This is an optimization exercise on Yosys and OpenROAD, whose aim is small area and a short achievable clock period, not a production implementation.
RTL that was checked went through simulation tests only; none was proved equivalent to the original.
The series may have gaps, and a smaller design here may also do less where the tests do not look.
The RTL of runs 3 to 8 was laid out without a check of its function.

--- design/flow/design.v ---
module gcd_input
#(
    parameter DATA_WIDTH = 32
)(
    input wire                         Clk,
    input wire                         Reset,
    input wire                         Start,
    input wire signed [DATA_WIDTH-1:0] Ain,
    input wire signed [DATA_WIDTH-1:0] Bin,
    output reg signed [DATA_WIDTH-1:0] Aout,
    output reg signed [DATA_WIDTH-1:0] Bout,
    output reg        [DATA_WIDTH-1:0] Cout
);
always @(posedge Clk or negedge Reset)
begin
    if(!Reset)
    begin
        Aout <= 0;
        Bout <= 0;
        Cout <= 0;
    end
    else if(!Start)
    begin
        Aout <= Aout;
        Bout <= Bout;
        Cout <= Cout;
    end
    else
    begin
        Aout <= Ain;
        Bout <= Bin;
        Cout <= 0;
    end
end
endmodule
module gcd_plc
#(
    parameter DATA_WIDTH = 32
)(
    input wire                         Clk,
    input wire                         Reset,
    input wire                         Start,
    input wire signed [DATA_WIDTH-1:0] Ain,
    input wire signed [DATA_WIDTH-1:0] Bin,
    input wire        [DATA_WIDTH-1:0] Cin,
    output reg signed [DATA_WIDTH-1:0] Aout,
    output reg signed [DATA_WIDTH-1:0] Bout,
    output reg        [DATA_WIDTH-1:0] Cout
);
wire signed [DATA_WIDTH-1:0] ab_sub;
wire signed [DATA_WIDTH-1:0] ba_sub;
wire signed [DATA_WIDTH-1:0] ab_sub_sr1;
wire signed [DATA_WIDTH-1:0] ba_sub_sr1;
wire signed [DATA_WIDTH-1:0] ain_sr1;
wire signed [DATA_WIDTH-1:0] bin_sr1;
assign ab_sub = Ain - Bin;
assign ba_sub = Bin - Ain;
assign ab_sub_sr1 = ab_sub >>> 1;
assign ba_sub_sr1 = ba_sub >>> 1;
assign ain_sr1 = Ain >>> 1;
assign bin_sr1 = Bin >>> 1;
always @(posedge Clk or negedge Reset)
begin
    if(!Reset)
    begin
        Aout <= 0;
        Bout <= 0;
        Cout <= 0;
    end
    else if(!Start)
    begin
        Aout <= Aout;
        Bout <= Bout;
        Cout <= Cout;
    end
    else if(ab_sub == 0 || Ain == 0 || Bin == 0)
    begin
        Aout <= Ain;
        Bout <= Bin;
        Cout <= Cin;
    end
    else if(ab_sub[DATA_WIDTH-1] == 0)
    begin
        if(Ain[0] == 0 && Bin[0] == 0)
        begin
            Aout <= ab_sub_sr1;
            Bout <= bin_sr1;
            Cout <= Cin + 1;
        end
        else if(Ain[0] == 1 && Bin[0] == 0)
        begin
            Aout <= ab_sub;
            Bout <= bin_sr1;
            Cout <= Cin;
        end
        else if(Ain[0] == 0 && Bin[0] == 1)
        begin
            Aout <= ain_sr1;  
            Bout <= Bin;
            Cout <= Cin;
        end
        else
        begin
            Aout <= ab_sub_sr1;
            Bout <= Bin;
            Cout <= Cin;
        end
    end
    else
    begin
        if(Bin[0] == 0 && Ain[0] == 0)
        begin
            Aout <= ba_sub_sr1;
            Bout <= ain_sr1;
            Cout <= Cin + 1;
        end
        else if(Bin[0] == 1 && Ain[0] == 0)
        begin
            Aout <= ba_sub;
            Bout <= ain_sr1;
            Cout <= Cin;
        end
        else if(Bin[0] == 0 && Ain[0] == 1)
        begin
            Aout <= bin_sr1;  
            Bout <= Ain;
            Cout <= Cin;
        end
        else
        begin
            Aout <= ba_sub_sr1;
            Bout <= Ain;
            Cout <= Cin;
        end
    end
end
endmodule
module gcd_output
#(
    parameter DATA_WIDTH = 32
)(
    input wire                         Clk,
    input wire                         Reset,
    input wire                         Start,
    input wire signed [DATA_WIDTH-1:0] Ain,
    input wire signed [DATA_WIDTH-1:0] Bin,
    input wire        [DATA_WIDTH-1:0] Cin,
    output reg signed [DATA_WIDTH-1:0] Pout,
    output reg                         Done
);
localparam ERROR = 32'hFFFF_FFFF;
always @(posedge Clk or negedge Reset)
begin
    if(!Reset)
    begin
        Pout <= 0;
        Done <= 0;
    end
    else if(!Start || (Ain == 0 && Bin == 0))
    begin
        Pout <= Pout;
        Done <= Done;
    end
    else if(Ain == Bin)
    begin
        Pout <= Ain <<< Cin;
        Done <= 1;
    end
    else if(Ain == 0)
    begin
        Pout <= Bin <<< Cin;
        Done <= 1;
    end
    else if(Bin == 0)
    begin
        Pout <= Ain <<< Cin;
        Done <= 1;
    end
    else
    begin
        Pout <= ERROR;
        Done <= 0;
    end
end
endmodule
module gcd_top
#(
    parameter DATA_WIDTH = 16,
    parameter PIPELINE_DEPTH = 31
)(
    input wire                          Clk,
    input wire                          Reset,
    input wire                          Start,
    input wire  signed [DATA_WIDTH-1:0] A,
    input wire  signed [DATA_WIDTH-1:0] B,
    output wire signed [DATA_WIDTH-1:0] Result,
    output wire                         Done
);
generate
    genvar i;
    for(i = 0; i < (PIPELINE_DEPTH + 1); i = i + 1)
    begin: plc_wire
        wire signed [DATA_WIDTH-1:0] a;
        wire signed [DATA_WIDTH-1:0] b;
        wire        [DATA_WIDTH-1:0] c;
    end
endgenerate
generate
    genvar j;
    for(j = 0; j < PIPELINE_DEPTH; j = j + 1)
    begin: plc
        gcd_plc
        #(
            .DATA_WIDTH(DATA_WIDTH)
        ) inst (
            .Clk   (Clk),
            .Reset (Reset),
            .Start (Start),
            .Ain   (plc_wire[j].a),
            .Bin   (plc_wire[j].b),
            .Cin   (plc_wire[j].c),
            .Aout  (plc_wire[j+1].a),
            .Bout  (plc_wire[j+1].b),
            .Cout  (plc_wire[j+1].c)
        );
    end
endgenerate
gcd_input
#(
    .DATA_WIDTH(DATA_WIDTH)
) input_inst (
    .Clk   (Clk),
    .Reset (Reset),
    .Start (Start),
    .Ain   (A),
    .Bin   (B),
    .Aout  (plc_wire[0].a),
    .Bout  (plc_wire[0].b),
    .Cout  (plc_wire[0].c)
);
gcd_output
#(
    .DATA_WIDTH(DATA_WIDTH)
) output_inst (
    .Clk   (Clk),
    .Reset (Reset),
    .Start (Start),
    .Ain   (plc_wire[PIPELINE_DEPTH].a),
    .Bin   (plc_wire[PIPELINE_DEPTH].b),
    .Cin   (plc_wire[PIPELINE_DEPTH].c),
    .Pout  (Result),
    .Done  (Done)
);
endmodule
--- design/flow/run.sh ---
#!/bin/bash
# synth_recipe.tcl (not shown) runs the flow's synth.tcl, then flattens the netlist and writes it again
# the make line also repeats each setting of config.mk as NAME=value (left out here)
make -C /OpenROAD-flow-scripts/flow DESIGN_CONFIG=/design/flow/config.mk WORK_HOME=/design/flow/orfs CLKGATE_MAP_FILE= SYNTH_SCRIPT=/design/flow/synth_recipe.tcl finish
--- design/flow/config.mk ---
export PLATFORM = sky130hd
export DESIGN_NAME = gcd_top
export DESIGN_NICKNAME = gcd_top
export VERILOG_FILES = /design/flow/design.v
export SDC_FILE = /design/flow/constraint.sdc
export NUM_CORES = 4
export LEC_CHECK = 0
export CAP_MARGIN = 20
export CORE_MARGIN = 2
export CORE_UTILIZATION = 30
export PLACE_DENSITY = 0.42
export SLEW_MARGIN = 20
--- design/flow/constraint.sdc ---
create_clock -name core_clock -period 4.5 [get_ports {Clk}]
set_input_delay 0.9000 -clock core_clock [delete_from_list [all_inputs] [get_ports {Clk}]]
set_output_delay 0.9000 -clock core_clock [all_outputs]
set_load 0.01 [all_outputs]
Fig. 1: run 1, cell area per tile
Scale: 0.5 px per um. 37 x 37 tiles, from dark blue (low) to red (high), 0 to 100% covered.
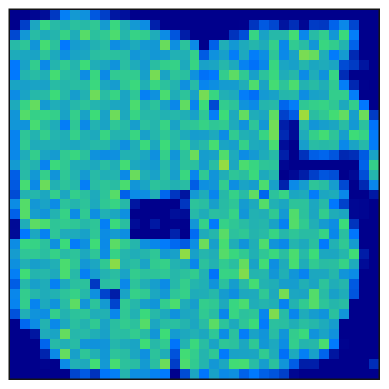
The fullest tile reaches 63%. The mean over all tiles is 33%. 13% of the tiles are nearly empty.
placeable core region: 536000 um2
starting density of the core: 30.1%
Util after Layout: 34.6%

Fig. 2: run 1, cell classes on the final placement
Scale: 1 px per um.
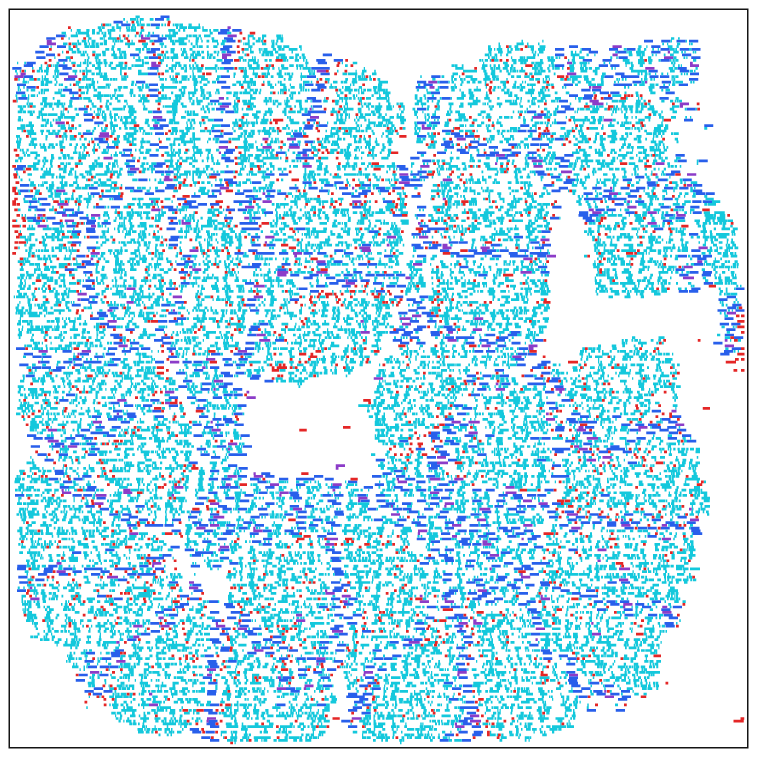
Key: sequential cells = blue [cells 1417, share of their area 20%]; combinational and other logic = cyan [cells 18614, share of their area 68%]; remaining buffers and delay cells = red [cells 1703, share of their area 8.0%]; clock drivers and dummy loads = purple [cells 368, share of their area 4.0%]
# rows: 269
register fraction of the total cell area: 19.1%

Fig. 3: run 1, CTS result over the die
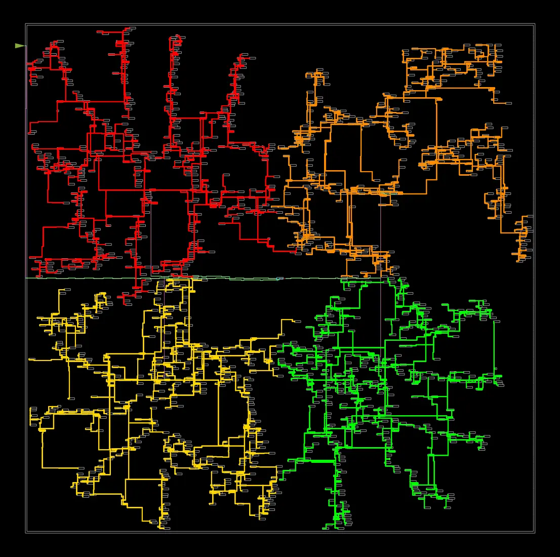
CTS Sinks: 1417
count of sequential standard cells: 1417
cell at the root of the clock tree: clkbuf_16
Num CTS Buffers: 199

run 1: state kept, by name (all words and copies together) (netlist names):
name              cells
input_inst.Aout      16
input_inst.Bout      16
output_inst.Done      1
output_inst.Pout     16
plc.inst.Aout       496
plc.inst.Bout       496
plc.inst.Cout       376
run 1: metrics by stage:
| stage | setup TNS, ps | utilization [%] |
|---|---|---|
| global route | 0 | 34.6 |
| CTS | -108 | 34.5 |
| global placement | -36.4 | 33.2 |
| floorplan | 0 | - |
| detailed placement | -4.98 | 33.2 |
| finish | 0 | 34.6 |
run 1: cell usage in the layout (no fill, tap or decap), types with 102 or more instances in the layout:
cell and count:
dfrtp_1 1414, nand2b_1 172, o31ai_1 302, o21a_1 248, o21ai_0 1141, a21oi_1 1689
nor2b_1 197, or2_2 119, a31oi_1 461, clkbuf_16 201, o221a_2 102, o22ai_1 339
mux2i_1 359, xor2_1 345, xnor2_1 638, o221ai_1 270, and3_1 250, a211oi_1 250
nor4_1 366, o31a_1 128, a221oi_1 321, and2_1 112, nand4_1 221, nor3_1 784
buf_4 1561, a21o_1 313, o211ai_1 524, a22oi_1 237, nor2_1 1893, inv_1 1273
nand3_1 666, or3_1 226, nand2_1 1773, ha_1 1017
run 1: cell type report:
cell class	count	area share (%)
diodes	8	0.0108
clock buffers	272	3.06
clock inverters	96	0.708
inverters	1299	2.64
multi-input cells	17300	62.0
flip-flops and latches	1417	19.1
well taps	7181	4.85
repair buffers	1703	7.59
run 1: kinds of logic after synthesis:
logic type                 after synthesis
AOI/OAI and AO/OA                     7683
and+or+nand+nor                       7125
buffers and inverters                 2984
DFF                                   1417
adders and majority gates             1084
xor gates and xnor gates              1000
muxes                                  423
run 1: final timing paths:
kind                                     start               endpoint  slack (ps)  cells after the start
setup / recovery           plc[3].inst.Aout[0]    plc[4].inst.Aout[5]         160                     16
hold / removal             output_inst.Pout[0]    output_inst.Pout[0]         480                      2
setup reg to reg           plc[3].inst.Aout[0]    plc[4].inst.Aout[5]         160                     16
hold reg to reg            output_inst.Pout[0]    output_inst.Pout[0]         480                      2
max in group asynchronous                Reset    input_inst.Aout[10]        2650                      4
min in group asynchronous                Reset  plc[19].inst.Bout[12]         560                      2
run 1: what timing repair did:
action,in CTS,in global routing
hold endpoints to repair,49,0
hold buffers,1,0
buffers inserted,0,1
resized for setup,0,53
pin swaps,0,3
endpoints found under the setup margin,3,280
run 1: worst reg2reg max path: stages (launching register included):
cell	delay, ps
dfrtp_1	340
inv_1	70
ha_1	220
fa_1	440
nand2b_1	210
a21o_1	220
a311o_1	430
a211o_1	310
or3b_2	210
nor4_2	60
buf_12	140
buf_4	150
or2_2	320
buf_12	170
a2111oi_0	620
buf_4	220
o22ai_1	70
run 1: layer usage:
| metal | wire length, um | part of all wire [%] | vias up |
|---|---|---|---|
| met3 | 40200 | 5.5 | 1188 |
| met4 | 24800 | 3.4 | 8 |
| met2 | 330000 | 45 | 6298 |
| met1 | 336000 | 46 | 85300 |
| met5 | 58 | 0.0079 | - |
| li1 | - | - | 81500 |
==> metrics.md, run 1 <==
| Metric | Value |
|---|---|
| Run status | finished clean |
| Slew at the pin closest to its max-slew limit | 1100 ps |
| DIE AREA | 543000 um2 |
| Remaining design rule violation count | 0 |
| Total length of routed wires | 732 mm |
| Number of antenna violations at the first check in global routing | 11 |
| Number of maximum-capacitance constraint violations | 0 |
| Post-synthesis compound-gate area fraction | 32.8% |
| Reg clk slew, reported paths | 60 ps |
| Arrival time at the worst endpoint | 5170 ps |
| Prevailing post-synth register cell | dfrtp_1 |
| Syn Nets | 22800 |
| Buf+Inv Stages, Crit Path | 5 |
| Half-perimeter wire length of the detailed placement result | 562 mm |
| Time the worst path needs with I/O delays and setup | 4340 ps |
| Post-DR wirelength/cell | 25.0 um |
| Worst path top cell family by delay | compound AO/OA/AOI/OAI gates |
| Sequential-to-total area share from yosys stat | 22.0% |
| Final setup vio count | 0 |
| Setup repair after global routing missed its margin | no |
| Largest driver fanout on the critical path | 21 |
| DR iter-0 viols | 17700 |
| Area growth from synthesis to layout | 15.0% |
| Fraction of layout cells with a size suffix above 1 | 11.4% |
| Clock Latency Late Sink | 960 ps |
| Final cycle utilization of the critical path | 96.5% |
| TritonCTS clock tree | built |
| Non-Filler Instances | 29300 |
| H-tree depth reported by CTS | 4 |
| Top-area cell type share of the netlist area | 22.0% |
| Number of top-level pins | 52 |
| Layer with the highest usage after global routing | met2 |
| Vias in the first global route | 167000 |
| Setup crit start kind | register |
| Most instantiated cells after synthesis | nor2_1 (1905), nand2_1 (1775), a21oi_1 (1695), dfrtp_1 (1417), clkbuf_1 (1414) |
| Smallest hold slack | 477 ps |
| Multi-input logic area | 115000 um2 |
| Dominant combinational cell family by area after synthesis | compound AO/OA/AOI/OAI gates |
| Worst setup slack after placement | -4.98 ps |
| Nets | 23100 |
| Overall die height | 737 um |
| Count of state elements after synthesis | 1417 |
| Setup clock skew after layout | 46.8 ps |
| Path class of the lowest-slack min-delay path | register to register |
| Pin count of the biggest net entering global routing | 173 |
| Total Routing Usage GR | 25.7% |
| Xor/xnor cell area share of the yosys netlist | 5.44% |
| Largest area contributor in the netlist | dfrtp_1 |
| Area fraction in and, or, nand and nor cells after synthesis | 21.2% |
| Antenna viol nets, final | 0 |
| Total standard cell area after synthesis | 161000 um2 |
| Crit end category | register |
| Hold violation total from the final report | 0 |
| Bufs on Longest Clock Path | 4 |
| Most used standard cell by instance count after synthesis | nor2_1 |
| Final setup margin | 158 ps |
--- run 2 (changed files replaced; the others as in run 1) ---
==> design/flow/design.v <==
module gcd_input (
    input  wire        Clk,
    input  wire        Reset,
    input  wire        Start,
    input  wire [14:0] Ain,
    input  wire [14:0] Bin,
    output reg  [14:0] Xout,
    output reg  [14:0] Yout,
    output reg  [3:0]  Kout
);
reg  [14:0] a0, b0;
reg         v0;
reg  [14:0] a1, b1;
reg  [3:2]  k1;
reg         v1;
always @(posedge Clk or negedge Reset)
    if (!Reset)      v0 <= 1'b0;
    else if (Start)  v0 <= |(Ain | Bin);
always @(posedge Clk)
    if (Start) begin
        a0 <= Ain;
        b0 <= Bin;
    end
wire [14:0] o0  = a0 | b0;
wire        z8  = ~|o0[7:0];
wire [14:0] o0s = z8 ? {8'b0, o0[14:8]} : o0;
wire        z4  = ~|o0s[3:0];
wire [3:2]  k1n = {z8, z4};
wire [14:0] a0s = (z8 ? {8'b0, a0[14:8]} : a0);
wire [14:0] b0s = (z8 ? {8'b0, b0[14:8]} : b0);
always @(posedge Clk or negedge Reset)
    if (!Reset)      v1 <= 1'b0;
    else if (Start)  v1 <= v0;
always @(posedge Clk)
    if (Start) begin
        a1 <= z4 ? {4'b0, a0s[14:4]} : a0s;
        b1 <= z4 ? {4'b0, b0s[14:4]} : b0s;
        k1 <= k1n;
    end
wire [14:0] o1  = a1 | b1;
wire        z2  = ~|o1[1:0];
wire [14:0] a1s = z2 ? {2'b0, a1[14:2]} : a1;
wire [14:0] b1s = z2 ? {2'b0, b1[14:2]} : b1;
wire        z1  = ~(a1s[0] | b1s[0]);
wire [14:0] a2  = z1 ? {1'b0, a1s[14:1]} : a1s;
wire [14:0] b2  = z1 ? {1'b0, b1s[14:1]} : b1s;
wire        aodd = a2[0];
always @(posedge Clk or negedge Reset)
    if (!Reset)      Xout[0] <= 1'b0;
    else if (Start)  Xout[0] <= v1;
always @(posedge Clk)
    if (Start) begin
        Xout[14:1] <= aodd ? a2[14:1] : b2[14:1];
        Yout       <= aodd ? b2 : a2;
        Kout       <= {k1, z2, z1};
    end
endmodule
module gcd_plc #(
    parameter WYI = 14,
    parameter WYO = 14,
    parameter WXS = 15
)(
    input  wire           Clk,
    input  wire           Reset,
    input  wire           Start,
    input  wire [14:0]    Xin,
    input  wire [WYI-1:0] Yin,
    input  wire [3:0]     Kin,
    output reg  [14:0]    Xout,
    output reg  [WYO-1:0] Yout,
    output reg  [3:0]     Kout
);
localparam WP = WYI - 1;                  
localparam WQ = WXS - 1;                  
localparam W  = (WP > WQ) ? WP : WQ;
wire [W-1:0] p = Yin[WYI-1:1];
wire [W-1:0] q = Xin[WXS-1:1];
wire [W:0]   d  = {1'b0, p} - {1'b0, q};
wire         lt = d[W];                   
wire [W-1:0] dm = q - p;
wire [W-1:0] ad = lt ? dm : d[W-1:0];
wire         yo = Yin[0];
wire [W-1:0]  yn = yo ? ad : p;
wire [14:0]   xs = Yin;
always @(posedge Clk or negedge Reset)
    if (!Reset)      Xout[0] <= 1'b0;
    else if (Start)  Xout[0] <= Xin[0];
always @(posedge Clk)
    if (Start) begin
        Xout[14:1] <= (yo & lt) ? xs[14:1] : Xin[14:1];
        Yout       <= yn[WYO-1:0];
        Kout       <= Kin;
    end
endmodule
module gcd_plc_last (
    input  wire           Clk,
    input  wire           Reset,
    input  wire           Start,
    input  wire [14:0]    Xin,
    input  wire [3:0]     Kin,
    output reg  [14:0]    Xout,
    output reg  [3:0]     Kout
);
always @(posedge Clk or negedge Reset)
    if (!Reset)      Xout[0] <= 1'b0;
    else if (Start)  Xout[0] <= Xin[0];
always @(posedge Clk)
    if (Start) begin
        Xout[14:1] <= Xin[14:1];
        Kout       <= Kin;
    end
endmodule
module gcd_output (
    input  wire        Clk,
    input  wire        Reset,
    input  wire        Start,
    input  wire [14:0] Xin,
    input  wire [3:0]  Kin,
    output reg  [14:0] Pout,
    output reg         Done
);
wire [14:0] r = Xin << Kin;
always @(posedge Clk or negedge Reset)
    if (!Reset) begin
        Pout <= 15'b0;
        Done <= 1'b0;
    end else if (Start && Xin[0]) begin
        Pout <= r;
        Done <= 1'b1;
    end
endmodule
module gcd_top
#(
    parameter DATA_WIDTH = 16,
    parameter PIPELINE_DEPTH = 31
)(
    input wire                          Clk,
    input wire                          Reset,
    input wire                          Start,
    input wire  signed [DATA_WIDTH-1:0] A,
    input wire  signed [DATA_WIDTH-1:0] B,
    output wire signed [DATA_WIDTH-1:0] Result,
    output wire                         Done
);
wire [14:0] x0;
wire [14:0] y0;
wire [3:0] k0;
wire [14:0] x1;
wire [13:0] y1;
wire [3:0] k1;
wire [14:0] x2;
wire [13:0] y2;
wire [3:0] k2;
wire [14:0] x3;
wire [13:0] y3;
wire [3:0] k3;
wire [14:0] x4;
wire [13:0] y4;
wire [3:0] k4;
wire [14:0] x5;
wire [13:0] y5;
wire [3:0] k5;
wire [14:0] x6;
wire [13:0] y6;
wire [3:0] k6;
wire [14:0] x7;
wire [13:0] y7;
wire [3:0] k7;
wire [14:0] x8;
wire [13:0] y8;
wire [3:0] k8;
wire [14:0] x9;
wire [13:0] y9;
wire [3:0] k9;
wire [14:0] x10;
wire [13:0] y10;
wire [3:0] k10;
wire [14:0] x11;
wire [13:0] y11;
wire [3:0] k11;
wire [14:0] x12;
wire [13:0] y12;
wire [3:0] k12;
wire [14:0] x13;
wire [13:0] y13;
wire [3:0] k13;
wire [14:0] x14;
wire [13:0] y14;
wire [3:0] k14;
wire [14:0] x15;
wire [13:0] y15;
wire [3:0] k15;
wire [14:0] x16;
wire [12:0] y16;
wire [3:0] k16;
wire [14:0] x17;
wire [11:0] y17;
wire [3:0] k17;
wire [14:0] x18;
wire [10:0] y18;
wire [3:0] k18;
wire [14:0] x19;
wire [9:0] y19;
wire [3:0] k19;
wire [14:0] x20;
wire [8:0] y20;
wire [3:0] k20;
wire [14:0] x21;
wire [7:0] y21;
wire [3:0] k21;
wire [14:0] x22;
wire [6:0] y22;
wire [3:0] k22;
wire [14:0] x23;
wire [5:0] y23;
wire [3:0] k23;
wire [14:0] x24;
wire [4:0] y24;
wire [3:0] k24;
wire [14:0] x25;
wire [3:0] y25;
wire [3:0] k25;
wire [14:0] x26;
wire [2:0] y26;
wire [3:0] k26;
wire [14:0] x27;
wire [1:0] y27;
wire [3:0] k27;
wire [14:0] x28;
wire [0:0] y28;
wire [3:0] k28;
wire [14:0] x29;
wire [3:0] k29;
gcd_input input_inst (
    .Clk(Clk), .Reset(Reset), .Start(Start),
    .Ain(A[14:0]), .Bin(B[14:0]),
    .Xout(x0), .Yout(y0), .Kout(k0)
);
gcd_plc #(.WYI(15), .WYO(14), .WXS(15)) step1 (
    .Clk(Clk), .Reset(Reset), .Start(Start),
    .Xin(x0), .Yin(y0), .Kin(k0),
    .Xout(x1), .Yout(y1), .Kout(k1)
);
gcd_plc #(.WYI(14), .WYO(14), .WXS(15)) step2 (
    .Clk(Clk), .Reset(Reset), .Start(Start),
    .Xin(x1), .Yin(y1), .Kin(k1),
    .Xout(x2), .Yout(y2), .Kout(k2)
);
gcd_plc #(.WYI(14), .WYO(14), .WXS(15)) step3 (
    .Clk(Clk), .Reset(Reset), .Start(Start),
    .Xin(x2), .Yin(y2), .Kin(k2),
    .Xout(x3), .Yout(y3), .Kout(k3)
);
gcd_plc #(.WYI(14), .WYO(14), .WXS(15)) step4 (
    .Clk(Clk), .Reset(Reset), .Start(Start),
    .Xin(x3), .Yin(y3), .Kin(k3),
    .Xout(x4), .Yout(y4), .Kout(k4)
);
gcd_plc #(.WYI(14), .WYO(14), .WXS(15)) step5 (
    .Clk(Clk), .Reset(Reset), .Start(Start),
    .Xin(x4), .Yin(y4), .Kin(k4),
    .Xout(x5), .Yout(y5), .Kout(k5)
);
gcd_plc #(.WYI(14), .WYO(14), .WXS(15)) step6 (
    .Clk(Clk), .Reset(Reset), .Start(Start),
    .Xin(x5), .Yin(y5), .Kin(k5),
    .Xout(x6), .Yout(y6), .Kout(k6)
);
gcd_plc #(.WYI(14), .WYO(14), .WXS(15)) step7 (
    .Clk(Clk), .Reset(Reset), .Start(Start),
    .Xin(x6), .Yin(y6), .Kin(k6),
    .Xout(x7), .Yout(y7), .Kout(k7)
);
gcd_plc #(.WYI(14), .WYO(14), .WXS(15)) step8 (
    .Clk(Clk), .Reset(Reset), .Start(Start),
    .Xin(x7), .Yin(y7), .Kin(k7),
    .Xout(x8), .Yout(y8), .Kout(k8)
);
gcd_plc #(.WYI(14), .WYO(14), .WXS(15)) step9 (
    .Clk(Clk), .Reset(Reset), .Start(Start),
    .Xin(x8), .Yin(y8), .Kin(k8),
    .Xout(x9), .Yout(y9), .Kout(k9)
);
gcd_plc #(.WYI(14), .WYO(14), .WXS(15)) step10 (
    .Clk(Clk), .Reset(Reset), .Start(Start),
    .Xin(x9), .Yin(y9), .Kin(k9),
    .Xout(x10), .Yout(y10), .Kout(k10)
);
gcd_plc #(.WYI(14), .WYO(14), .WXS(15)) step11 (
    .Clk(Clk), .Reset(Reset), .Start(Start),
    .Xin(x10), .Yin(y10), .Kin(k10),
    .Xout(x11), .Yout(y11), .Kout(k11)
);
gcd_plc #(.WYI(14), .WYO(14), .WXS(15)) step12 (
    .Clk(Clk), .Reset(Reset), .Start(Start),
    .Xin(x11), .Yin(y11), .Kin(k11),
    .Xout(x12), .Yout(y12), .Kout(k12)
);
gcd_plc #(.WYI(14), .WYO(14), .WXS(15)) step13 (
    .Clk(Clk), .Reset(Reset), .Start(Start),
    .Xin(x12), .Yin(y12), .Kin(k12),
    .Xout(x13), .Yout(y13), .Kout(k13)
);
gcd_plc #(.WYI(14), .WYO(14), .WXS(15)) step14 (
    .Clk(Clk), .Reset(Reset), .Start(Start),
    .Xin(x13), .Yin(y13), .Kin(k13),
    .Xout(x14), .Yout(y14), .Kout(k14)
);
gcd_plc #(.WYI(14), .WYO(14), .WXS(15)) step15 (
    .Clk(Clk), .Reset(Reset), .Start(Start),
    .Xin(x14), .Yin(y14), .Kin(k14),
    .Xout(x15), .Yout(y15), .Kout(k15)
);
gcd_plc #(.WYI(14), .WYO(13), .WXS(14)) step16 (
    .Clk(Clk), .Reset(Reset), .Start(Start),
    .Xin(x15), .Yin(y15), .Kin(k15),
    .Xout(x16), .Yout(y16), .Kout(k16)
);
gcd_plc #(.WYI(13), .WYO(12), .WXS(13)) step17 (
    .Clk(Clk), .Reset(Reset), .Start(Start),
    .Xin(x16), .Yin(y16), .Kin(k16),
    .Xout(x17), .Yout(y17), .Kout(k17)
);
gcd_plc #(.WYI(12), .WYO(11), .WXS(12)) step18 (
    .Clk(Clk), .Reset(Reset), .Start(Start),
    .Xin(x17), .Yin(y17), .Kin(k17),
    .Xout(x18), .Yout(y18), .Kout(k18)
);
gcd_plc #(.WYI(11), .WYO(10), .WXS(11)) step19 (
    .Clk(Clk), .Reset(Reset), .Start(Start),
    .Xin(x18), .Yin(y18), .Kin(k18),
    .Xout(x19), .Yout(y19), .Kout(k19)
);
gcd_plc #(.WYI(10), .WYO(9), .WXS(10)) step20 (
    .Clk(Clk), .Reset(Reset), .Start(Start),
    .Xin(x19), .Yin(y19), .Kin(k19),
    .Xout(x20), .Yout(y20), .Kout(k20)
);
gcd_plc #(.WYI(9), .WYO(8), .WXS(9)) step21 (
    .Clk(Clk), .Reset(Reset), .Start(Start),
    .Xin(x20), .Yin(y20), .Kin(k20),
    .Xout(x21), .Yout(y21), .Kout(k21)
);
gcd_plc #(.WYI(8), .WYO(7), .WXS(8)) step22 (
    .Clk(Clk), .Reset(Reset), .Start(Start),
    .Xin(x21), .Yin(y21), .Kin(k21),
    .Xout(x22), .Yout(y22), .Kout(k22)
);
gcd_plc #(.WYI(7), .WYO(6), .WXS(7)) step23 (
    .Clk(Clk), .Reset(Reset), .Start(Start),
    .Xin(x22), .Yin(y22), .Kin(k22),
    .Xout(x23), .Yout(y23), .Kout(k23)
);
gcd_plc #(.WYI(6), .WYO(5), .WXS(6)) step24 (
    .Clk(Clk), .Reset(Reset), .Start(Start),
    .Xin(x23), .Yin(y23), .Kin(k23),
    .Xout(x24), .Yout(y24), .Kout(k24)
);
gcd_plc #(.WYI(5), .WYO(4), .WXS(5)) step25 (
    .Clk(Clk), .Reset(Reset), .Start(Start),
    .Xin(x24), .Yin(y24), .Kin(k24),
    .Xout(x25), .Yout(y25), .Kout(k25)
);
gcd_plc #(.WYI(4), .WYO(3), .WXS(4)) step26 (
    .Clk(Clk), .Reset(Reset), .Start(Start),
    .Xin(x25), .Yin(y25), .Kin(k25),
    .Xout(x26), .Yout(y26), .Kout(k26)
);
gcd_plc #(.WYI(3), .WYO(2), .WXS(3)) step27 (
    .Clk(Clk), .Reset(Reset), .Start(Start),
    .Xin(x26), .Yin(y26), .Kin(k26),
    .Xout(x27), .Yout(y27), .Kout(k27)
);
gcd_plc #(.WYI(2), .WYO(1), .WXS(2)) step28 (
    .Clk(Clk), .Reset(Reset), .Start(Start),
    .Xin(x27), .Yin(y27), .Kin(k27),
    .Xout(x28), .Yout(y28), .Kout(k28)
);
gcd_plc_last step29 (
    .Clk(Clk), .Reset(Reset), .Start(Start),
    .Xin(x28), .Kin(k28),
    .Xout(x29), .Kout(k29)
);
gcd_output output_inst (
    .Clk(Clk), .Reset(Reset), .Start(Start),
    .Xin(x29), .Kin(k29),
    .Pout(Result[14:0]), .Done(Done)
);
assign Result[15] = 1'b0;
endmodule
==> run 2 against run 1 <==
Net effect: still clean on timing, DRC and antenna; worst hold slack worse by 320 ps; global-route usage down 12 points; maximum frequency up 16%; non-clock buffer count down 1586; flip-flop and latch count down 452; cell count down 68%; via count down 74%; clock skew up 9.0 ps; setup slack better by 610 ps; critical endpoint is now step12.Yout[13]; highest routed layer is now met4.
==> metrics.md, run 2 <==
| Metric | Value |
|---|---|
| Run status | finished clean |
| Total Routing Usage GR | 13.8% |
| Arrival time at the worst endpoint | 4250 ps |
| Hold violation total from the final report | 0 |
| Remaining design rule violation count | 0 |
| Time the worst path needs with I/O delays and setup | 3730 ps |
| Setup crit start kind | register |
| Top-area cell type share of the netlist area | 42.5% |
| Antenna viol nets, final | 0 |
| Cts hold-fix bufs | 0 |
| H-tree depth reported by CTS | 3 |
| Path class of the lowest-slack min-delay path | input pin to async pin |
| Area growth from synthesis to layout | 11.5% |
| Fraction of layout cells with a size suffix above 1 | 6.57% |
| Num CTS Buffers | 118 |
| Post-DR wirelength/cell | 16.4 um |
| Final setup vio count | 0 |
| DIE AREA | 220000 um2 |
| Most common library cell in the layout ignoring fill and taps | edfxtp_1 |
| Crit end category | register |
| Starting density of the core | 30.2% |
| Setup repair after global routing missed its margin | no |
| Reg clk slew, reported paths | 60 ps |
| Highest-count cells in the layout ignoring fill and taps | edfxtp_1 (917), inv_1 (731), ha_1 (559) |
| Cell at the root of the clock tree | clkbuf_16 |
| Post-CTS Setup Inserts | 0 |
## run 2: cell types whose count changed in the layout (fill, tap and decap cells not counted), sizes merged, moves of 483 or more
cell | before | now
nor3 | 788 | 79
nand3 | 666 | 82
nor2 | 1906 | 379
edfxtp | 0 | 917
buf | 1653 | 71
dfrtp | 1417 | 48
xnor2 | 649 | 134
nand2 | 1775 | 542
inv | 1284 | 738
o211ai | 525 | 42
a21oi | 1697 | 519
o21ai | 1183 | 560
## run 2: worst paths after layout
kind                                 from               to  cells after the start
max                        step11.Yout[1]  step12.Yout[13]                     11
min                                 Reset   step13.Xout[0]                      1
max reg2reg                step11.Yout[1]  step12.Yout[13]                     11
min reg2reg                step16.Kout[3]   step17.Kout[3]                      0
max in group asynchronous           Reset   step29.Xout[0]                      1
min in group core_clock    step16.Kout[3]   step17.Kout[3]                      0
## run 2: per-stage QoR
step	util, %	hold WS, ps	worst slack (ps)
floorplan	-	400	1450
global placement	31.8	401	827
detailed placement	31.8	405	824
CTS	33.7	308	784
global route	33.7	156	462
finish	33.7	159	767
## run 2: layer usage
layer  vias up  track usage (%)  routed length, um
met5         -                0                  0
met4         0             3.07               3050
met3       191             1.79               3850
met2       544             23.0              72400
met1     21900             19.1              75100
li1      23100                -                  -
## run 2: layout make-up
cell class | instances | area, um2 | area share (%)
Timing Repair Buffer | 117 | 1140 | 1.58
Multi-Input combinational cell | 4524 | 32100 | 44.5
Antenna cell | 4 | 10.0 | 0.0139
Inverter | 732 | 2750 | 3.80
Sequential cell | 965 | 28700 | 39.8
Tap cell | 2838 | 3550 | 4.92
Clock buffer | 143 | 3130 | 4.33
Clock inverter | 81 | 805 | 1.11
## run 2: logic make-up after synthesis
family | count (synthesis)
AOI/OAI and AO/OA | 1719
xor gates and xnor gates | 200
adders and majority gates | 612
buffers and inverters | 1013
DFF | 965
muxes | 378
other | 1
and+or+nand+nor | 1614
## run 2: worst max-delay path, stage by stage (launching register included)
cell and delay, ps:
edfxtp_1 380, inv_1 70, ha_1 230, fa_1 420, o21ai_1 250, a221oi_1 220
o41ai_4 750, buf_4 330, mux2i_1 380, a221oi_2 130, o21ai_0 230, mux2i_1 100
Fig. 4: run 2, final layout
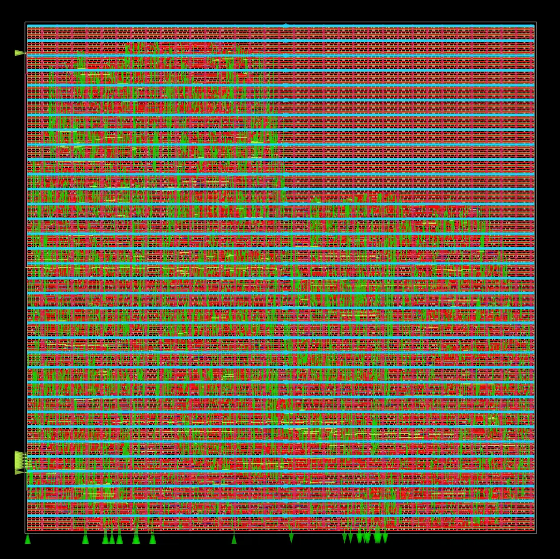
total length of routed wires: 154 mm
Util after Layout: 33.7%
number of top-level pins: 52
overall die height: 469 um

Fig. 5: run 2, I/O pins on the die edge
Scale: 1 px per um. Pins as bars across the die edge, other pins in gray.
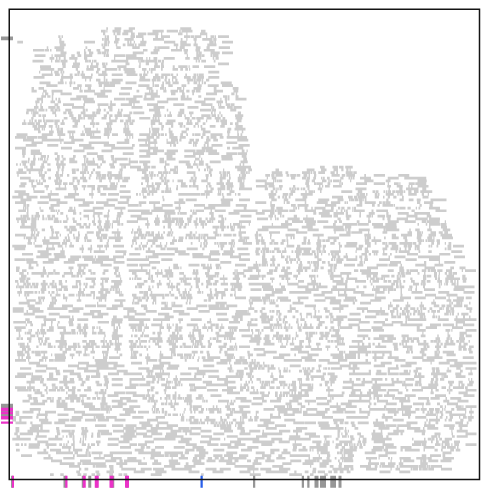
Key: `Reset` = blue [pins 1, direction input, edge bottom]; `B` = magenta [pins 16, direction input, edge 10 bottom, 6 left]
All pins by edge: 38 bottom, 14 left.
count of input and output buffers: 48
Die Span X: 469 um

Fig. 6: run 2, cell classes on the final placement
Scale: 1 px per um.
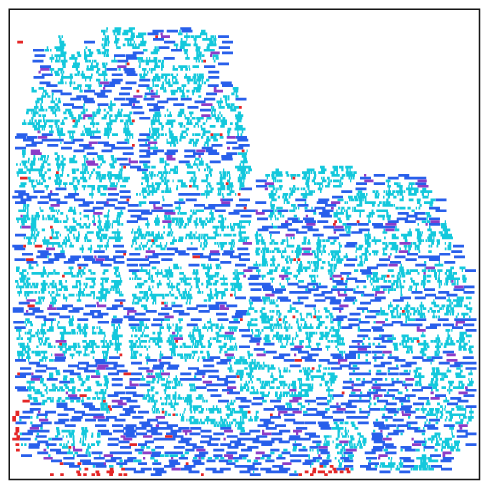
placeable core region: 215000 um2
register fraction of the total cell area: 39.8%

## Run 3: what changed since run 2
--- a/design/flow/design.v
+++ b/design/flow/design.v
@@ -75,10 +75,24 @@
 localparam W  = (WP > WQ) ? WP : WQ;
 wire [W-1:0] p = Yin[WYI-1:1];
 wire [W-1:0] q = Xin[WXS-1:1];
-wire [W:0]   d  = {1'b0, p} - {1'b0, q};
-wire         lt = d[W];                   
-wire [W-1:0] dm = q - p;
-wire [W-1:0] ad = lt ? dm : d[W-1:0];
+wire [W-1:0] h = ~(p ^ q);
+wire [W-1:0] g = p & ~q;
+reg [W-1:0] gg, hh;
+integer lv, i;
+always @* begin
+    gg = g;
+    hh = h;
+    for (lv = 1; lv < W; lv = lv * 2)
+        for (i = 0; i < W; i = i + 1)
+            if ((i / lv) % 2 == 1) begin
+                gg[i] = gg[i] | (hh[i] & gg[(i / lv) * lv - 1]);
+                hh[i] = hh[i] & hh[(i / lv) * lv - 1];
+            end
+end
+wire [W:0]   c0 = {gg, 1'b0};             
+wire [W:0]   c1 = {gg | hh, 1'b1};        
+wire         ge = c1[W];                  
+wire [W-1:0] ad = h ^ (ge ? c1[W-1:0] : ~c0[W-1:0]);
 wire         yo = Yin[0];
 wire [W-1:0]  yn = yo ? ad : p;
 wire [14:0]   xs = Yin;
@@ -87,7 +101,7 @@
     else if (Start)  Xout[0] <= Xin[0];
 always @(posedge Clk)
     if (Start) begin
-        Xout[14:1] <= (yo & lt) ? xs[14:1] : Xin[14:1];
+        Xout[14:1] <= (yo & ~ge) ? xs[14:1] : Xin[14:1];
         Yout       <= yn[WYO-1:0];
         Kout       <= Kin;
     end
==> design/flow/config.mk (replaced) <==
export PLATFORM = sky130hd
export DESIGN_NAME = gcd_top
export DESIGN_NICKNAME = gcd_top
export VERILOG_FILES = /design/flow/design.v
export SDC_FILE = /design/flow/constraint.sdc
export NUM_CORES = 4
export LEC_CHECK = 0
export ABC_AREA = 1
export CAP_MARGIN = 20
export CORE_MARGIN = 2
export CORE_UTILIZATION = 60
export PLACE_DENSITY = 0.7
export SETUP_SLACK_MARGIN = 2.3
export SLEW_MARGIN = 20
Fig. 7: run 3, final layout
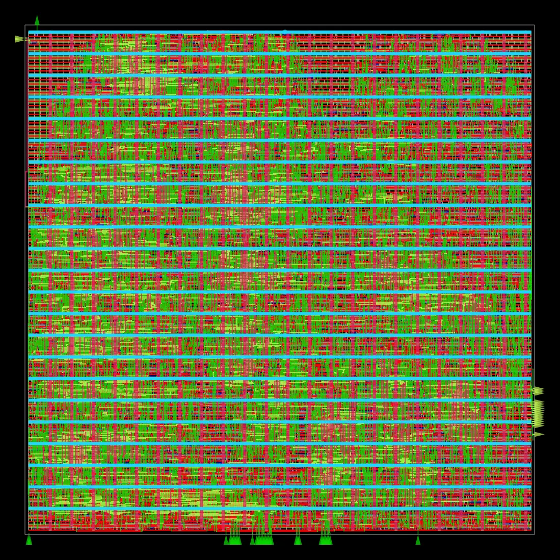
final non-filler cell area: 82100 um2
# rows: 115
overall die height: 320 um
Util after Layout: 83.1%

Fig. 8: run 3, cell area per tile
Scale: 1 px per um. 32 x 32 tiles, from dark blue (low) to red (high), 0 to 100% covered.
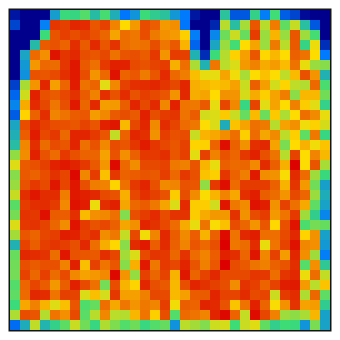
2.2% of the tiles are nearly empty. The mean over all tiles is 79%. The fullest tile reaches 100%. 74% of the tiles are over 75% full.
starting density of the core: 60.7%
placeable core region: 98700 um2

Fig. 9: run 3, cell classes on the final placement
Scale: 1.5 px per um.
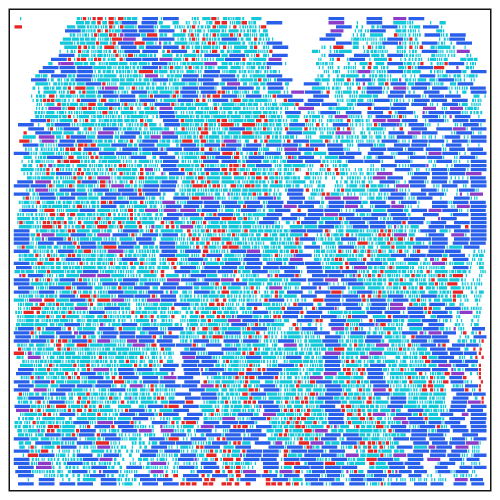
Key: sequential cells = blue [cells 965, share of their area 36%]; combinational and other logic = cyan [cells 6179, share of their area 51%]; clock drivers and dummy loads = purple [cells 197, share of their area 4.6%]; remaining buffers and delay cells = red [cells 794, share of their area 8.8%]
register fraction of the total cell area: 35.0%

==> run 3 against run 2 <==
Net effect: core utilization rose by 49 points; setup slack improved by 1200 ps; still clean on timing, DRC and antenna; maximum frequency grew 50%; via count increased by 26%; first-iteration DRC count up 140%; area after synthesis fell by 7.5%; synthesized cell count is 11% higher; worst hold slack improved by 130 ps; sequential share of layout area down 4.8 points.
==> metrics.md, run 3 <==
| Metric | Value |
|---|---|
| Run status | finished clean |
| Setup crit start kind | register |
| Count of antenna diodes in the layout | 0 |
| Final TNS setup | 0 ps |
| Antenna viol nets, final | 0 |
| Fraction of layout cells with a size suffix above 1 | 35.3% |
| Most instantiated cells after synthesis | nand2_1 (2357), inv_1 (1068), edfxtp_1 (917), nand3_1 (673), a21oi_1 (352) |
| Post-DR wirelength/cell | 20.3 um |
| Bufs on Longest Clock Path | 3 |
| Pin count of the biggest net entering global routing | 177 |
| H-tree depth reported by CTS | 3 |
| CTS Sinks | 965 |
| Number of maximum-capacitance constraint violations | 0 |
| Clock Latency Late Sink | 720 ps |
| Most common library cell in the layout ignoring fill and taps | nand2_1 |
| Half-perimeter wire length of the detailed placement result | 90.4 mm |
| Setup clock skew after layout | 34.2 ps |
| DIE AREA | 102000 um2 |
| Non-Filler Instances | 9422 |
| Number of top-level pins | 52 |
| Highest-count cells in the layout ignoring fill and taps | nand2_1 (1784), edfxtp_1 (917), inv_1 (889) |
| Worst setup path start | step11.Xout[8] |
| Crit end category | register |
| Syn Nets | 7590 |
| Crit Reg-Reg Endpoint | step12.Yout[9] |
| Top-area cell type share of the netlist area | 46.0% |
| Number of antenna violations at the first check in global routing | 0 |
| Largest driver fanout on the critical path | 4 |
| Setup repair after global routing missed its margin | yes |
| Slew at the pin closest to its max-slew limit | 1090 ps |
| Vias in the first global route | 49400 |
| Largest area contributor in the netlist | edfxtp_1 |
| TritonCTS clock tree | built |
| Total Routing Usage GR | 28.7% |
| Nets | 8392 |
| Arrival time at the worst endpoint | 2940 ps |
| Count of state elements after synthesis | 965 |
| Final setup vio count | 0 |
| Capture point of the worst path | step12.Yout[9] |
| DR iter-0 viols | 6806 |
| Remaining design rule violation count | 0 |
| Final cycle utilization of the critical path | 55.3% |
| Critical register-to-register path startpoint | step11.Xout[8] |
==> run 3: worst min path at each step <==
stage                     startpoint                  to  slack (ps)
floorplan           input_inst.k1[2]  input_inst.Kout[2]         400
global placement      step18.Kout[0]      step19.Kout[0]         400
detailed placement    step14.Kout[0]      step15.Kout[0]         400
CTS                            Reset       input_inst.v0         290
global route                   Reset       input_inst.v0         330
finish                         Reset       input_inst.v0         290
==> run 3: layer usage <==
layer	global-route usage (%)	wire (um)
met1	37.2	70300
met2	48.7	93200
met3	3.72	16300
met4	11.7	11300
met5	0	0
==> run 3: kinds of logic after synthesis <==
family	after synthesis	share of synthesized area (%)
compound gates	908	8.51
fa+ha+maj	313	6.54
buf+inv	1272	8.89
flops	965	48.0
mux	3	0.0501
other cells	1	0.00626
simple gates	3780	28.0
==> run 3: cell type report <==
type                            instances  area share [%]
Clock inverter                         76            1.12
Multi-Input combinational cell       5063            44.3
Inverter                             1091            5.17
Tap cell                             1287            1.96
Sequential cell                       965            35.0
Timing Repair inverter                 25           0.389
Timing Repair Buffer                  794            8.66
Clock buffer                          121            3.35
==> run 3: critical path, cell delays in order, from the launching register on <==
cell and delay, ps:
edfxtp_1 470, inv_2 160, ha_4 240, nand2_4 80
inv_1 70, a21oi_4 220, nand3_4 190, a21oi_4 310
nand2_1 150, nand2_1 80, nand2_1 70, nand3_1 80
nand2_1 110
==> run 3: stage by stage <==
step / setup WS (ps) / area, um2
3_5_place_dp: 1570 / 61000
5_1_grt: 1920 / 82100
2_1_floorplan: 2430 / 59900
6_report: 2010 / 82100
4_1_cts: 2200 / 71900
3_3_place_gp: 1580 / 61000
==> run 3: what timing repair did <==
action	4_1_cts	5_1_grt
endpoints found under the setup margin	705	669
gates resized for setup	678	1803
hold buffers	0	0
setup buffers	328	388
pin swaps	238	830
cloned	68	25
## Run 4: what changed since run 3
--- a/design/flow/config.mk
+++ b/design/flow/config.mk
@@ -10,5 +10,4 @@
 export CORE_MARGIN = 2
 export CORE_UTILIZATION = 60
 export PLACE_DENSITY = 0.7
-export SETUP_SLACK_MARGIN = 2.3
 export SLEW_MARGIN = 20
==> run 4 against run 3 <==
Net effect: area after synthesis unchanged; wire length down 33%; maximum frequency down 16%; setup slack worse by 470 ps; first-iteration DRC count down 47%; critical endpoint is now step7.Xout[9].
==> metrics.md, run 4 <==
| Metric | Value |
|---|---|
| Number of maximum-capacitance constraint violations | 0 |
| Setup repair after global routing missed its margin | no |
| CTS Sinks | 965 |
| Placeable core region | 98700 um2 |
| Setup clock skew after layout | 36.8 ps |
| Reg clk slew, reported paths | 60 ps |
| H-tree depth reported by CTS | 3 |
| Num CTS Buffers | 104 |
| Area growth from synthesis to layout | 7.94% |
| Starting density of the core | 60.7% |
| Nets | 7583 |
| Antenna viol nets, final | 0 |
| Crit Reg-Reg Endpoint | step7.Xout[9] |
| Path class of the lowest-slack min-delay path | input pin to async pin |
| Bufs on Longest Clock Path | 3 |
| Final setup margin | 1540 ps |
| Slew at the pin closest to its max-slew limit | 1040 ps |
| Setup crit start kind | register |
| Syn Nets | 7590 |
| Post-CTS Setup Inserts | 0 |
| Number of top-level pins | 52 |
| Final setup vio count | 0 |
| Vias in the first global route | 44000 |
| Count of state elements after synthesis | 965 |
| Total length of routed wires | 128 mm |
| Total standard cell area after synthesis | 59900 um2 |
| Pin count of the biggest net entering global routing | 177 |
| Hold violation total from the final report | 0 |
| Run status | finished clean |
| Worst setup path start | step6.Yout[10] |
| Fraction of layout cells with a size suffix above 1 | 7.28% |
| Sequential-to-total area share from yosys stat | 48.0% |
| Most used standard cell by instance count after synthesis | nand2_1 |
| Cell depth of the worst flop-to-flop path | 7 |
| Capture point of the worst path | step7.Xout[9] |
| Final cycle utilization of the critical path | 65.7% |
| Total Routing Usage GR | 24.8% |
| Clock Latency Late Sink | 710 ps |
| Cts hold-fix bufs | 0 |
| Most instantiated cells after synthesis | nand2_1 (2357), inv_1 (1068), edfxtp_1 (917), nand3_1 (673), a21oi_1 (352) |
| Largest area contributor in the netlist | edfxtp_1 |
| Post_cts resized | 0 |
| Remaining design rule violation count | 0 |
| Time the worst path needs with I/O delays and setup | 2960 ps |
| Number of antenna violations at the first check in global routing | 0 |
| DR iter-0 viols | 3589 |
| # rows | 115 |
| Half-perimeter wire length of the detailed placement result | 90.4 mm |
| Top-area cell type share of the netlist area | 46.0% |
| Critical register-to-register path startpoint | step6.Yout[10] |
| Crit end category | register |
| Count of input and output buffers | 48 |
| Count of antenna diodes in the layout | 0 |
==> run 4: changes by cell type in the layout (fill, tap and decap cells not counted), sizes merged, moves of 7 or more <==
cell	before	now
buf	758	22
nor2	363	350
clkinv	76	55
clkdlybuf4s50	30	46
nand2	2536	2495
clkinvlp	10	3
==> run 4: logic make-up (layout without fill, tap and decap cells) <==
group                    count (synthesis)  count (layout)  share of synthesized area (%)
buffers and inverters                 1272            1356                           8.89
other                                    1               1                        0.00626
AO/OA/AOI/OAI                          908             908                           8.51
multiplexers                             3               3                         0.0501
AND/OR/NAND/NOR                       3780            3780                           28.0
adder cells (fa/ha/maj)                313             313                           6.54
flip-flops                             965             965                           48.0
==> run 4: how the worst min path moves through the flow <==
| stage | depth (start not counted) | slack (ps) | to | from |
|---|---|---|---|---|
| after detailed placement | 0 | 400 | step15.Kout[0] | step14.Kout[0] |
| after global routing | 2 | 340 | input_inst.v0 | Reset |
| final | 2 | 310 | step6.Xout[0] | Reset |
| after CTS | 2 | 290 | input_inst.v0 | Reset |
| after global placement | 0 | 400 | step19.Kout[0] | step18.Kout[0] |
| after floorplan | 0 | 400 | input_inst.Kout[2] | input_inst.k1[2] |
==> run 4: metal layers <==
layer	track usage (%)	vias up	part of all wire [%]
met1	33.0	21800	44
li1	-	23800	-
met4	8.43	0	2.7
met2	42.4	1150	48
met3	2.95	231	4.9
met5	0	-	0
==> run 4: through the flow <==
step | instance area (um2) | utilization (%) | hold WS [ps]
floorplan | 59900 | - | 400
global placement | 61000 | 61.8 | 401
detailed placement | 61000 | 61.8 | 405
CTS | 64600 | 65.5 | 293
global route | 64600 | 65.5 | 341
finish | 64600 | 65.5 | 310
==> run 4: cell type report <==
| type | count | area [um2] |
|---|---|---|
| Tap cell | 1287 | 1610 |
| Sequential cell | 965 | 28700 |
| Inverter | 1091 | 4100 |
| Clock buffer | 121 | 2750 |
| Fill cell | 8243 | 34100 |
| Timing Repair Buffer | 68 | 706 |
| Multi-Input combinational cell | 5005 | 25800 |
| Clock inverter | 76 | 918 |
==> run 4: critical path, stage by stage, from the launching register on <==
cell and delay, ps:
edfxtp_1 410, ha_1 370, a21oi_2 210, o21ai_1 180
a21oi_2 660, nand2_4 310, nor2_8 380, o21ai_1 150
Fig. 10: run 4, I/O pins on the die edge
Scale: 1.5 px per um. Pins as bars across the die edge, other pins in gray.
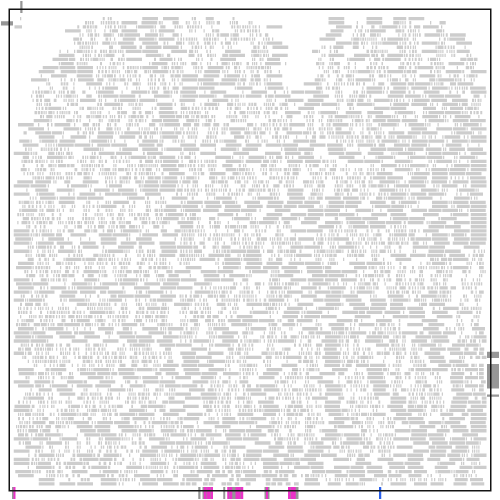
Die Span X: 320 um

Fig. 11: run 4, final layout
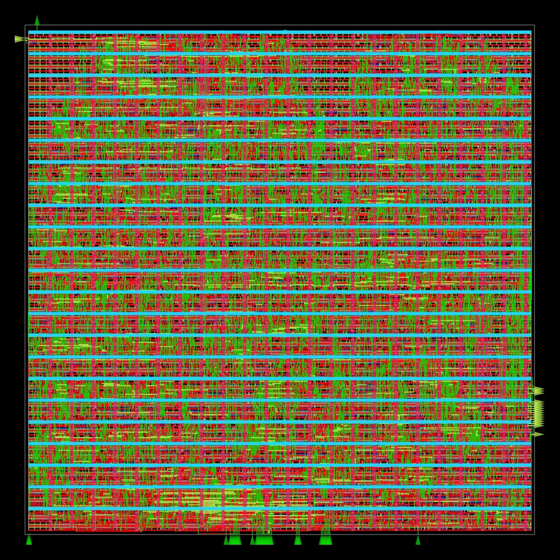
Util after Layout: 65.5%
DIE AREA: 102000 um2
Non-Filler Instances: 8613
final non-filler cell area: 64600 um2

Fig. 12: run 4, cell area per tile
Scale: 1 px per um. 32 x 32 tiles, from dark blue (low) to red (high), 0 to 100% covered.
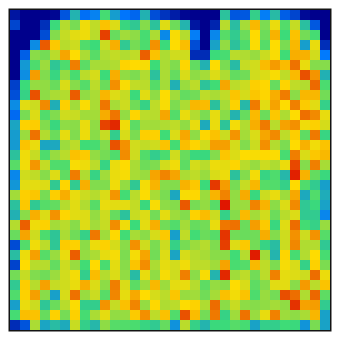

## Run 5: what changed since run 4
--- a/design/flow/config.mk
+++ b/design/flow/config.mk
@@ -10,4 +10,5 @@
 export CORE_MARGIN = 2
 export CORE_UTILIZATION = 60
 export PLACE_DENSITY = 0.7
+export SETUP_SLACK_MARGIN = 1.2
 export SLEW_MARGIN = 20
==> run 5 against run 4 <==
Net effect: worst hold slack unchanged; area after synthesis unchanged; synthesized cell count unchanged; sequential share of layout area unchanged; count of clock-buffer cells in the layout unchanged; critical path type unchanged.
==> metrics.md, run 5 <==
| Metric | Value |
|---|---|
| Run status | finished clean |
| List of cells traversed by the critical path | ha_1 > a21oi_2 > o21ai_1 > a21oi_2 > nand2_4 > nor2_8 > o21ai_1 |
| Number of antenna violations at the first check in global routing | 0 |
| Setup crit start kind | register |
| Antenna viol nets, final | 0 |
| Worst path top cell family by delay | compound AO/OA/AOI/OAI gates |
| Multi-input logic area | 25800 um2 |
| Remaining design rule violation count | 0 |
| Half-perimeter wire length of the detailed placement result | 90.4 mm |
| Time the worst path needs with I/O delays and setup | 2960 ps |
| Starting density of the core | 60.7% |
| Fraction of layout cells with a size suffix above 1 | 7.28% |
| Util after Layout | 65.5% |
| Bufs on Longest Clock Path | 3 |
| Setup repair after global routing missed its margin | no |
| CTS Sinks | 965 |
| Total length of routed wires | 128 mm |
| Hold violation total from the final report | 0 |
| Buf+Inv Stages, Crit Path | 0 |
| Post_cts resized | 0 |
| Final non-filler cell area | 64600 um2 |
| Num CTS Buffers | 104 |
| Delay of the slowest cell on the worst path | 660 ps |
| Vias in the first global route | 44000 |
| Max stage delay cell, worst path | a21oi_2 |
| Most used standard cell by instance count after synthesis | nand2_1 |
| Top-area cell type share of the netlist area | 46.0% |
| Fillers | 8243 |
| Number of top-level pins | 52 |
| Most common library cell in the layout ignoring fill and taps | nand2_1 |
| Area growth from synthesis to layout | 7.94% |
| Slew at the pin closest to its max-slew limit | 1040 ps |
| Syn Nets | 7590 |
| Clock Latency Late Sink | 710 ps |
| Most instantiated cells after synthesis | nand2_1 (2357), inv_1 (1068), edfxtp_1 (917), nand3_1 (673), a21oi_1 (352) |
| Non-Filler Instances | 8613 |
| Reg clk slew, reported paths | 60 ps |
| Path class of the lowest-slack min-delay path | input pin to async pin |
| Count of antenna diodes in the layout | 0 |
| Die Span X | 320 um |
| DIE AREA | 102000 um2 |
-- run 5: cell counts after synthesis --
No cell type changed its count.
-- run 5: final timing paths --
| kind | end | cells past startpoint | startpoint | slack [ps] |
|---|---|---|---|---|
| min in group core_clock | step15.Kout[1] | 0 | step14.Kout[1] | 410 |
| worst max register to register | step7.Xout[9] | 7 | step6.Yout[10] | 1540 |
| worst min-delay path | step6.Xout[0] | 2 | Reset | 310 |
| worst max-delay path | step7.Xout[9] | 7 | step6.Yout[10] | 1540 |
| worst min register to register | step15.Kout[1] | 0 | step14.Kout[1] | 410 |
| max in group asynchronous | output_inst.Pout[6] | 2 | Reset | 3740 |
-- run 5: metal layers --
metal | vias up | GRT usage [%] | part of all wire, %
met4 | 0 | 8.43 | 2.7
li1 | 23800 | - | -
met1 | 21800 | 33.0 | 44
met5 | - | 0 | 0
met2 | 1150 | 42.4 | 48
met3 | 231 | 2.95 | 4.9
-- run 5: kinds of logic after synthesis --
kind of cell | Yosys count | synth area share [%]
DFF | 965 | 48.0
buffers and inverters | 1272 | 8.89
muxes | 3 | 0.0501
and+or+nand+nor | 3780 | 28.0
adders and majority gates | 313 | 6.54
other | 1 | 0.00626
AOI/OAI and AO/OA | 908 | 8.51
-- run 5: final cells by class --
| class | instances | share of cell area (%) |
|---|---|---|
| Timing Repair Buffer | 68 | 1.09 |
| Multi-Input combinational cell | 5005 | 40.0 |
| Clock inverter | 76 | 1.42 |
| Sequential cell | 965 | 44.5 |
| Clock buffer | 121 | 4.25 |
| Tap cell | 1287 | 2.49 |
| Inverter | 1091 | 6.33 |
-- run 5: per-stage QoR --
stage	hold slack, ps	setup slack [ps]
6_report	310	1540
5_1_grt	341	1330
4_1_cts	293	1570
3_5_place_dp	405	1570
3_3_place_gp	401	1580
2_1_floorplan	400	2430
Fig. 13: run 5, cell classes on the final placement
Scale: 1.5 px per um.
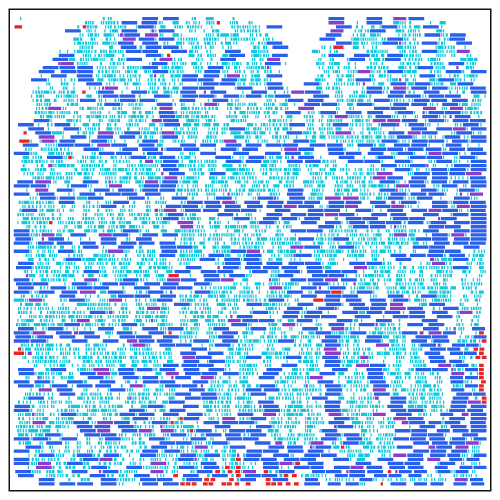
Key: combinational and other logic = cyan [cells 6096, share of their area 47%]; remaining buffers and delay cells = red [cells 68, share of their area 1.1%]; sequential cells = blue [cells 965, share of their area 46%]; clock drivers and dummy loads = purple [cells 197, share of their area 5.8%]
register fraction of the total cell area: 44.5%

Fig. 14: run 5, CTS result over the die
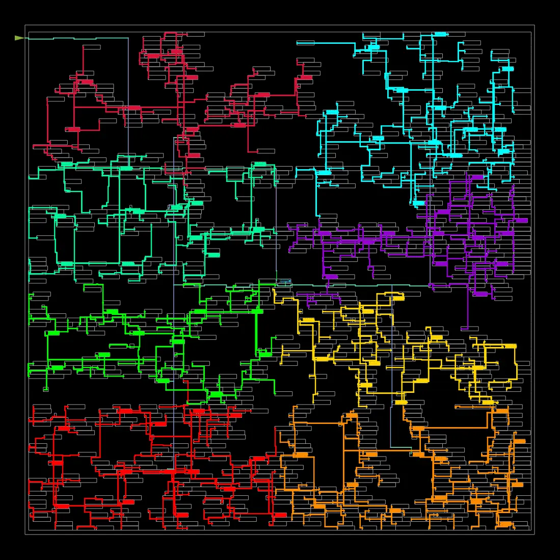
H-tree depth reported by CTS: 3
count of sequential standard cells: 965

## Run 6: what changed since run 5
--- a/design/flow/config.mk
+++ b/design/flow/config.mk
@@ -10,5 +10,5 @@
 export CORE_MARGIN = 2
 export CORE_UTILIZATION = 60
 export PLACE_DENSITY = 0.7
-export SETUP_SLACK_MARGIN = 1.2
+export SETUP_SLACK_MARGIN = 1.7
 export SLEW_MARGIN = 20
==> run 6 against run 5 <==
Net effect: non-clock buffer count up 15; die area stayed put; clock skew is 3.4 ps lower; synthesized cell count is the same; flip-flop and latch count unchanged; critical path depth is 4 higher; first-iteration DRC count up 6.0%; largest cell class unchanged; highest routed layer unchanged.
==> metrics.md, run 6 <==
| Metric | Value |
|---|---|
| Run status | finished clean |
| Number of antenna violations at the first check in global routing | 0 |
| Number of top-level pins | 52 |
| Crit end category | register |
| Setup crit start kind | register |
| Number of maximum-capacitance constraint violations | 0 |
| Count of input and output buffers | 48 |
| Area growth from synthesis to layout | 8.44% |
| Slew at the pin closest to its max-slew limit | 1040 ps |
| TritonCTS clock tree | built |
| DR iter-0 viols | 3804 |
| Final cycle utilization of the critical path | 59.3% |
| Time the worst path needs with I/O delays and setup | 2670 ps |
| Largest area contributor in the netlist | edfxtp_1 |
| Vias in the first global route | 44000 |
| Placeable core region | 98700 um2 |
| Most used standard cell by instance count after synthesis | nand2_1 |
| Fraction of layout cells with a size suffix above 1 | 7.58% |
| Prevailing post-synth register cell | edfxtp_1 |
| Largest driver fanout on the critical path | 13 |
| Total placed instance area | 61000 um2 |
| Most common library cell in the layout ignoring fill and taps | nand2_1 |
| Final setup vio count | 0 |
| Count of antenna diodes in the layout | 0 |
| Nets | 7606 |
| Top-area cell type share of the netlist area | 46.0% |
| Final TNS setup | 0 ps |
| Bufs on Longest Clock Path | 3 |
| Setup repair after global routing missed its margin | yes |
| Arrival time at the worst endpoint | 3090 ps |
| Setup clock skew after layout | 33.4 ps |
| Remaining design rule violation count | 0 |
| Antenna viol nets, final | 0 |
| Die Span X | 320 um |
| Post-DR wirelength/cell | 14.9 um |
| Highest-count cells in the layout ignoring fill and taps | nand2_1 (2355), inv_1 (1068), edfxtp_1 (917) |
| Total Routing Usage GR | 24.8% |
| Cts hold-fix bufs | 0 |
| H-tree depth reported by CTS | 3 |
| # rows | 115 |
| Starting density of the core | 60.7% |
==> run 6: worst paths after layout <==
kind | slack [ps] | endpoint | cells past startpoint | from
max | 1830 | step9.Yout[11] | 11 | step8.Yout[6]
min | 300 | step6.Xout[0] | 2 | Reset
max reg2reg | 1830 | step9.Yout[11] | 11 | step8.Yout[6]
min reg2reg | 410 | step15.Kout[1] | 0 | step14.Kout[1]
max in group asynchronous | 3750 | output_inst.Pout[6] | 2 | Reset
min in group core_clock | 410 | step15.Kout[1] | 0 | step14.Kout[1]
==> run 6: layer usage <==
metal	global-route usage, %	vias up	share of wire (%)
li1	-	23900	-
met1	33.0	21900	44
met2	42.4	1224	48
met3	2.94	225	5.1
met4	8.38	0	2.6
met5	0	-	0
==> run 6: worst max-delay path: stages (launching register included) <==
cell and delay [ps]:
edfxtp_1 500, ha_1 390, nand2_1 80, nand2_1 100
a21oi_2 250, nand3_4 150, nand2_2 250, nand2_2 250
nand2_1 130, nand3_1 70, nand3_1 100, nand2_1 110
==> run 6: metrics by stage <==
step / hold slack (ps) / std cells
after floorplan: 400 / 7242
after global placement: 401 / 8416
after detailed placement: 405 / 8416
after CTS: 293 / 8613
after global routing: 341 / 8636
final: 303 / 8636
==> run 6: cell families after synthesis <==
logic type / after synthesis / synth area share, %
and+or+nand+nor: 3780 / 28.0
buffers and inverters: 1272 / 8.89
DFF: 965 / 48.0
AOI/OAI and AO/OA: 908 / 8.51
adders and majority gates: 313 / 6.54
muxes: 3 / 0.0501
other: 1 / 0.00626
==> run 6: cell type report <==
class / instances / area, um2
Tap cell: 1287 / 1610
Fill cell: 8221 / 33800
Timing Repair Buffer: 83 / 831
Multi-Input combinational cell: 5013 / 26000
Clock buffer: 121 / 2750
Sequential cell: 965 / 28700
Clock inverter: 76 / 918
Inverter: 1091 / 4110
==> run 6: timing repair <==
| item | 4_1_cts | 5_1_grt |
|---|---|---|
| setup endpoints to repair | 20 | 200 |
| gates cloned | 0 | 8 |
| gates resized for setup | 2 | 22 |
| buffers inserted | 0 | 15 |
| pin swaps | 0 | 14 |
Fig. 15: run 6, cell classes on the final placement
Scale: 1.5 px per um.
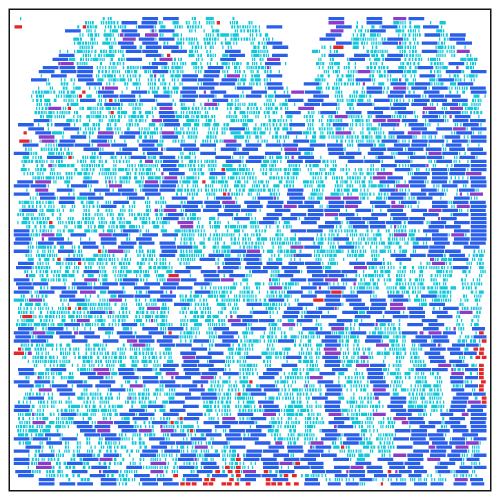
Key: sequential cells = blue [cells 965, share of their area 45%]; remaining buffers and delay cells = red [cells 83, share of their area 1.3%]; combinational and other logic = cyan [cells 6104, share of their area 48%]; clock drivers and dummy loads = purple [cells 197, share of their area 5.8%]
register fraction of the total cell area: 44.2%
Util after Layout: 65.8%
final non-filler cell area: 65000 um2

Fig. 16: run 6, CTS result over the die
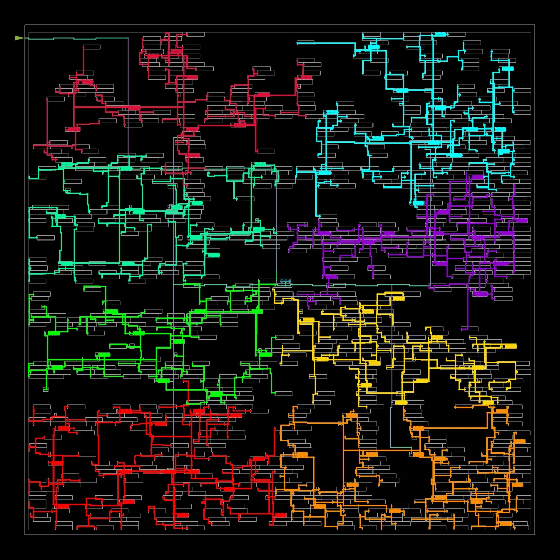
Num CTS Buffers: 104
CTS Sinks: 965

Fig. 17: run 6, final layout
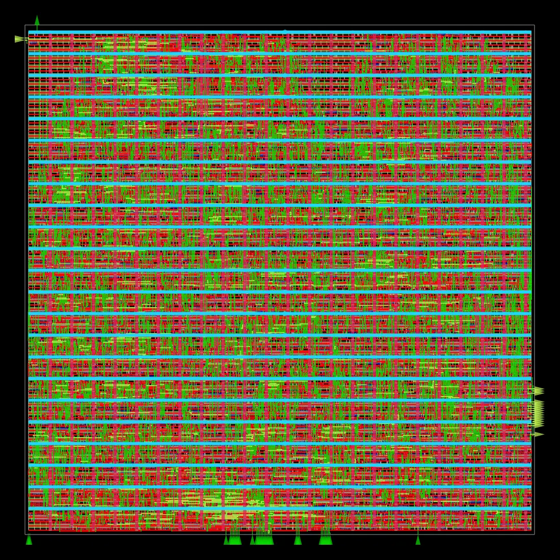
Non-Filler Instances: 8636
total length of routed wires: 129 mm

Fig. 18: run 6, cell area per tile
Scale: 1 px per um. 32 x 32 tiles, from dark blue (low) to red (high), 0 to 100% covered.
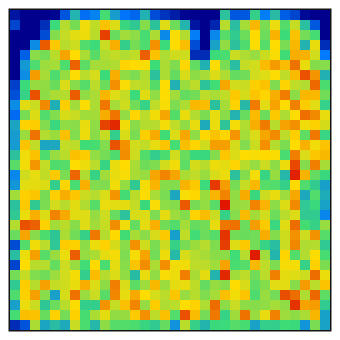

## Run 7: what changed since run 6
--- a/design/flow/config.mk
+++ b/design/flow/config.mk
@@ -10,5 +10,5 @@
 export CORE_MARGIN = 2
 export CORE_UTILIZATION = 60
 export PLACE_DENSITY = 0.7
-export SETUP_SLACK_MARGIN = 1.7
+export SETUP_SLACK_MARGIN = 2.05
 export SLEW_MARGIN = 20
Fig. 19: run 7, cell area per tile
Scale: 1 px per um. 32 x 32 tiles, from dark blue (low) to red (high), 0 to 100% covered.
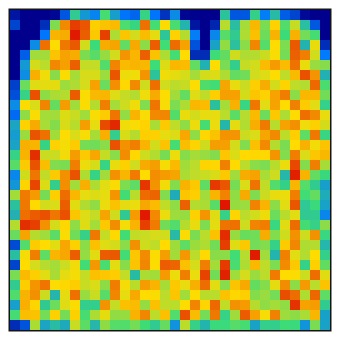
2.4% of the tiles are nearly empty. The fullest tile reaches 98%. 36% of the tiles are over 75% full. The mean over all tiles is 66%.
Util after Layout: 69.8%

Fig. 20: run 7, final layout
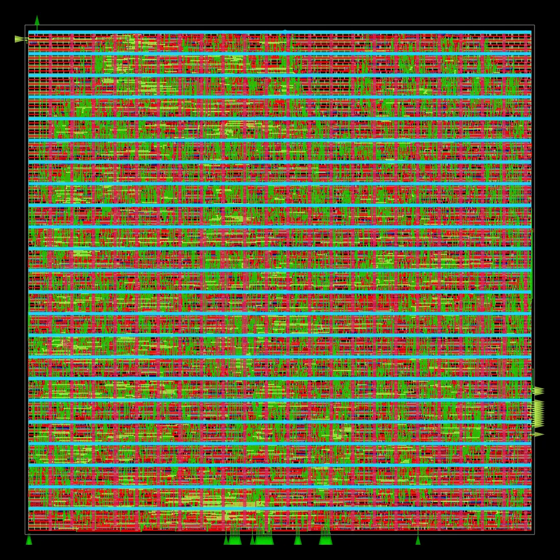
final non-filler cell area: 68900 um2
Non-Filler Instances: 8836

==> run 7 against run 6 <==
Net effect: cell count grew 2.3%; sequential share of layout area shrank 2.5 points; setup slack gained 240 ps.
==> metrics.md, run 7 <==
| Metric | Value |
|---|---|
| Total length of routed wires | 139 mm |
| Nets | 7806 |
| CTS Sinks | 965 |
| Cell depth of the worst flop-to-flop path | 11 |
| Number of top-level pins | 52 |
| Fraction of layout cells with a size suffix above 1 | 11.9% |
| # rows | 115 |
| Syn Nets | 7590 |
| Highest-count cells in the layout ignoring fill and taps | nand2_1 (2333), inv_1 (1067), edfxtp_1 (917) |
| Number of antenna violations at the first check in global routing | 0 |
| Arrival time at the worst endpoint | 2850 ps |
| Setup repair after global routing missed its margin | yes |
| Reg clk slew, reported paths | 60 ps |
| Met3 usage | 2.91% |
| Setup crit start kind | register |
| Overall die height | 320 um |
| Run status | finished clean |
| Most used standard cell by instance count after synthesis | nand2_1 |
| Time the worst path needs with I/O delays and setup | 2430 ps |
| Prevailing post-synth register cell | edfxtp_1 |
| Antenna viol nets, final | 0 |
| Post-DR wirelength/cell | 15.8 um |
| Sequential-to-total area share from yosys stat | 48.0% |
| Total standard cell area after synthesis | 59900 um2 |
| Remaining design rule violation count | 0 |
| Starting density of the core | 60.7% |
| Path class of the lowest-slack min-delay path | input pin to async pin |
| Count of antenna diodes in the layout | 0 |
| DIE AREA | 102000 um2 |
| Number of maximum-capacitance constraint violations | 0 |
| Most common library cell in the layout ignoring fill and taps | nand2_1 |
Fig. 21: run 7, cell classes on the final placement
Scale: 1.5 px per um.
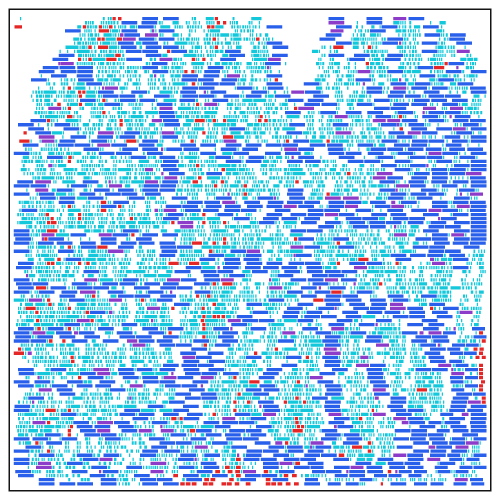
Key: remaining buffers and delay cells = red [cells 244, share of their area 3.4%]; combinational and other logic = cyan [cells 6143, share of their area 48%]; sequential cells = blue [cells 965, share of their area 43%]; clock drivers and dummy loads = purple [cells 197, share of their area 5.5%]
register fraction of the total cell area: 41.7%

run 7: cell counts after synthesis:
No cell type changed its count.
run 7: final cells by class:
cell class	instances	area [um2]
fill	7669	29800
timing repair buffer	244	2290
clock buffer	121	2750
inverter	1091	4180
tap	1287	1610
sequential	965	28700
timing repair inverter	13	95.1
clock inverter	76	918
multi-input combinational	5039	28300
run 7: per-stage QoR:
step / worst slack [ps] / hold WS, ps / cells / util, %
4_1_cts: 2000 / 293 / 8667 / 66.3
3_3_place_gp: 1580 / 401 / 8416 / 61.8
5_1_grt: 1980 / 342 / 8836 / 69.8
2_1_floorplan: 2430 / 400 / 7242 / -
3_5_place_dp: 1570 / 405 / 8416 / 61.8
6_report: 2070 / 304 / 8836 / 69.8
run 7: repair_timing:
action | CTS | global route
pin swaps | 29 | 72
buffers inserted | 36 | 139
cloned | 18 | 30
resized for setup | 82 | 276
endpoints found under the setup margin | 469 | 626
run 7: how the worst max path moves through the flow:
stage / from / to / slack, ps / depth (start not counted)
floorplan: step2.Yout[3] / step3.Yout[2] / 2430 / 14
global placement: Start / output_inst.Pout[14] / 1580 / 7
detailed placement: Start / output_inst.Pout[14] / 1570 / 7
CTS: step5.Yout[6] / step6.Xout[3] / 2000 / 9
global route: step5.Yout[11] / step6.Xout[3] / 1980 / 11
finish: step5.Yout[4] / step6.Xout[3] / 2070 / 11
run 7: cell families after synthesis:
group,Yosys count,synth area share (%)
compound gates,908,8.51
flops,965,48.0
simple gates,3780,28.0
other cells,1,0.00626
mux,3,0.0501
fa+ha+maj,313,6.54
buf+inv,1272,8.89
run 7: critical path, stage by stage (launching register included):
cell	delay, ps
edfxtp_1	420
ha_1	360
nand2_1	160
inv_1	60
nand2_1	70
nand2_2	80
nand2_2	110
nand3_4	160
a21oi_4	220
nand2_2	180
inv_6	190
o21ai_0	130
run 7: routing by layer:
metal	share of wire (%)	vias to the layer above
li1	-	24400
met1	43	22900
met2	48	1507
met3	5.8	304
met4	2.8	0
met5	0	-
## Run 8: what changed since run 7
--- a/design/flow/config.mk
+++ b/design/flow/config.mk
@@ -10,5 +10,5 @@
 export CORE_MARGIN = 2
 export CORE_UTILIZATION = 60
 export PLACE_DENSITY = 0.7
-export SETUP_SLACK_MARGIN = 2.05
+export SETUP_SLACK_MARGIN = 1.9
 export SLEW_MARGIN = 20
Fig. 22: run 8, cell classes on the final placement
Scale: 1.5 px per um.
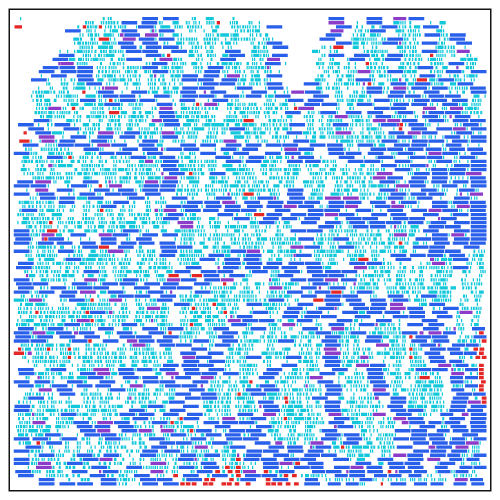
register fraction of the total cell area: 43.7%
final non-filler cell area: 65800 um2
Util after Layout: 66.7%

Fig. 23: run 8, cell area per tile
Scale: 1 px per um. 32 x 32 tiles, from dark blue (low) to red (high), 0 to 100% covered.
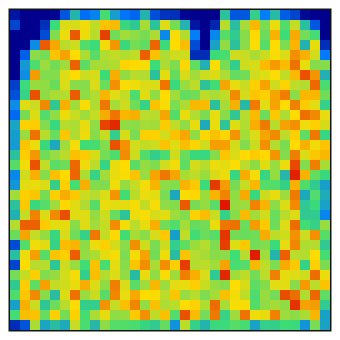

==> run 8 against run 7 <==
Net effect: clock skew increased by 1.9 ps; critical path depth decreased by 10; still clean on timing, DRC and antenna; register-to-register slack got worse by 50 ps.
==> metrics.md, run 8 <==
| Metric | Value |
|---|---|
| Number of maximum-capacitance constraint violations | 0 |
| Number of top-level pins | 52 |
| Highest Signal Layer | met4 |
| Reg clk slew, reported paths | 60 ps |
| Die Span X | 320 um |
| List of cells traversed by the critical path | clkdlybuf4s50_1 |
| Capture point of the worst path | Result[10] |
| Pin count of the biggest net entering global routing | 177 |
| Setup repair after global routing missed its margin | yes |
| Placeable core region | 98700 um2 |
| Buf+Inv Stages, Crit Path | 1 |
| Cell at the root of the clock tree | clkbuf_16 |
| Largest driver fanout on the critical path | 2 |
| Worst setup path start | output_inst.Pout[10] |
| Worst path top cell family by delay | buffers and inverters |
| Setup clock skew after layout | 34.5 ps |
| Overall die height | 320 um |
| Most instantiated cells after synthesis | nand2_1 (2357), inv_1 (1068), edfxtp_1 (917), nand3_1 (673), a21oi_1 (352) |
| Met2 routed WL | 63.0 mm |
| Delay of the slowest cell on the worst path | 540 ps |
| Final setup vio count | 0 |
| Crit end category | output pin |
| Run status | finished clean |
| Max stage delay cell, worst path | clkdlybuf4s50_1 |
| Final cycle utilization of the critical path | 55.3% |
| Slew at the pin closest to its max-slew limit | 1140 ps |
Fig. 24: run 8, final layout
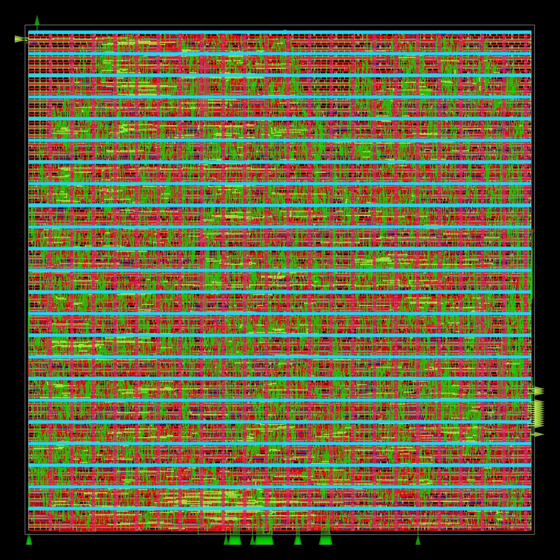
total length of routed wires: 132 mm
Non-Filler Instances: 8680

-- run 8: cell counts after synthesis --
No cell type changed its count.
-- run 8: logic make-up after synthesis --
| family | Yosys count | share of synthesized area, % |
|---|---|---|
| adders and majority gates | 313 | 6.54 |
| other | 1 | 0.00626 |
| AOI/OAI and AO/OA | 908 | 8.51 |
| DFF | 965 | 48.0 |
| and+or+nand+nor | 3780 | 28.0 |
| muxes | 3 | 0.0501 |
| buffers and inverters | 1272 | 8.89 |
-- run 8: worst min path at each step --
| stage | slack, ps | cells after the start | to | from |
|---|---|---|---|---|
| after CTS | 290 | 2 | input_inst.v0 | Reset |
| final | 310 | 2 | step11.Xout[0] | Reset |
| after global routing | 340 | 2 | input_inst.v0 | Reset |
| after detailed placement | 400 | 0 | step15.Kout[0] | step14.Kout[0] |
| after global placement | 400 | 0 | step19.Kout[0] | step18.Kout[0] |
| after floorplan | 400 | 0 | input_inst.Kout[2] | input_inst.k1[2] |
-- run 8: cell type report --
cell class / instances / area [um2] / area share [%]
clock inverters: 76 / 918 / 1.40
inverters: 1091 / 4150 / 6.30
multi-input cells: 5019 / 26400 / 40.2
well taps: 1287 / 1610 / 2.45
repair buffers: 116 / 1200 / 1.83
clock buffers: 121 / 2750 / 4.18
repair inverters: 5 / 28.8 / 0.0437
flip-flops and latches: 965 / 28700 / 43.7
-- run 8: repair_timing --
item	CTS	global route
pin swaps	10	30
buffers inserted	5	43
cloned	5	14
setup endpoints to repair	176	493
resized for setup	16	93
-- run 8: layer usage --
layer,track usage [%],up-vias
met5,0,-
met4,8.33,0
met3,2.95,242
met2,42.7,1286
met1,33.3,22000
li1,-,24000
-- run 8: per-stage QoR --
stage	hold WS [ps]
finish	310
global route	341
CTS	293
detailed placement	405
global placement	401
floorplan	400
Fig. 25: run 8, I/O pins on the die edge
Scale: 1.5 px per um. Pins as bars across the die edge, other pins in gray.
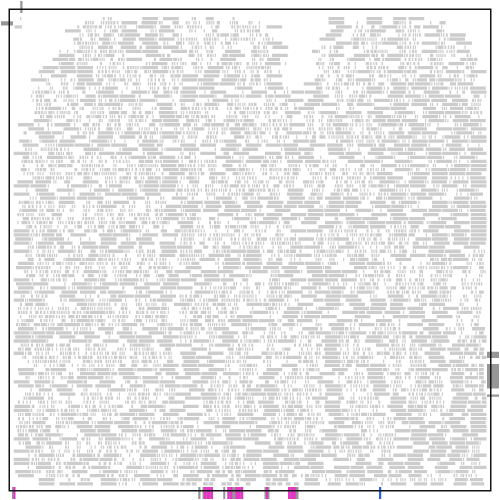

## Run 9: what changed since run 8
--- a/design/flow/design.v
+++ b/design/flow/design.v
@@ -75,8 +75,10 @@
 localparam W  = (WP > WQ) ? WP : WQ;
 wire [W-1:0] p = Yin[WYI-1:1];
 wire [W-1:0] q = Xin[WXS-1:1];
-wire [W-1:0] h = ~(p ^ q);
-wire [W-1:0] g = p & ~q;
+wire         yo = Yin[0];
+wire [W-1:0] qm = q & {W{yo}};
+wire [W-1:0] h = ~(p ^ qm);
+wire [W-1:0] g = p & ~qm;
 reg [W-1:0] gg, hh;
 integer lv, i;
 always @* begin
@@ -92,16 +94,14 @@
 wire [W:0]   c0 = {gg, 1'b0};             
 wire [W:0]   c1 = {gg | hh, 1'b1};        
 wire         ge = c1[W];                  
-wire [W-1:0] ad = h ^ (ge ? c1[W-1:0] : ~c0[W-1:0]);
-wire         yo = Yin[0];
-wire [W-1:0]  yn = yo ? ad : p;
-wire [14:0]   xs = Yin;
+wire [W-1:0] yn = h ^ (ge ? c1[W-1:0] : ~c0[W-1:0]);
+wire [14:0]  xs = Yin;
 always @(posedge Clk or negedge Reset)
     if (!Reset)      Xout[0] <= 1'b0;
     else if (Start)  Xout[0] <= Xin[0];
 always @(posedge Clk)
     if (Start) begin
-        Xout[14:1] <= (yo & ~ge) ? xs[14:1] : Xin[14:1];
+        Xout[14:1] <= ge ? Xin[14:1] : xs[14:1];
         Yout       <= yn[WYO-1:0];
         Kout       <= Kin;
     end
Fig. 26: run 9, I/O pins on the die edge
Scale: 1.5 px per um. Pins as bars across the die edge, other pins in gray.
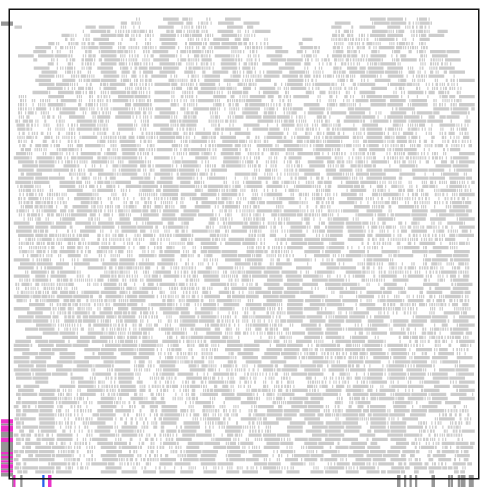
Key: `B` = magenta [pins 16, direction input, edge 13 left, 3 bottom]; `Reset` = blue [pins 1, direction input, edge bottom]
Die Span X: 312 um
overall die height: 312 um

Fig. 27: run 9, cell area per tile
Scale: 1 px per um. 31 x 31 tiles, from dark blue (low) to red (high), 0 to 100% covered.
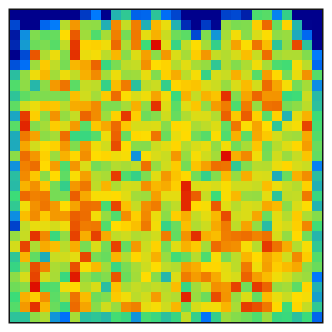
starting density of the core: 60.7%
Util after Layout: 69.9%
placeable core region: 93700 um2

Fig. 28: run 9, cell classes on the final placement
Scale: 1.5 px per um.
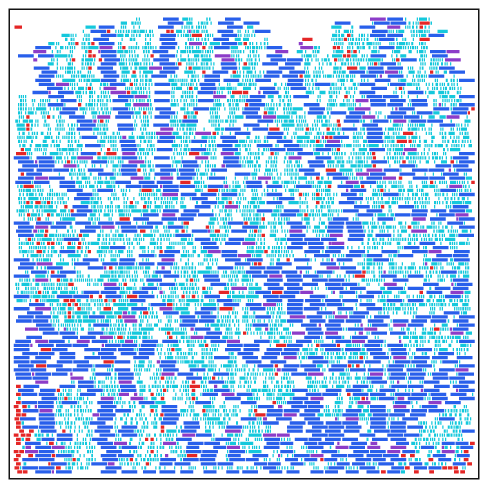
# rows: 112
final non-filler cell area: 65600 um2
register fraction of the total cell area: 43.8%

==> run 9 against run 8 <==
Net effect: still clean; register-to-register slack got worse by 60 ps; flip-flop and latch count did not move; wire length fell by 5.9%; setup slack got worse by 56 ps; non-clock buffer count rose by 160; core utilization rose by 3.3 points; area after synthesis fell by 4.9%; global-route usage fell by 0.77 points; critical path type is now register to register.
==> metrics.md, run 9 <==
| Metric | Value |
|---|---|
| Sequential-to-total area share from yosys stat | 50.5% |
| Count of input and output buffers | 48 |
| Clock Latency Late Sink | 700 ps |
| Post-DR wirelength/cell | 14.6 um |
| H-tree depth reported by CTS | 3 |
| Nets | 7507 |
| TritonCTS clock tree | built |
| Hold violation total from the final report | 0 |
| Pin count of the biggest net entering global routing | 186 |
| Most common library cell in the layout ignoring fill and taps | nand2_1 |
| Slew at the pin closest to its max-slew limit | 1060 ps |
| Crit end category | register |
| Time the worst path needs with I/O delays and setup | 2550 ps |
| Number of maximum-capacitance constraint violations | 0 |
| Total Routing Usage GR | 24.3% |
| Reg clk slew, reported paths | 60 ps |
| Largest driver fanout on the critical path | 10 |
| Antenna viol nets, final | 0 |
| Total standard cell area after synthesis | 56900 um2 |
| Final setup vio count | 0 |
| Remaining design rule violation count | 0 |
| Count of antenna diodes in the layout | 0 |
| Top-area cell type share of the netlist area | 48.4% |
| Most instantiated cells after synthesis | nand2_1 (3037), edfxtp_1 (917), inv_1 (826), nand3_1 (415), ha_1 (313) |
| Most used standard cell by instance count after synthesis | nand2_1 |
| Run status | finished clean |
| Multi-input logic area | 25700 um2 |
| Worst setup slack after placement | 1090 ps |
| Cell repeated most along the worst path | nand2_1 |
| Final setup margin | 1960 ps |
| Delay of the slowest cell on the worst path | 410 ps |
| DIE AREA | 97400 um2 |
| Final cycle utilization of the critical path | 56.6% |
| Final TNS setup | 0 ps |
| Number of top-level pins | 52 |
| Total length of routed wires | 124 mm |
| Highest-count cells in the layout ignoring fill and taps | nand2_1 (2995), edfxtp_1 (917), inv_1 (818) |
| Num CTS Buffers | 105 |
| Max stage delay cell, worst path | edfxtp_1 |
run 9: repair_timing:
| action | 4_1_cts | 5_1_grt |
|---|---|---|
| gates resized for setup | 39 | 230 |
| hold endpoints to repair | 0 | 0 |
| gates cloned | 0 | 27 |
| endpoints found under the setup margin | 517 | 489 |
| pin swaps | 14 | 80 |
| setup buffers | 79 | 116 |
run 9: worst paths after layout:
path,startpoint,to,slack [ps],cells after the start
min reg2reg,step28.Xout[4],step29.Xout[4],400,0
max reg2reg,step5.Yout[0],step6.Yout[4],1960,14
max,step5.Yout[0],step6.Yout[4],1960,14
min in group core_clock,step28.Xout[4],step29.Xout[4],400,0
max in group asynchronous,Reset,output_inst.Pout[9],3710,2
min,Reset,input_inst.v0,290,2
run 9: layout make-up:
class                           instances  area share [%]
Clock buffer                          125            4.18
Clock inverter                         72            1.44
Inverter                              854            4.99
Multi-Input combinational cell       4954            39.1
Sequential cell                       965            43.8
Tap cell                             1254            2.39
Timing Repair Buffer                  276            4.00
Timing Repair inverter                  3          0.0267
run 9: stage by stage:
step | hold WS [ps] | area (um2) | std cells
floorplan | 400 | 56900 | 6889
detailed placement | 405 | 58400 | 8084
finish | 294 | 65600 | 8503
global placement | 400 | 58400 | 8084
CTS | 286 | 63200 | 8360
global route | 341 | 65600 | 8503
run 9: routing by layer:
metal  track usage [%]  routed length (um)  vias to the layer above
met4              8.18                3390                        0
met3              2.83                6520                      203
met5                 0                   0                        -
met2              39.5               57700                     1104
met1              34.1               56300                    21100
li1                  -                   -                    23000
run 9: worst max-delay path: cells and delay by family, from the launching register on:
| kind | cells | cell delay [ps] |
|---|---|---|
| AO/OA/AOI/OAI | 1 | 260 |
| flip-flops | 1 | 410 |
| buffers and inverters | 3 | 450 |
| AND/OR/NAND/NOR | 9 | 840 |
| adder cells (fa/ha/maj) | 1 | 330 |
run 9: kinds of logic after synthesis:
family,count (synthesis),synth area share [%]
other,1,0.00659
and+or+nand+nor,4006,29.3
adders and majority gates,313,6.88
buffers and inverters,991,7.08
AOI/OAI and AO/OA,610,6.16
xor gates and xnor gates,1,0.0154
muxes,2,0.0396
DFF,965,50.5
## Run 10: what changed since run 9
--- a/design/flow/design.v
+++ b/design/flow/design.v
@@ -80,16 +80,22 @@
 wire [W-1:0] h = ~(p ^ qm);
 wire [W-1:0] g = p & ~qm;
 reg [W-1:0] gg, hh;
-integer lv, i;
+localparam DMAX = (W > 8) ? 8 : (W > 4) ? 4 : (W > 2) ? 2 : 1;
+integer d, i;
 always @* begin
     gg = g;
     hh = h;
-    for (lv = 1; lv < W; lv = lv * 2)
-        for (i = 0; i < W; i = i + 1)
-            if ((i / lv) % 2 == 1) begin
-                gg[i] = gg[i] | (hh[i] & gg[(i / lv) * lv - 1]);
-                hh[i] = hh[i] & hh[(i / lv) * lv - 1];
-            end
+    for (d = 1; d < W; d = d * 2) begin
+        for (i = 2 * d - 1; i < W; i = i + 2 * d) begin
+            gg[i] = gg[i] | (hh[i] & gg[i - d]);
+            hh[i] = hh[i] & hh[i - d];
+        end
+    end
+    for (d = DMAX / 2; d >= 1; d = d / 2)
+        for (i = 3 * d - 1; i < W; i = i + 2 * d) begin
+            gg[i] = gg[i] | (hh[i] & gg[i - d]);
+            hh[i] = hh[i] & hh[i - d];
+        end
 end
 wire [W:0]   c0 = {gg, 1'b0};             
 wire [W:0]   c1 = {gg | hh, 1'b1};        
--- a/design/flow/config.mk
+++ b/design/flow/config.mk
@@ -9,6 +9,8 @@
 export CAP_MARGIN = 20
 export CORE_MARGIN = 2
 export CORE_UTILIZATION = 60
+export CTS_CLUSTER_DIAMETER = 100
+export CTS_CLUSTER_SIZE = 25
 export PLACE_DENSITY = 0.7
-export SETUP_SLACK_MARGIN = 1.9
+export SETUP_SLACK_MARGIN = 2.0
 export SLEW_MARGIN = 20
Fig. 29: run 10, cell classes on the final placement
Scale: 1.5 px per um.
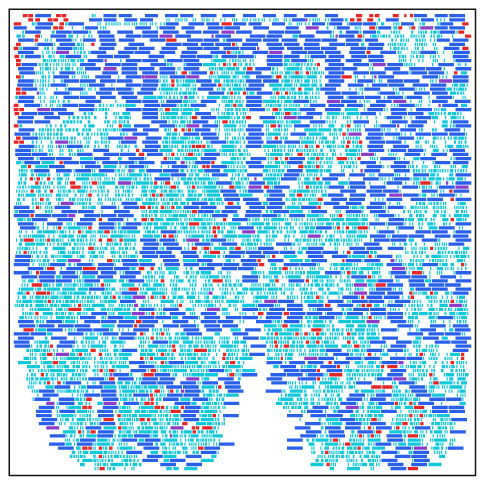
Key: sequential cells = blue [cells 965, share of their area 43%]; clock drivers and dummy loads = purple [cells 75, share of their area 2.0%]; combinational and other logic = cyan [cells 5559, share of their area 49%]; remaining buffers and delay cells = red [cells 347, share of their area 5.2%]
register fraction of the total cell area: 42.4%
final non-filler cell area: 67700 um2
Util after Layout: 72.8%
placeable core region: 93000 um2

Fig. 30: run 10, I/O pins on the die edge
Scale: 1.5 px per um. Pins as bars across the die edge, other pins in gray.
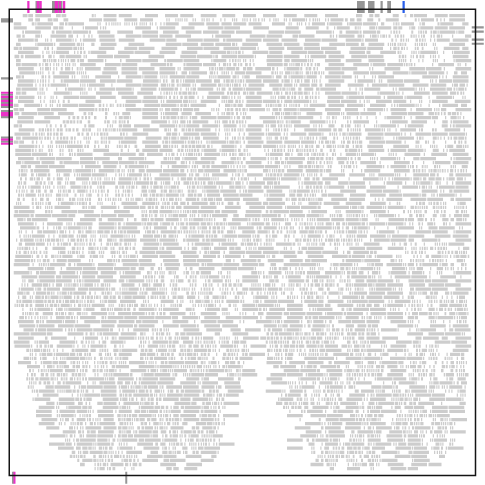
Key: `Reset` = blue [pins 1, direction input, edge top]; `B` = magenta [pins 16, direction input, edge 8 left, 7 top, 1 bottom]
Die Span X: 310 um
overall die height: 310 um

==> run 10 against run 9 <==
Net effect: clock skew down 6.7 ps; highest routed layer is now met5; first-iteration DRC count down 3.8%; critical path type unchanged; cell count is 3.6% lower; via count down 1.0%.
==> metrics.md, run 10 <==
| Metric | Value |
|---|---|
| Run status | finished clean |
| Hold violation total from the final report | 0 |
| Total placed instance area | 57300 um2 |
| Largest driver fanout on the critical path | 8 |
| Num CTS Buffers | 46 |
| Prevailing post-synth register cell | edfxtp_1 |
| Total length of routed wires | 127 mm |
| Highest-count cells in the layout ignoring fill and taps | nand2_1 (2456), edfxtp_1 (917), inv_1 (707) |
| Top-area cell type share of the netlist area | 49.1% |
| CTS Sinks | 965 |
| Bufs on Longest Clock Path | 3 |
| Setup clock skew after layout | 21.6 ps |
| Worst setup path start | step5.Yout[0] |
| Setup crit start kind | register |
| Sequential-to-total area share from yosys stat | 51.2% |
| Final cycle utilization of the critical path | 56.6% |
| Number of top-level pins | 52 |
| Final TNS setup | 0 ps |
| Reg clk slew, reported paths | 100 ps |
| Area growth from synthesis to layout | 20.7% |
| Cell at the root of the clock tree | clkbuf_16 |
| Arrival time at the worst endpoint | 2960 ps |
| Relative slew margins | 30.1% |
| Remaining design rule violation count | 0 |
| Pin count of the biggest net entering global routing | 206 |
| Most common library cell in the layout ignoring fill and taps | nand2_1 |
| Setup repair after global routing missed its margin | yes |
| Nets | 7267 |
| Count of state elements after synthesis | 965 |
| Time the worst path needs with I/O delays and setup | 2550 ps |
| Final setup vio count | 0 |
| Total Routing Usage GR | 22.9% |
| TritonCTS clock tree | built |
| Number of antenna violations at the first check in global routing | 1 |
| Crit end category | register |
| Post-DR wirelength/cell | 15.5 um |
| Count of input and output buffers | 48 |
| Antenna viol nets, final | 0 |
| Slew at the pin closest to its max-slew limit | 1050 ps |
| Fraction of layout cells with a size suffix above 1 | 20.9% |
| Total standard cell area after synthesis | 56100 um2 |
| Critical register-to-register path startpoint | step5.Yout[0] |
| H-tree depth reported by CTS | 2 |
| DIE AREA | 96000 um2 |
| Syn Nets | 6984 |
| Path class of the lowest-slack min-delay path | input pin to async pin |
| Count of antenna diodes in the layout | 0 |
| Cts hold-fix bufs | 0 |
| # rows | 112 |
| Smallest hold slack | 329 ps |
| Vias in the first global route | 38800 |
| Half-perimeter wire length of the detailed placement result | 77.7 mm |
| DR iter-0 viols | 3495 |
Fig. 31: run 10, cell area per tile
Scale: 1 px per um. 31 x 31 tiles, from dark blue (low) to red (high), 0 to 100% covered.
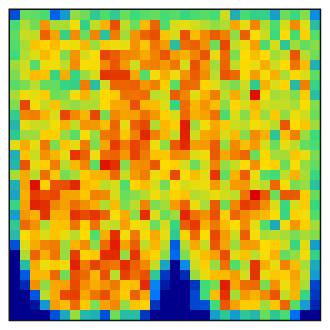
The fullest tile reaches 100%. 48% of the tiles are over 75% full. The emptiest ninth of the die: bottom middle. The mean over all tiles is 69%. 3.1% of the tiles are nearly empty.
starting density of the core: 60.3%

-- run 10: changes by cell type in the layout (fill, tap and decap cells not counted), moves of 71 or more --
cell,previous run,this run
nand2_1,2995,2456
a21oi_1,248,177
ha_1,278,121
ha_4,31,188
nand2_4,31,152
nand2_2,107,368
inv_1,818,707
nor2_1,269,183
-- run 10: stage by stage --
stage | instances | setup WS [ps]
after detailed placement | 7786 | 1220
after CTS | 7970 | 1980
after global routing | 8200 | 1790
after global placement | 7786 | 1240
after floorplan | 6636 | 2090
final | 8200 | 1950
-- run 10: layout make-up --
type | instances | area [um2]
timing repair buffer | 347 | 3430
inverter | 780 | 3060
timing repair inverter | 5 | 40.0
sequential | 965 | 28700
clock inverter | 10 | 87.6
fill | 6609 | 25300
multi-input combinational | 4774 | 29500
clock buffer | 65 | 1250
tap | 1254 | 1570
-- run 10: what timing repair did --
item,CTS,global route
gates resized for setup,90,1169
gates cloned,29,42
endpoints found under the setup margin,610,634
pin swaps,11,365
setup buffers,80,188
-- run 10: final timing paths --
path | end | slack [ps] | cells after the start
setup / recovery | step6.Xout[9] | 1950 | 16
hold / removal | output_inst.Pout[0] | 330 | 2
setup reg to reg | step6.Xout[9] | 1950 | 16
hold reg to reg | step28.Kout[1] | 410 | 0
max in group asynchronous | step4.Xout[0] | 3720 | 2
min in group core_clock | step28.Kout[1] | 410 | 0
-- run 10: logic make-up (layout without fill, tap and decap cells) --
logic type / after synthesis / in the layout / synth area share [%]
AOI/OAI and AO/OA: 549 / 549 / 5.36
and+or+nand+nor: 3836 / 3887 / 29.0
xor gates and xnor gates: 20 / 20 / 0.312
other: 1 / 1 / 0.00668
buffers and inverters: 948 / 1207 / 7.10
DFF: 965 / 965 / 51.2
adders and majority gates: 313 / 313 / 6.98
muxes: 4 / 4 / 0.0803
-- run 10: metal layers --
metal / wire length (um) / share of wire, % / GRT usage (%) / up-vias
li1: - / - / - / 22200
met1: 52800 / 42 / 29.2 / 21300
met2: 65500 / 51 / 41.1 / 1088
met3: 5120 / 4.0 / 2.21 / 255
met4: 3740 / 2.9 / 7.02 / 2
met5: 13 / 0.010 / 0 / -
-- run 10: critical path: cells and delay by family (launching register included) --
kind	cells	cell delay, ps
DFF	1	470
adders and majority gates	1	260
and+or+nand+nor	10	970
buffers and inverters	5	590
Fig. 32: run 10, final layout
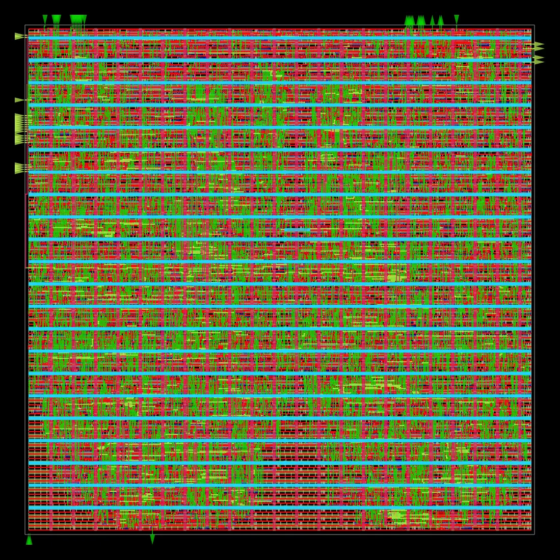

## Run 11: what changed since run 10
--- a/design/flow/config.mk
+++ b/design/flow/config.mk
@@ -12,5 +12,5 @@
 export CTS_CLUSTER_DIAMETER = 100
 export CTS_CLUSTER_SIZE = 25
 export PLACE_DENSITY = 0.7
-export SETUP_SLACK_MARGIN = 2.0
+export SETUP_SLACK_MARGIN = 1.7
 export SLEW_MARGIN = 20
Fig. 33: run 11, final layout
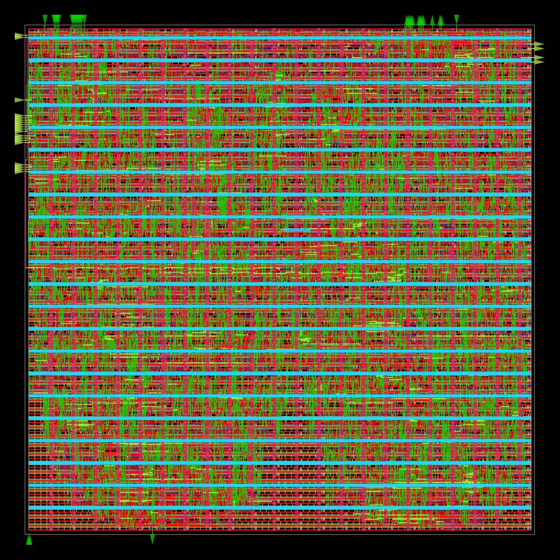
total length of routed wires: 109 mm
Non-Filler Instances: 7941
Util after Layout: 64.0%
DIE AREA: 96000 um2
final non-filler cell area: 59600 um2

Fig. 34: run 11, CTS result over the die
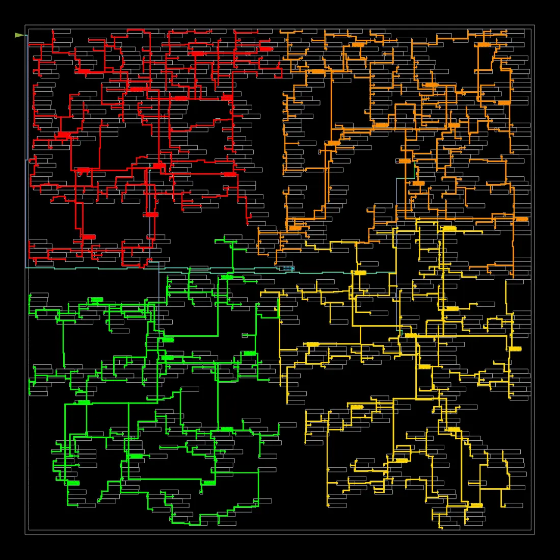
H-tree depth reported by CTS: 2
Num CTS Buffers: 46

==> run 11 against run 10 <==
Net effect: still clean; clock skew about the same; register-to-register slack got worse by 70 ps; final area shrank 12%; non-clock buffer count down 217; first-iteration DRC count decreased by 13%; flip-flop and latch count did not move; cell count shrank 3.2%; die area stayed put.
==> metrics.md, run 11 <==
| Metric | Value |
|---|---|
| Die Span X | 310 um |
| Fraction of layout cells with a size suffix above 1 | 5.97% |
| Slew at the pin closest to its max-slew limit | 1170 ps |
| Cts hold-fix bufs | 0 |
| Bufs on Longest Clock Path | 3 |
| Path class of the lowest-slack min-delay path | input pin to async pin |
| Time the worst path needs with I/O delays and setup | 2620 ps |
| Largest area contributor in the netlist | edfxtp_1 |
| Number of top-level pins | 52 |
| Total placed instance area | 57300 um2 |
| Final TNS setup | 0 ps |
| Pin count of the biggest net entering global routing | 206 |
| Run status | finished clean |
| Prevailing post-synth register cell | edfxtp_1 |
| Reg clk slew, reported paths | 100 ps |
| Largest driver fanout on the critical path | 14 |
| Smallest hold slack | 333 ps |
| # rows | 112 |
| Count of antenna diodes in the layout | 0 |
| Cell at the root of the clock tree | clkbuf_16 |
| Syn Nets | 6984 |
| Final setup vio count | 0 |
| Most used standard cell by instance count after synthesis | nand2_1 |
| Top-area cell type share of the netlist area | 49.1% |
| Clock Latency Late Sink | 650 ps |
| Placeable core region | 93000 um2 |
| Setup repair after global routing missed its margin | no |
| Half-perimeter wire length of the detailed placement result | 77.7 mm |
| Post-DR wirelength/cell | 13.7 um |
| Setup clock skew after layout | 22.0 ps |
Fig. 35: run 11, I/O pins on the die edge
Scale: 1.5 px per um. Pins as bars across the die edge, other pins in gray.
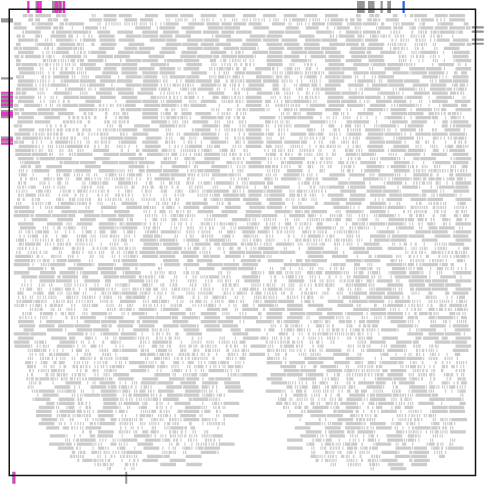
Key: `B` = magenta [pins 16, direction input, edge 8 left, 7 top, 1 bottom]; `Reset` = blue [pins 1, direction input, edge top]
All pins by edge: 26 top, 19 left, 4 right, 3 bottom.

run 11: cell counts after synthesis:
Identical to the previous run, type by type.
run 11: routing by layer:
metal  global-route usage (%)  wire, um  vias to the layer above
met5                        0        13                        -
met4                     6.55      2920                        2
met3                     2.12      3350                      168
met2                     39.8     54900                      696
met1                     28.4     47800                    19500
li1                         -         -                    21600
run 11: critical path, stage by stage (launching register included):
cell      delay (ps)
edfxtp_1         460
buf_4            190
buf_4            140
nand2_1           60
ha_1             260
a21oi_1          240
o22ai_1          110
nor2_1           140
nand3_1          140
nand2_4          210
nand2_8          130
nand2_1          130
nand2_1           60
nand2_1           60
nand2_1           50
run 11: layout make-up:
| type | count | area, um2 |
|---|---|---|
| clock inverter | 10 | 87.6 |
| timing repair buffer | 130 | 1190 |
| inverter | 780 | 2980 |
| sequential | 965 | 28700 |
| clock buffer | 65 | 1250 |
| multi-input combinational | 4735 | 23700 |
| tap | 1254 | 1570 |
| fill | 7807 | 33500 |
| timing repair inverter | 2 | 15.0 |
run 11: worst paths after layout:
| check | start | endpoint | slack, ps | depth (start not counted) |
|---|---|---|---|---|
| worst max-delay path | step15.Yout[0] | step16.Yout[7] | 1880 | 14 |
| worst min-delay path | Reset | output_inst.Pout[0] | 330 | 2 |
| worst max register to register | step15.Yout[0] | step16.Yout[7] | 1880 | 14 |
| worst min register to register | step27.Kout[1] | step28.Kout[1] | 410 | 0 |
| max in group asynchronous | Reset | step7.Xout[0] | 3710 | 2 |
| min in group core_clock | step27.Kout[1] | step28.Kout[1] | 410 | 0 |
run 11: metrics by stage:
stage / std cells / worst slack [ps] / utilization (%)
final: 7941 / 1880 / 64.0
after detailed placement: 7786 / 1220 / 61.6
after CTS: 7896 / 1700 / 63.3
after global routing: 7941 / 1640 / 64.0
after floorplan: 6636 / 2090 / -
after global placement: 7786 / 1240 / 61.6
run 11: cell families after synthesis:
| logic type | Yosys count | synth area share, % |
|---|---|---|
| and+or+nand+nor | 3836 | 29.0 |
| DFF | 965 | 51.2 |
| buffers and inverters | 948 | 7.10 |
| AOI/OAI and AO/OA | 549 | 5.36 |
| adders and majority gates | 313 | 6.98 |
| xor gates and xnor gates | 20 | 0.312 |
| muxes | 4 | 0.0803 |
| other | 1 | 0.00668 |
run 11: repair_timing:
action                                 4_1_cts  5_1_grt
cloned                                       2       12
endpoints found under the hold margin        0        0
setup endpoints to repair                  212      466
pin swaps                                    1        5
buffers inserted                            33       33
gates resized for setup                      9       54
Fig. 36: run 11, cell area per tile
Scale: 1 px per um. 31 x 31 tiles, from dark blue (low) to red (high), 0 to 100% covered.
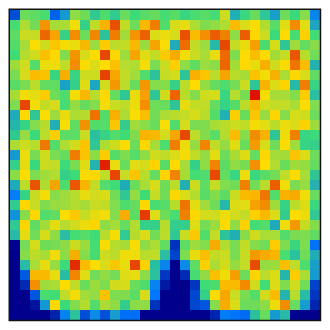

## Run 12: what changed since run 11
--- a/design/flow/config.mk
+++ b/design/flow/config.mk
@@ -12,5 +12,5 @@
 export CTS_CLUSTER_DIAMETER = 100
 export CTS_CLUSTER_SIZE = 25
 export PLACE_DENSITY = 0.7
-export SETUP_SLACK_MARGIN = 1.7
+export SETUP_SLACK_MARGIN = 1.85
 export SLEW_MARGIN = 20
Fig. 37: run 12, cell area per tile
Scale: 1 px per um. 31 x 31 tiles, from dark blue (low) to red (high), 0 to 100% covered.
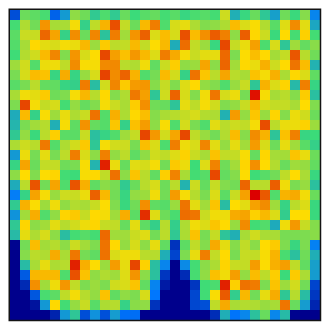
Util after Layout: 65.8%

Fig. 38: run 12, cell classes on the final placement
Scale: 1.5 px per um.
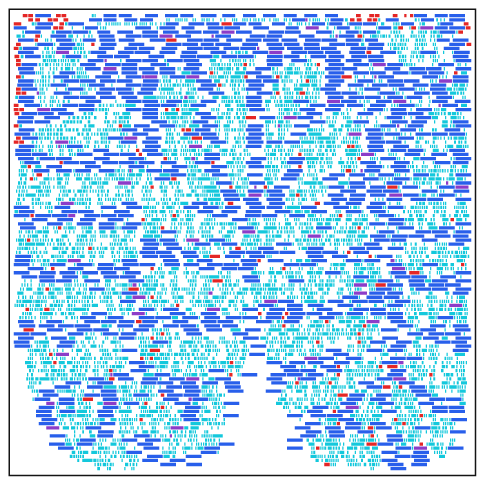
Key: sequential cells = blue [cells 965, share of their area 48%]; remaining buffers and delay cells = red [cells 169, share of their area 2.8%]; clock drivers and dummy loads = purple [cells 75, share of their area 2.2%]; combinational and other logic = cyan [cells 5545, share of their area 47%]
final non-filler cell area: 61200 um2
register fraction of the total cell area: 46.9%

Fig. 39: run 12, final layout
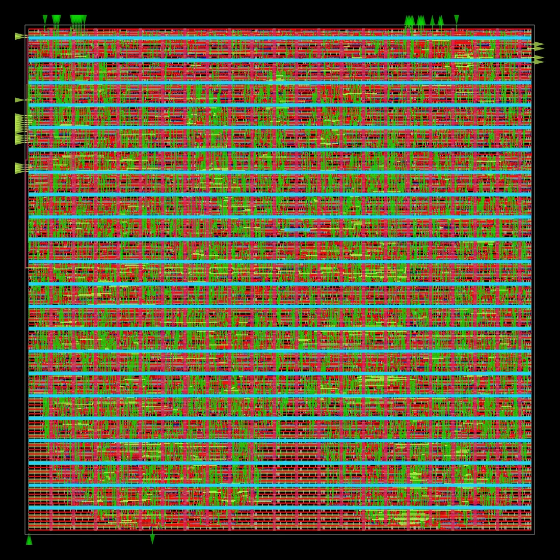
Non-Filler Instances: 8008
total length of routed wires: 114 mm

==> run 12 against run 11 <==
Net effect: still clean on timing, DRC and antenna; core utilization increased by 1.8 points; flip-flop and latch count unchanged; maximum frequency decreased by 0.59%; non-clock buffer count increased by 39; clock skew decreased by 2.2 ps; first-iteration DRC count increased by 7.1%; setup slack got worse by 16 ps; worst hold slack improved by 2.1 ps; critical path depth unchanged; critical path type unchanged; largest cell class unchanged.
==> metrics.md, run 12 <==
| Metric | Value |
|---|---|
| Worst path top cell family by delay | simple AND/OR/NAND/NOR gates |
| Antenna viol nets, final | 0 |
| Total standard cell area after synthesis | 56100 um2 |
| Slew at the pin closest to its max-slew limit | 1100 ps |
| Critical register-to-register path startpoint | step9.Yout[0] |
| Starting density of the core | 60.3% |
| DIE AREA | 96000 um2 |
| Bufs on Longest Clock Path | 3 |
| Final cycle utilization of the critical path | 58.6% |
| Count of state elements after synthesis | 965 |
| # rows | 112 |
| Clock Latency Late Sink | 650 ps |
| Cell count along the critical path | 14 |
| Remaining design rule violation count | 0 |
| Pin count of the biggest net entering global routing | 206 |
| Largest driver fanout on the critical path | 7 |
| Crit Reg-Reg Endpoint | step10.Yout[5] |
| Cell at the root of the clock tree | clkbuf_16 |
| Number of top-level pins | 52 |
| Num CTS Buffers | 46 |
| CTS Sinks | 965 |
| Setup repair after global routing missed its margin | yes |
| Run status | finished clean |
| Crit end category | register |
| Cts hold-fix bufs | 0 |
| Most used standard cell by instance count after synthesis | nand2_1 |
| Overall die height | 310 um |
[run 12: cell counts after synthesis]
No cell type changed its count.
[run 12: worst reg2reg max path, delay by kind of cell (launching register included)]
kind,cells,cell delay [ps]
buffers and inverters,2,340
and+or+nand+nor,10,1250
adders and majority gates,1,230
AOI/OAI and AO/OA,1,90
DFF,1,500
[run 12: final cells by class]
cell class	count	share of cell area [%]
Clock inverter	10	0.143
Timing Repair Buffer	169	2.70
Sequential cell	965	46.9
Timing Repair inverter	1	0.0123
Inverter	780	4.92
Multi-Input combinational cell	4764	40.7
Clock buffer	65	2.05
Tap cell	1254	2.56
[run 12: what timing repair did]
| action | in CTS | in global routing |
|---|---|---|
| resized for setup | 25 | 229 |
| gates cloned | 5 | 38 |
| buffers inserted | 51 | 53 |
| pin swaps | 3 | 53 |
| endpoints found under the setup margin | 486 | 575 |
[run 12: worst min-delay path by stage]
stage	end	cells past startpoint
after floorplan	input_inst.Kout[2]	0
after global placement	step29.Kout[3]	0
after detailed placement	input_inst.Kout[2]	0
after CTS	output_inst.Pout[0]	2
after global routing	output_inst.Pout[5]	2
final	output_inst.Pout[0]	2
[run 12: stage by stage]
step,worst slack [ps],instances,instance area [um2]
global placement,1240,7786,57300
finish,1860,8008,61200
detailed placement,1220,7786,57300
CTS,1860,7917,59200
floorplan,2090,6636,56100
global route,1760,8008,61200
[run 12: per-layer routing]
metal / track usage, % / vias up / share of wire (%)
met5: 0 / - / 0.011
met4: 6.70 / 2 / 2.8
met3: 2.16 / 194 / 3.7
met2: 39.9 / 825 / 50
met1: 28.5 / 19900 / 43
li1: - / 21800 / -
[run 12: logic make-up (layout without fill, tap and decap cells)]
family	count (synthesis)	count (layout)	synth area share [%]
AO/OA/AOI/OAI	549	549	5.36
XOR/XNOR	20	20	0.312
adder cells (fa/ha/maj)	313	313	6.98
buffers and inverters	948	1025	7.10
flip-flops	965	965	51.2
multiplexers	4	4	0.0803
other	1	1	0.00668
AND/OR/NAND/NOR	3836	3877	29.0

==> notes/layouts.md <==
Pictures saved along the way, in no particular order.

I/O pins on the die edge.
picture 1
Scale: 1.5 px per um. Pins as bars across the die edge, other pins in gray.
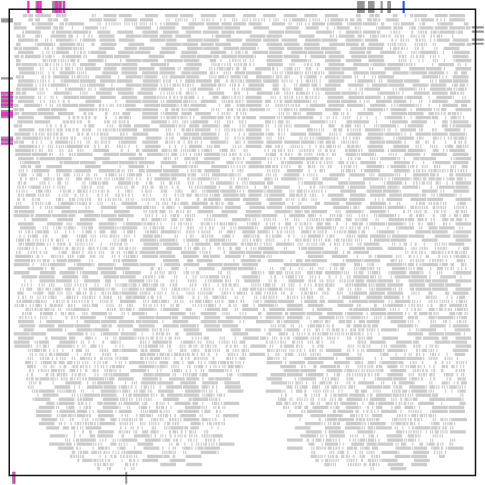
picture 2
Scale: 1.5 px per um. Pins as bars across the die edge, other pins in gray.
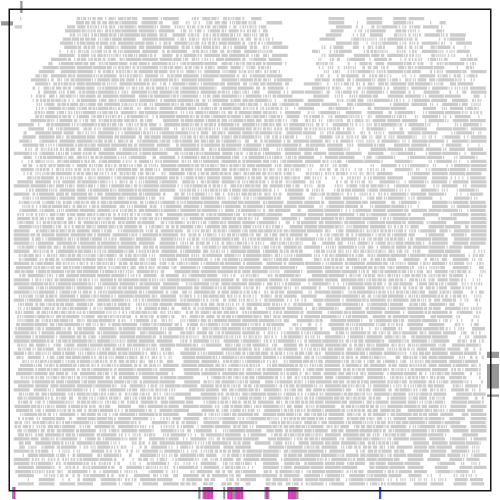
picture 3
Scale: 0.5 px per um. Pins as bars across the die edge, other pins in gray.
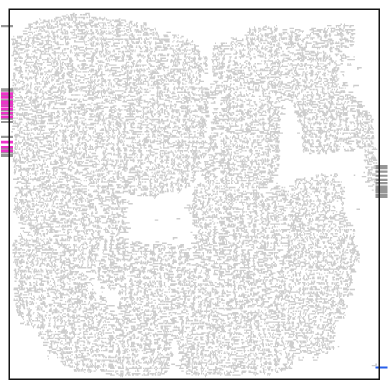
Of these, largest die: picture 3
Picture 2 comes from run 3.
Picture 1 comes from run 12.
Picture 3 comes from run 1.


==> screenshots <==
CTS result over the die.
panel A
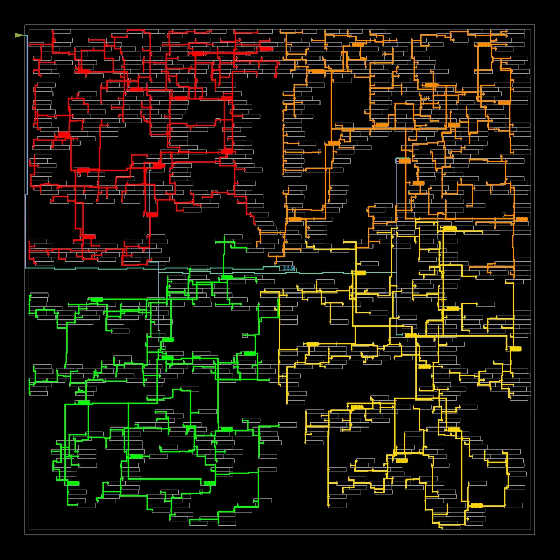
panel B
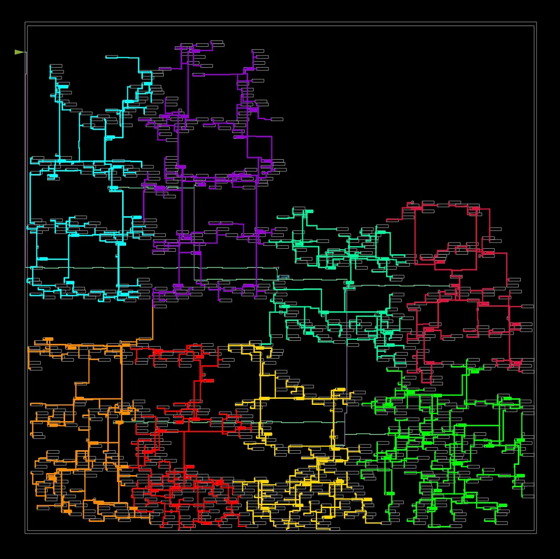
panel C
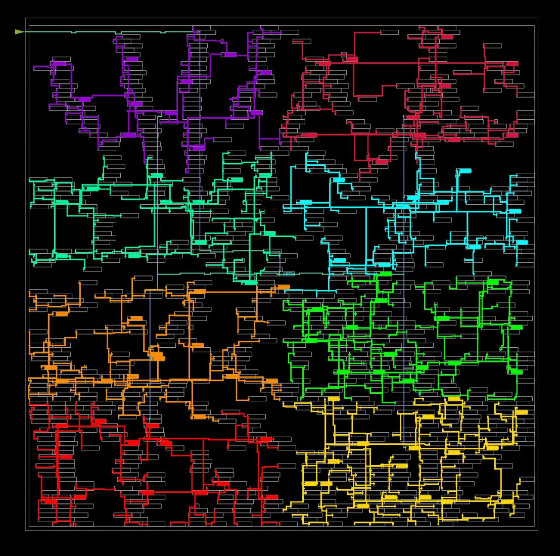
panel D
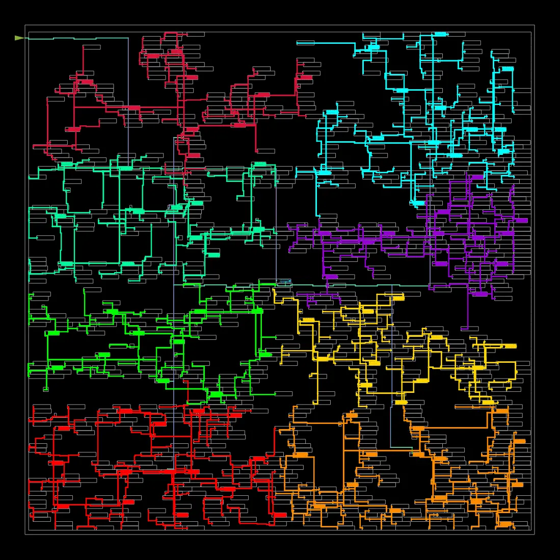
Panel D is run 8.
Panel B is run 2.
Panel C is run 9.
Panel A is run 10.

[re-timing with driven ports]
The flow's constraints put no driver on any port. The routed layouts listed below were extracted and timed again, unchanged, in two steps.
Step 1 assumes that a clkbuf_16 drives the clock port and a buf_2 every other input.
Step 2 moves the port delays by t, midway between the first and last clock arrival at a register: inputs arrive t later, outputs are due t later. That takes back most of the time a late clock gives input paths.
a / b / c = no drivers / after step 1 / after step 2; a / b = the first two.
run | t, ns | setup slack, ns | latest minus earliest clock arrival (ns)
run 1 | 1.072 | 0.158 / 0.158 / 0.158 | 0.072 / 0.072
run 2 | 0.838 | 0.767 / 0.767 / 0.767 | 0.064 / 0.064
run 3 | 0.780 | 2.011 / 2.011 / 1.585 | 0.039 / 0.039
run 4 | 0.760 | 1.543 / 1.543 / 1.543 | 0.039 / 0.039
run 5 | 0.760 | 1.543 / 1.543 / 1.543 | 0.039 / 0.039
run 6 | 0.758 | 1.833 / 1.833 / 1.557 | 0.038 / 0.037
run 7 | 0.764 | 2.072 / 2.072 / 1.543 | 0.036 / 0.036
run 8 | 0.758 | 2.011 / 1.937 / 1.548 | 0.038 / 0.038
run 9 | 0.752 | 1.955 / 1.924 / 1.433 | 0.032 / 0.033
run 10 | 0.714 | 1.951 / 1.951 / 1.714 | 0.023 / 0.023
run 11 | 0.708 | 1.876 / 1.876 / 1.477 | 0.025 / 0.025
run 12 | 0.708 | 1.861 / 1.861 / 1.465 | 0.021 / 0.021
After both steps every run listed still meets setup and hold. The setup slack of run 7, which loses most, moves by 0.000 ns with the drivers and by -0.529 ns with both steps.
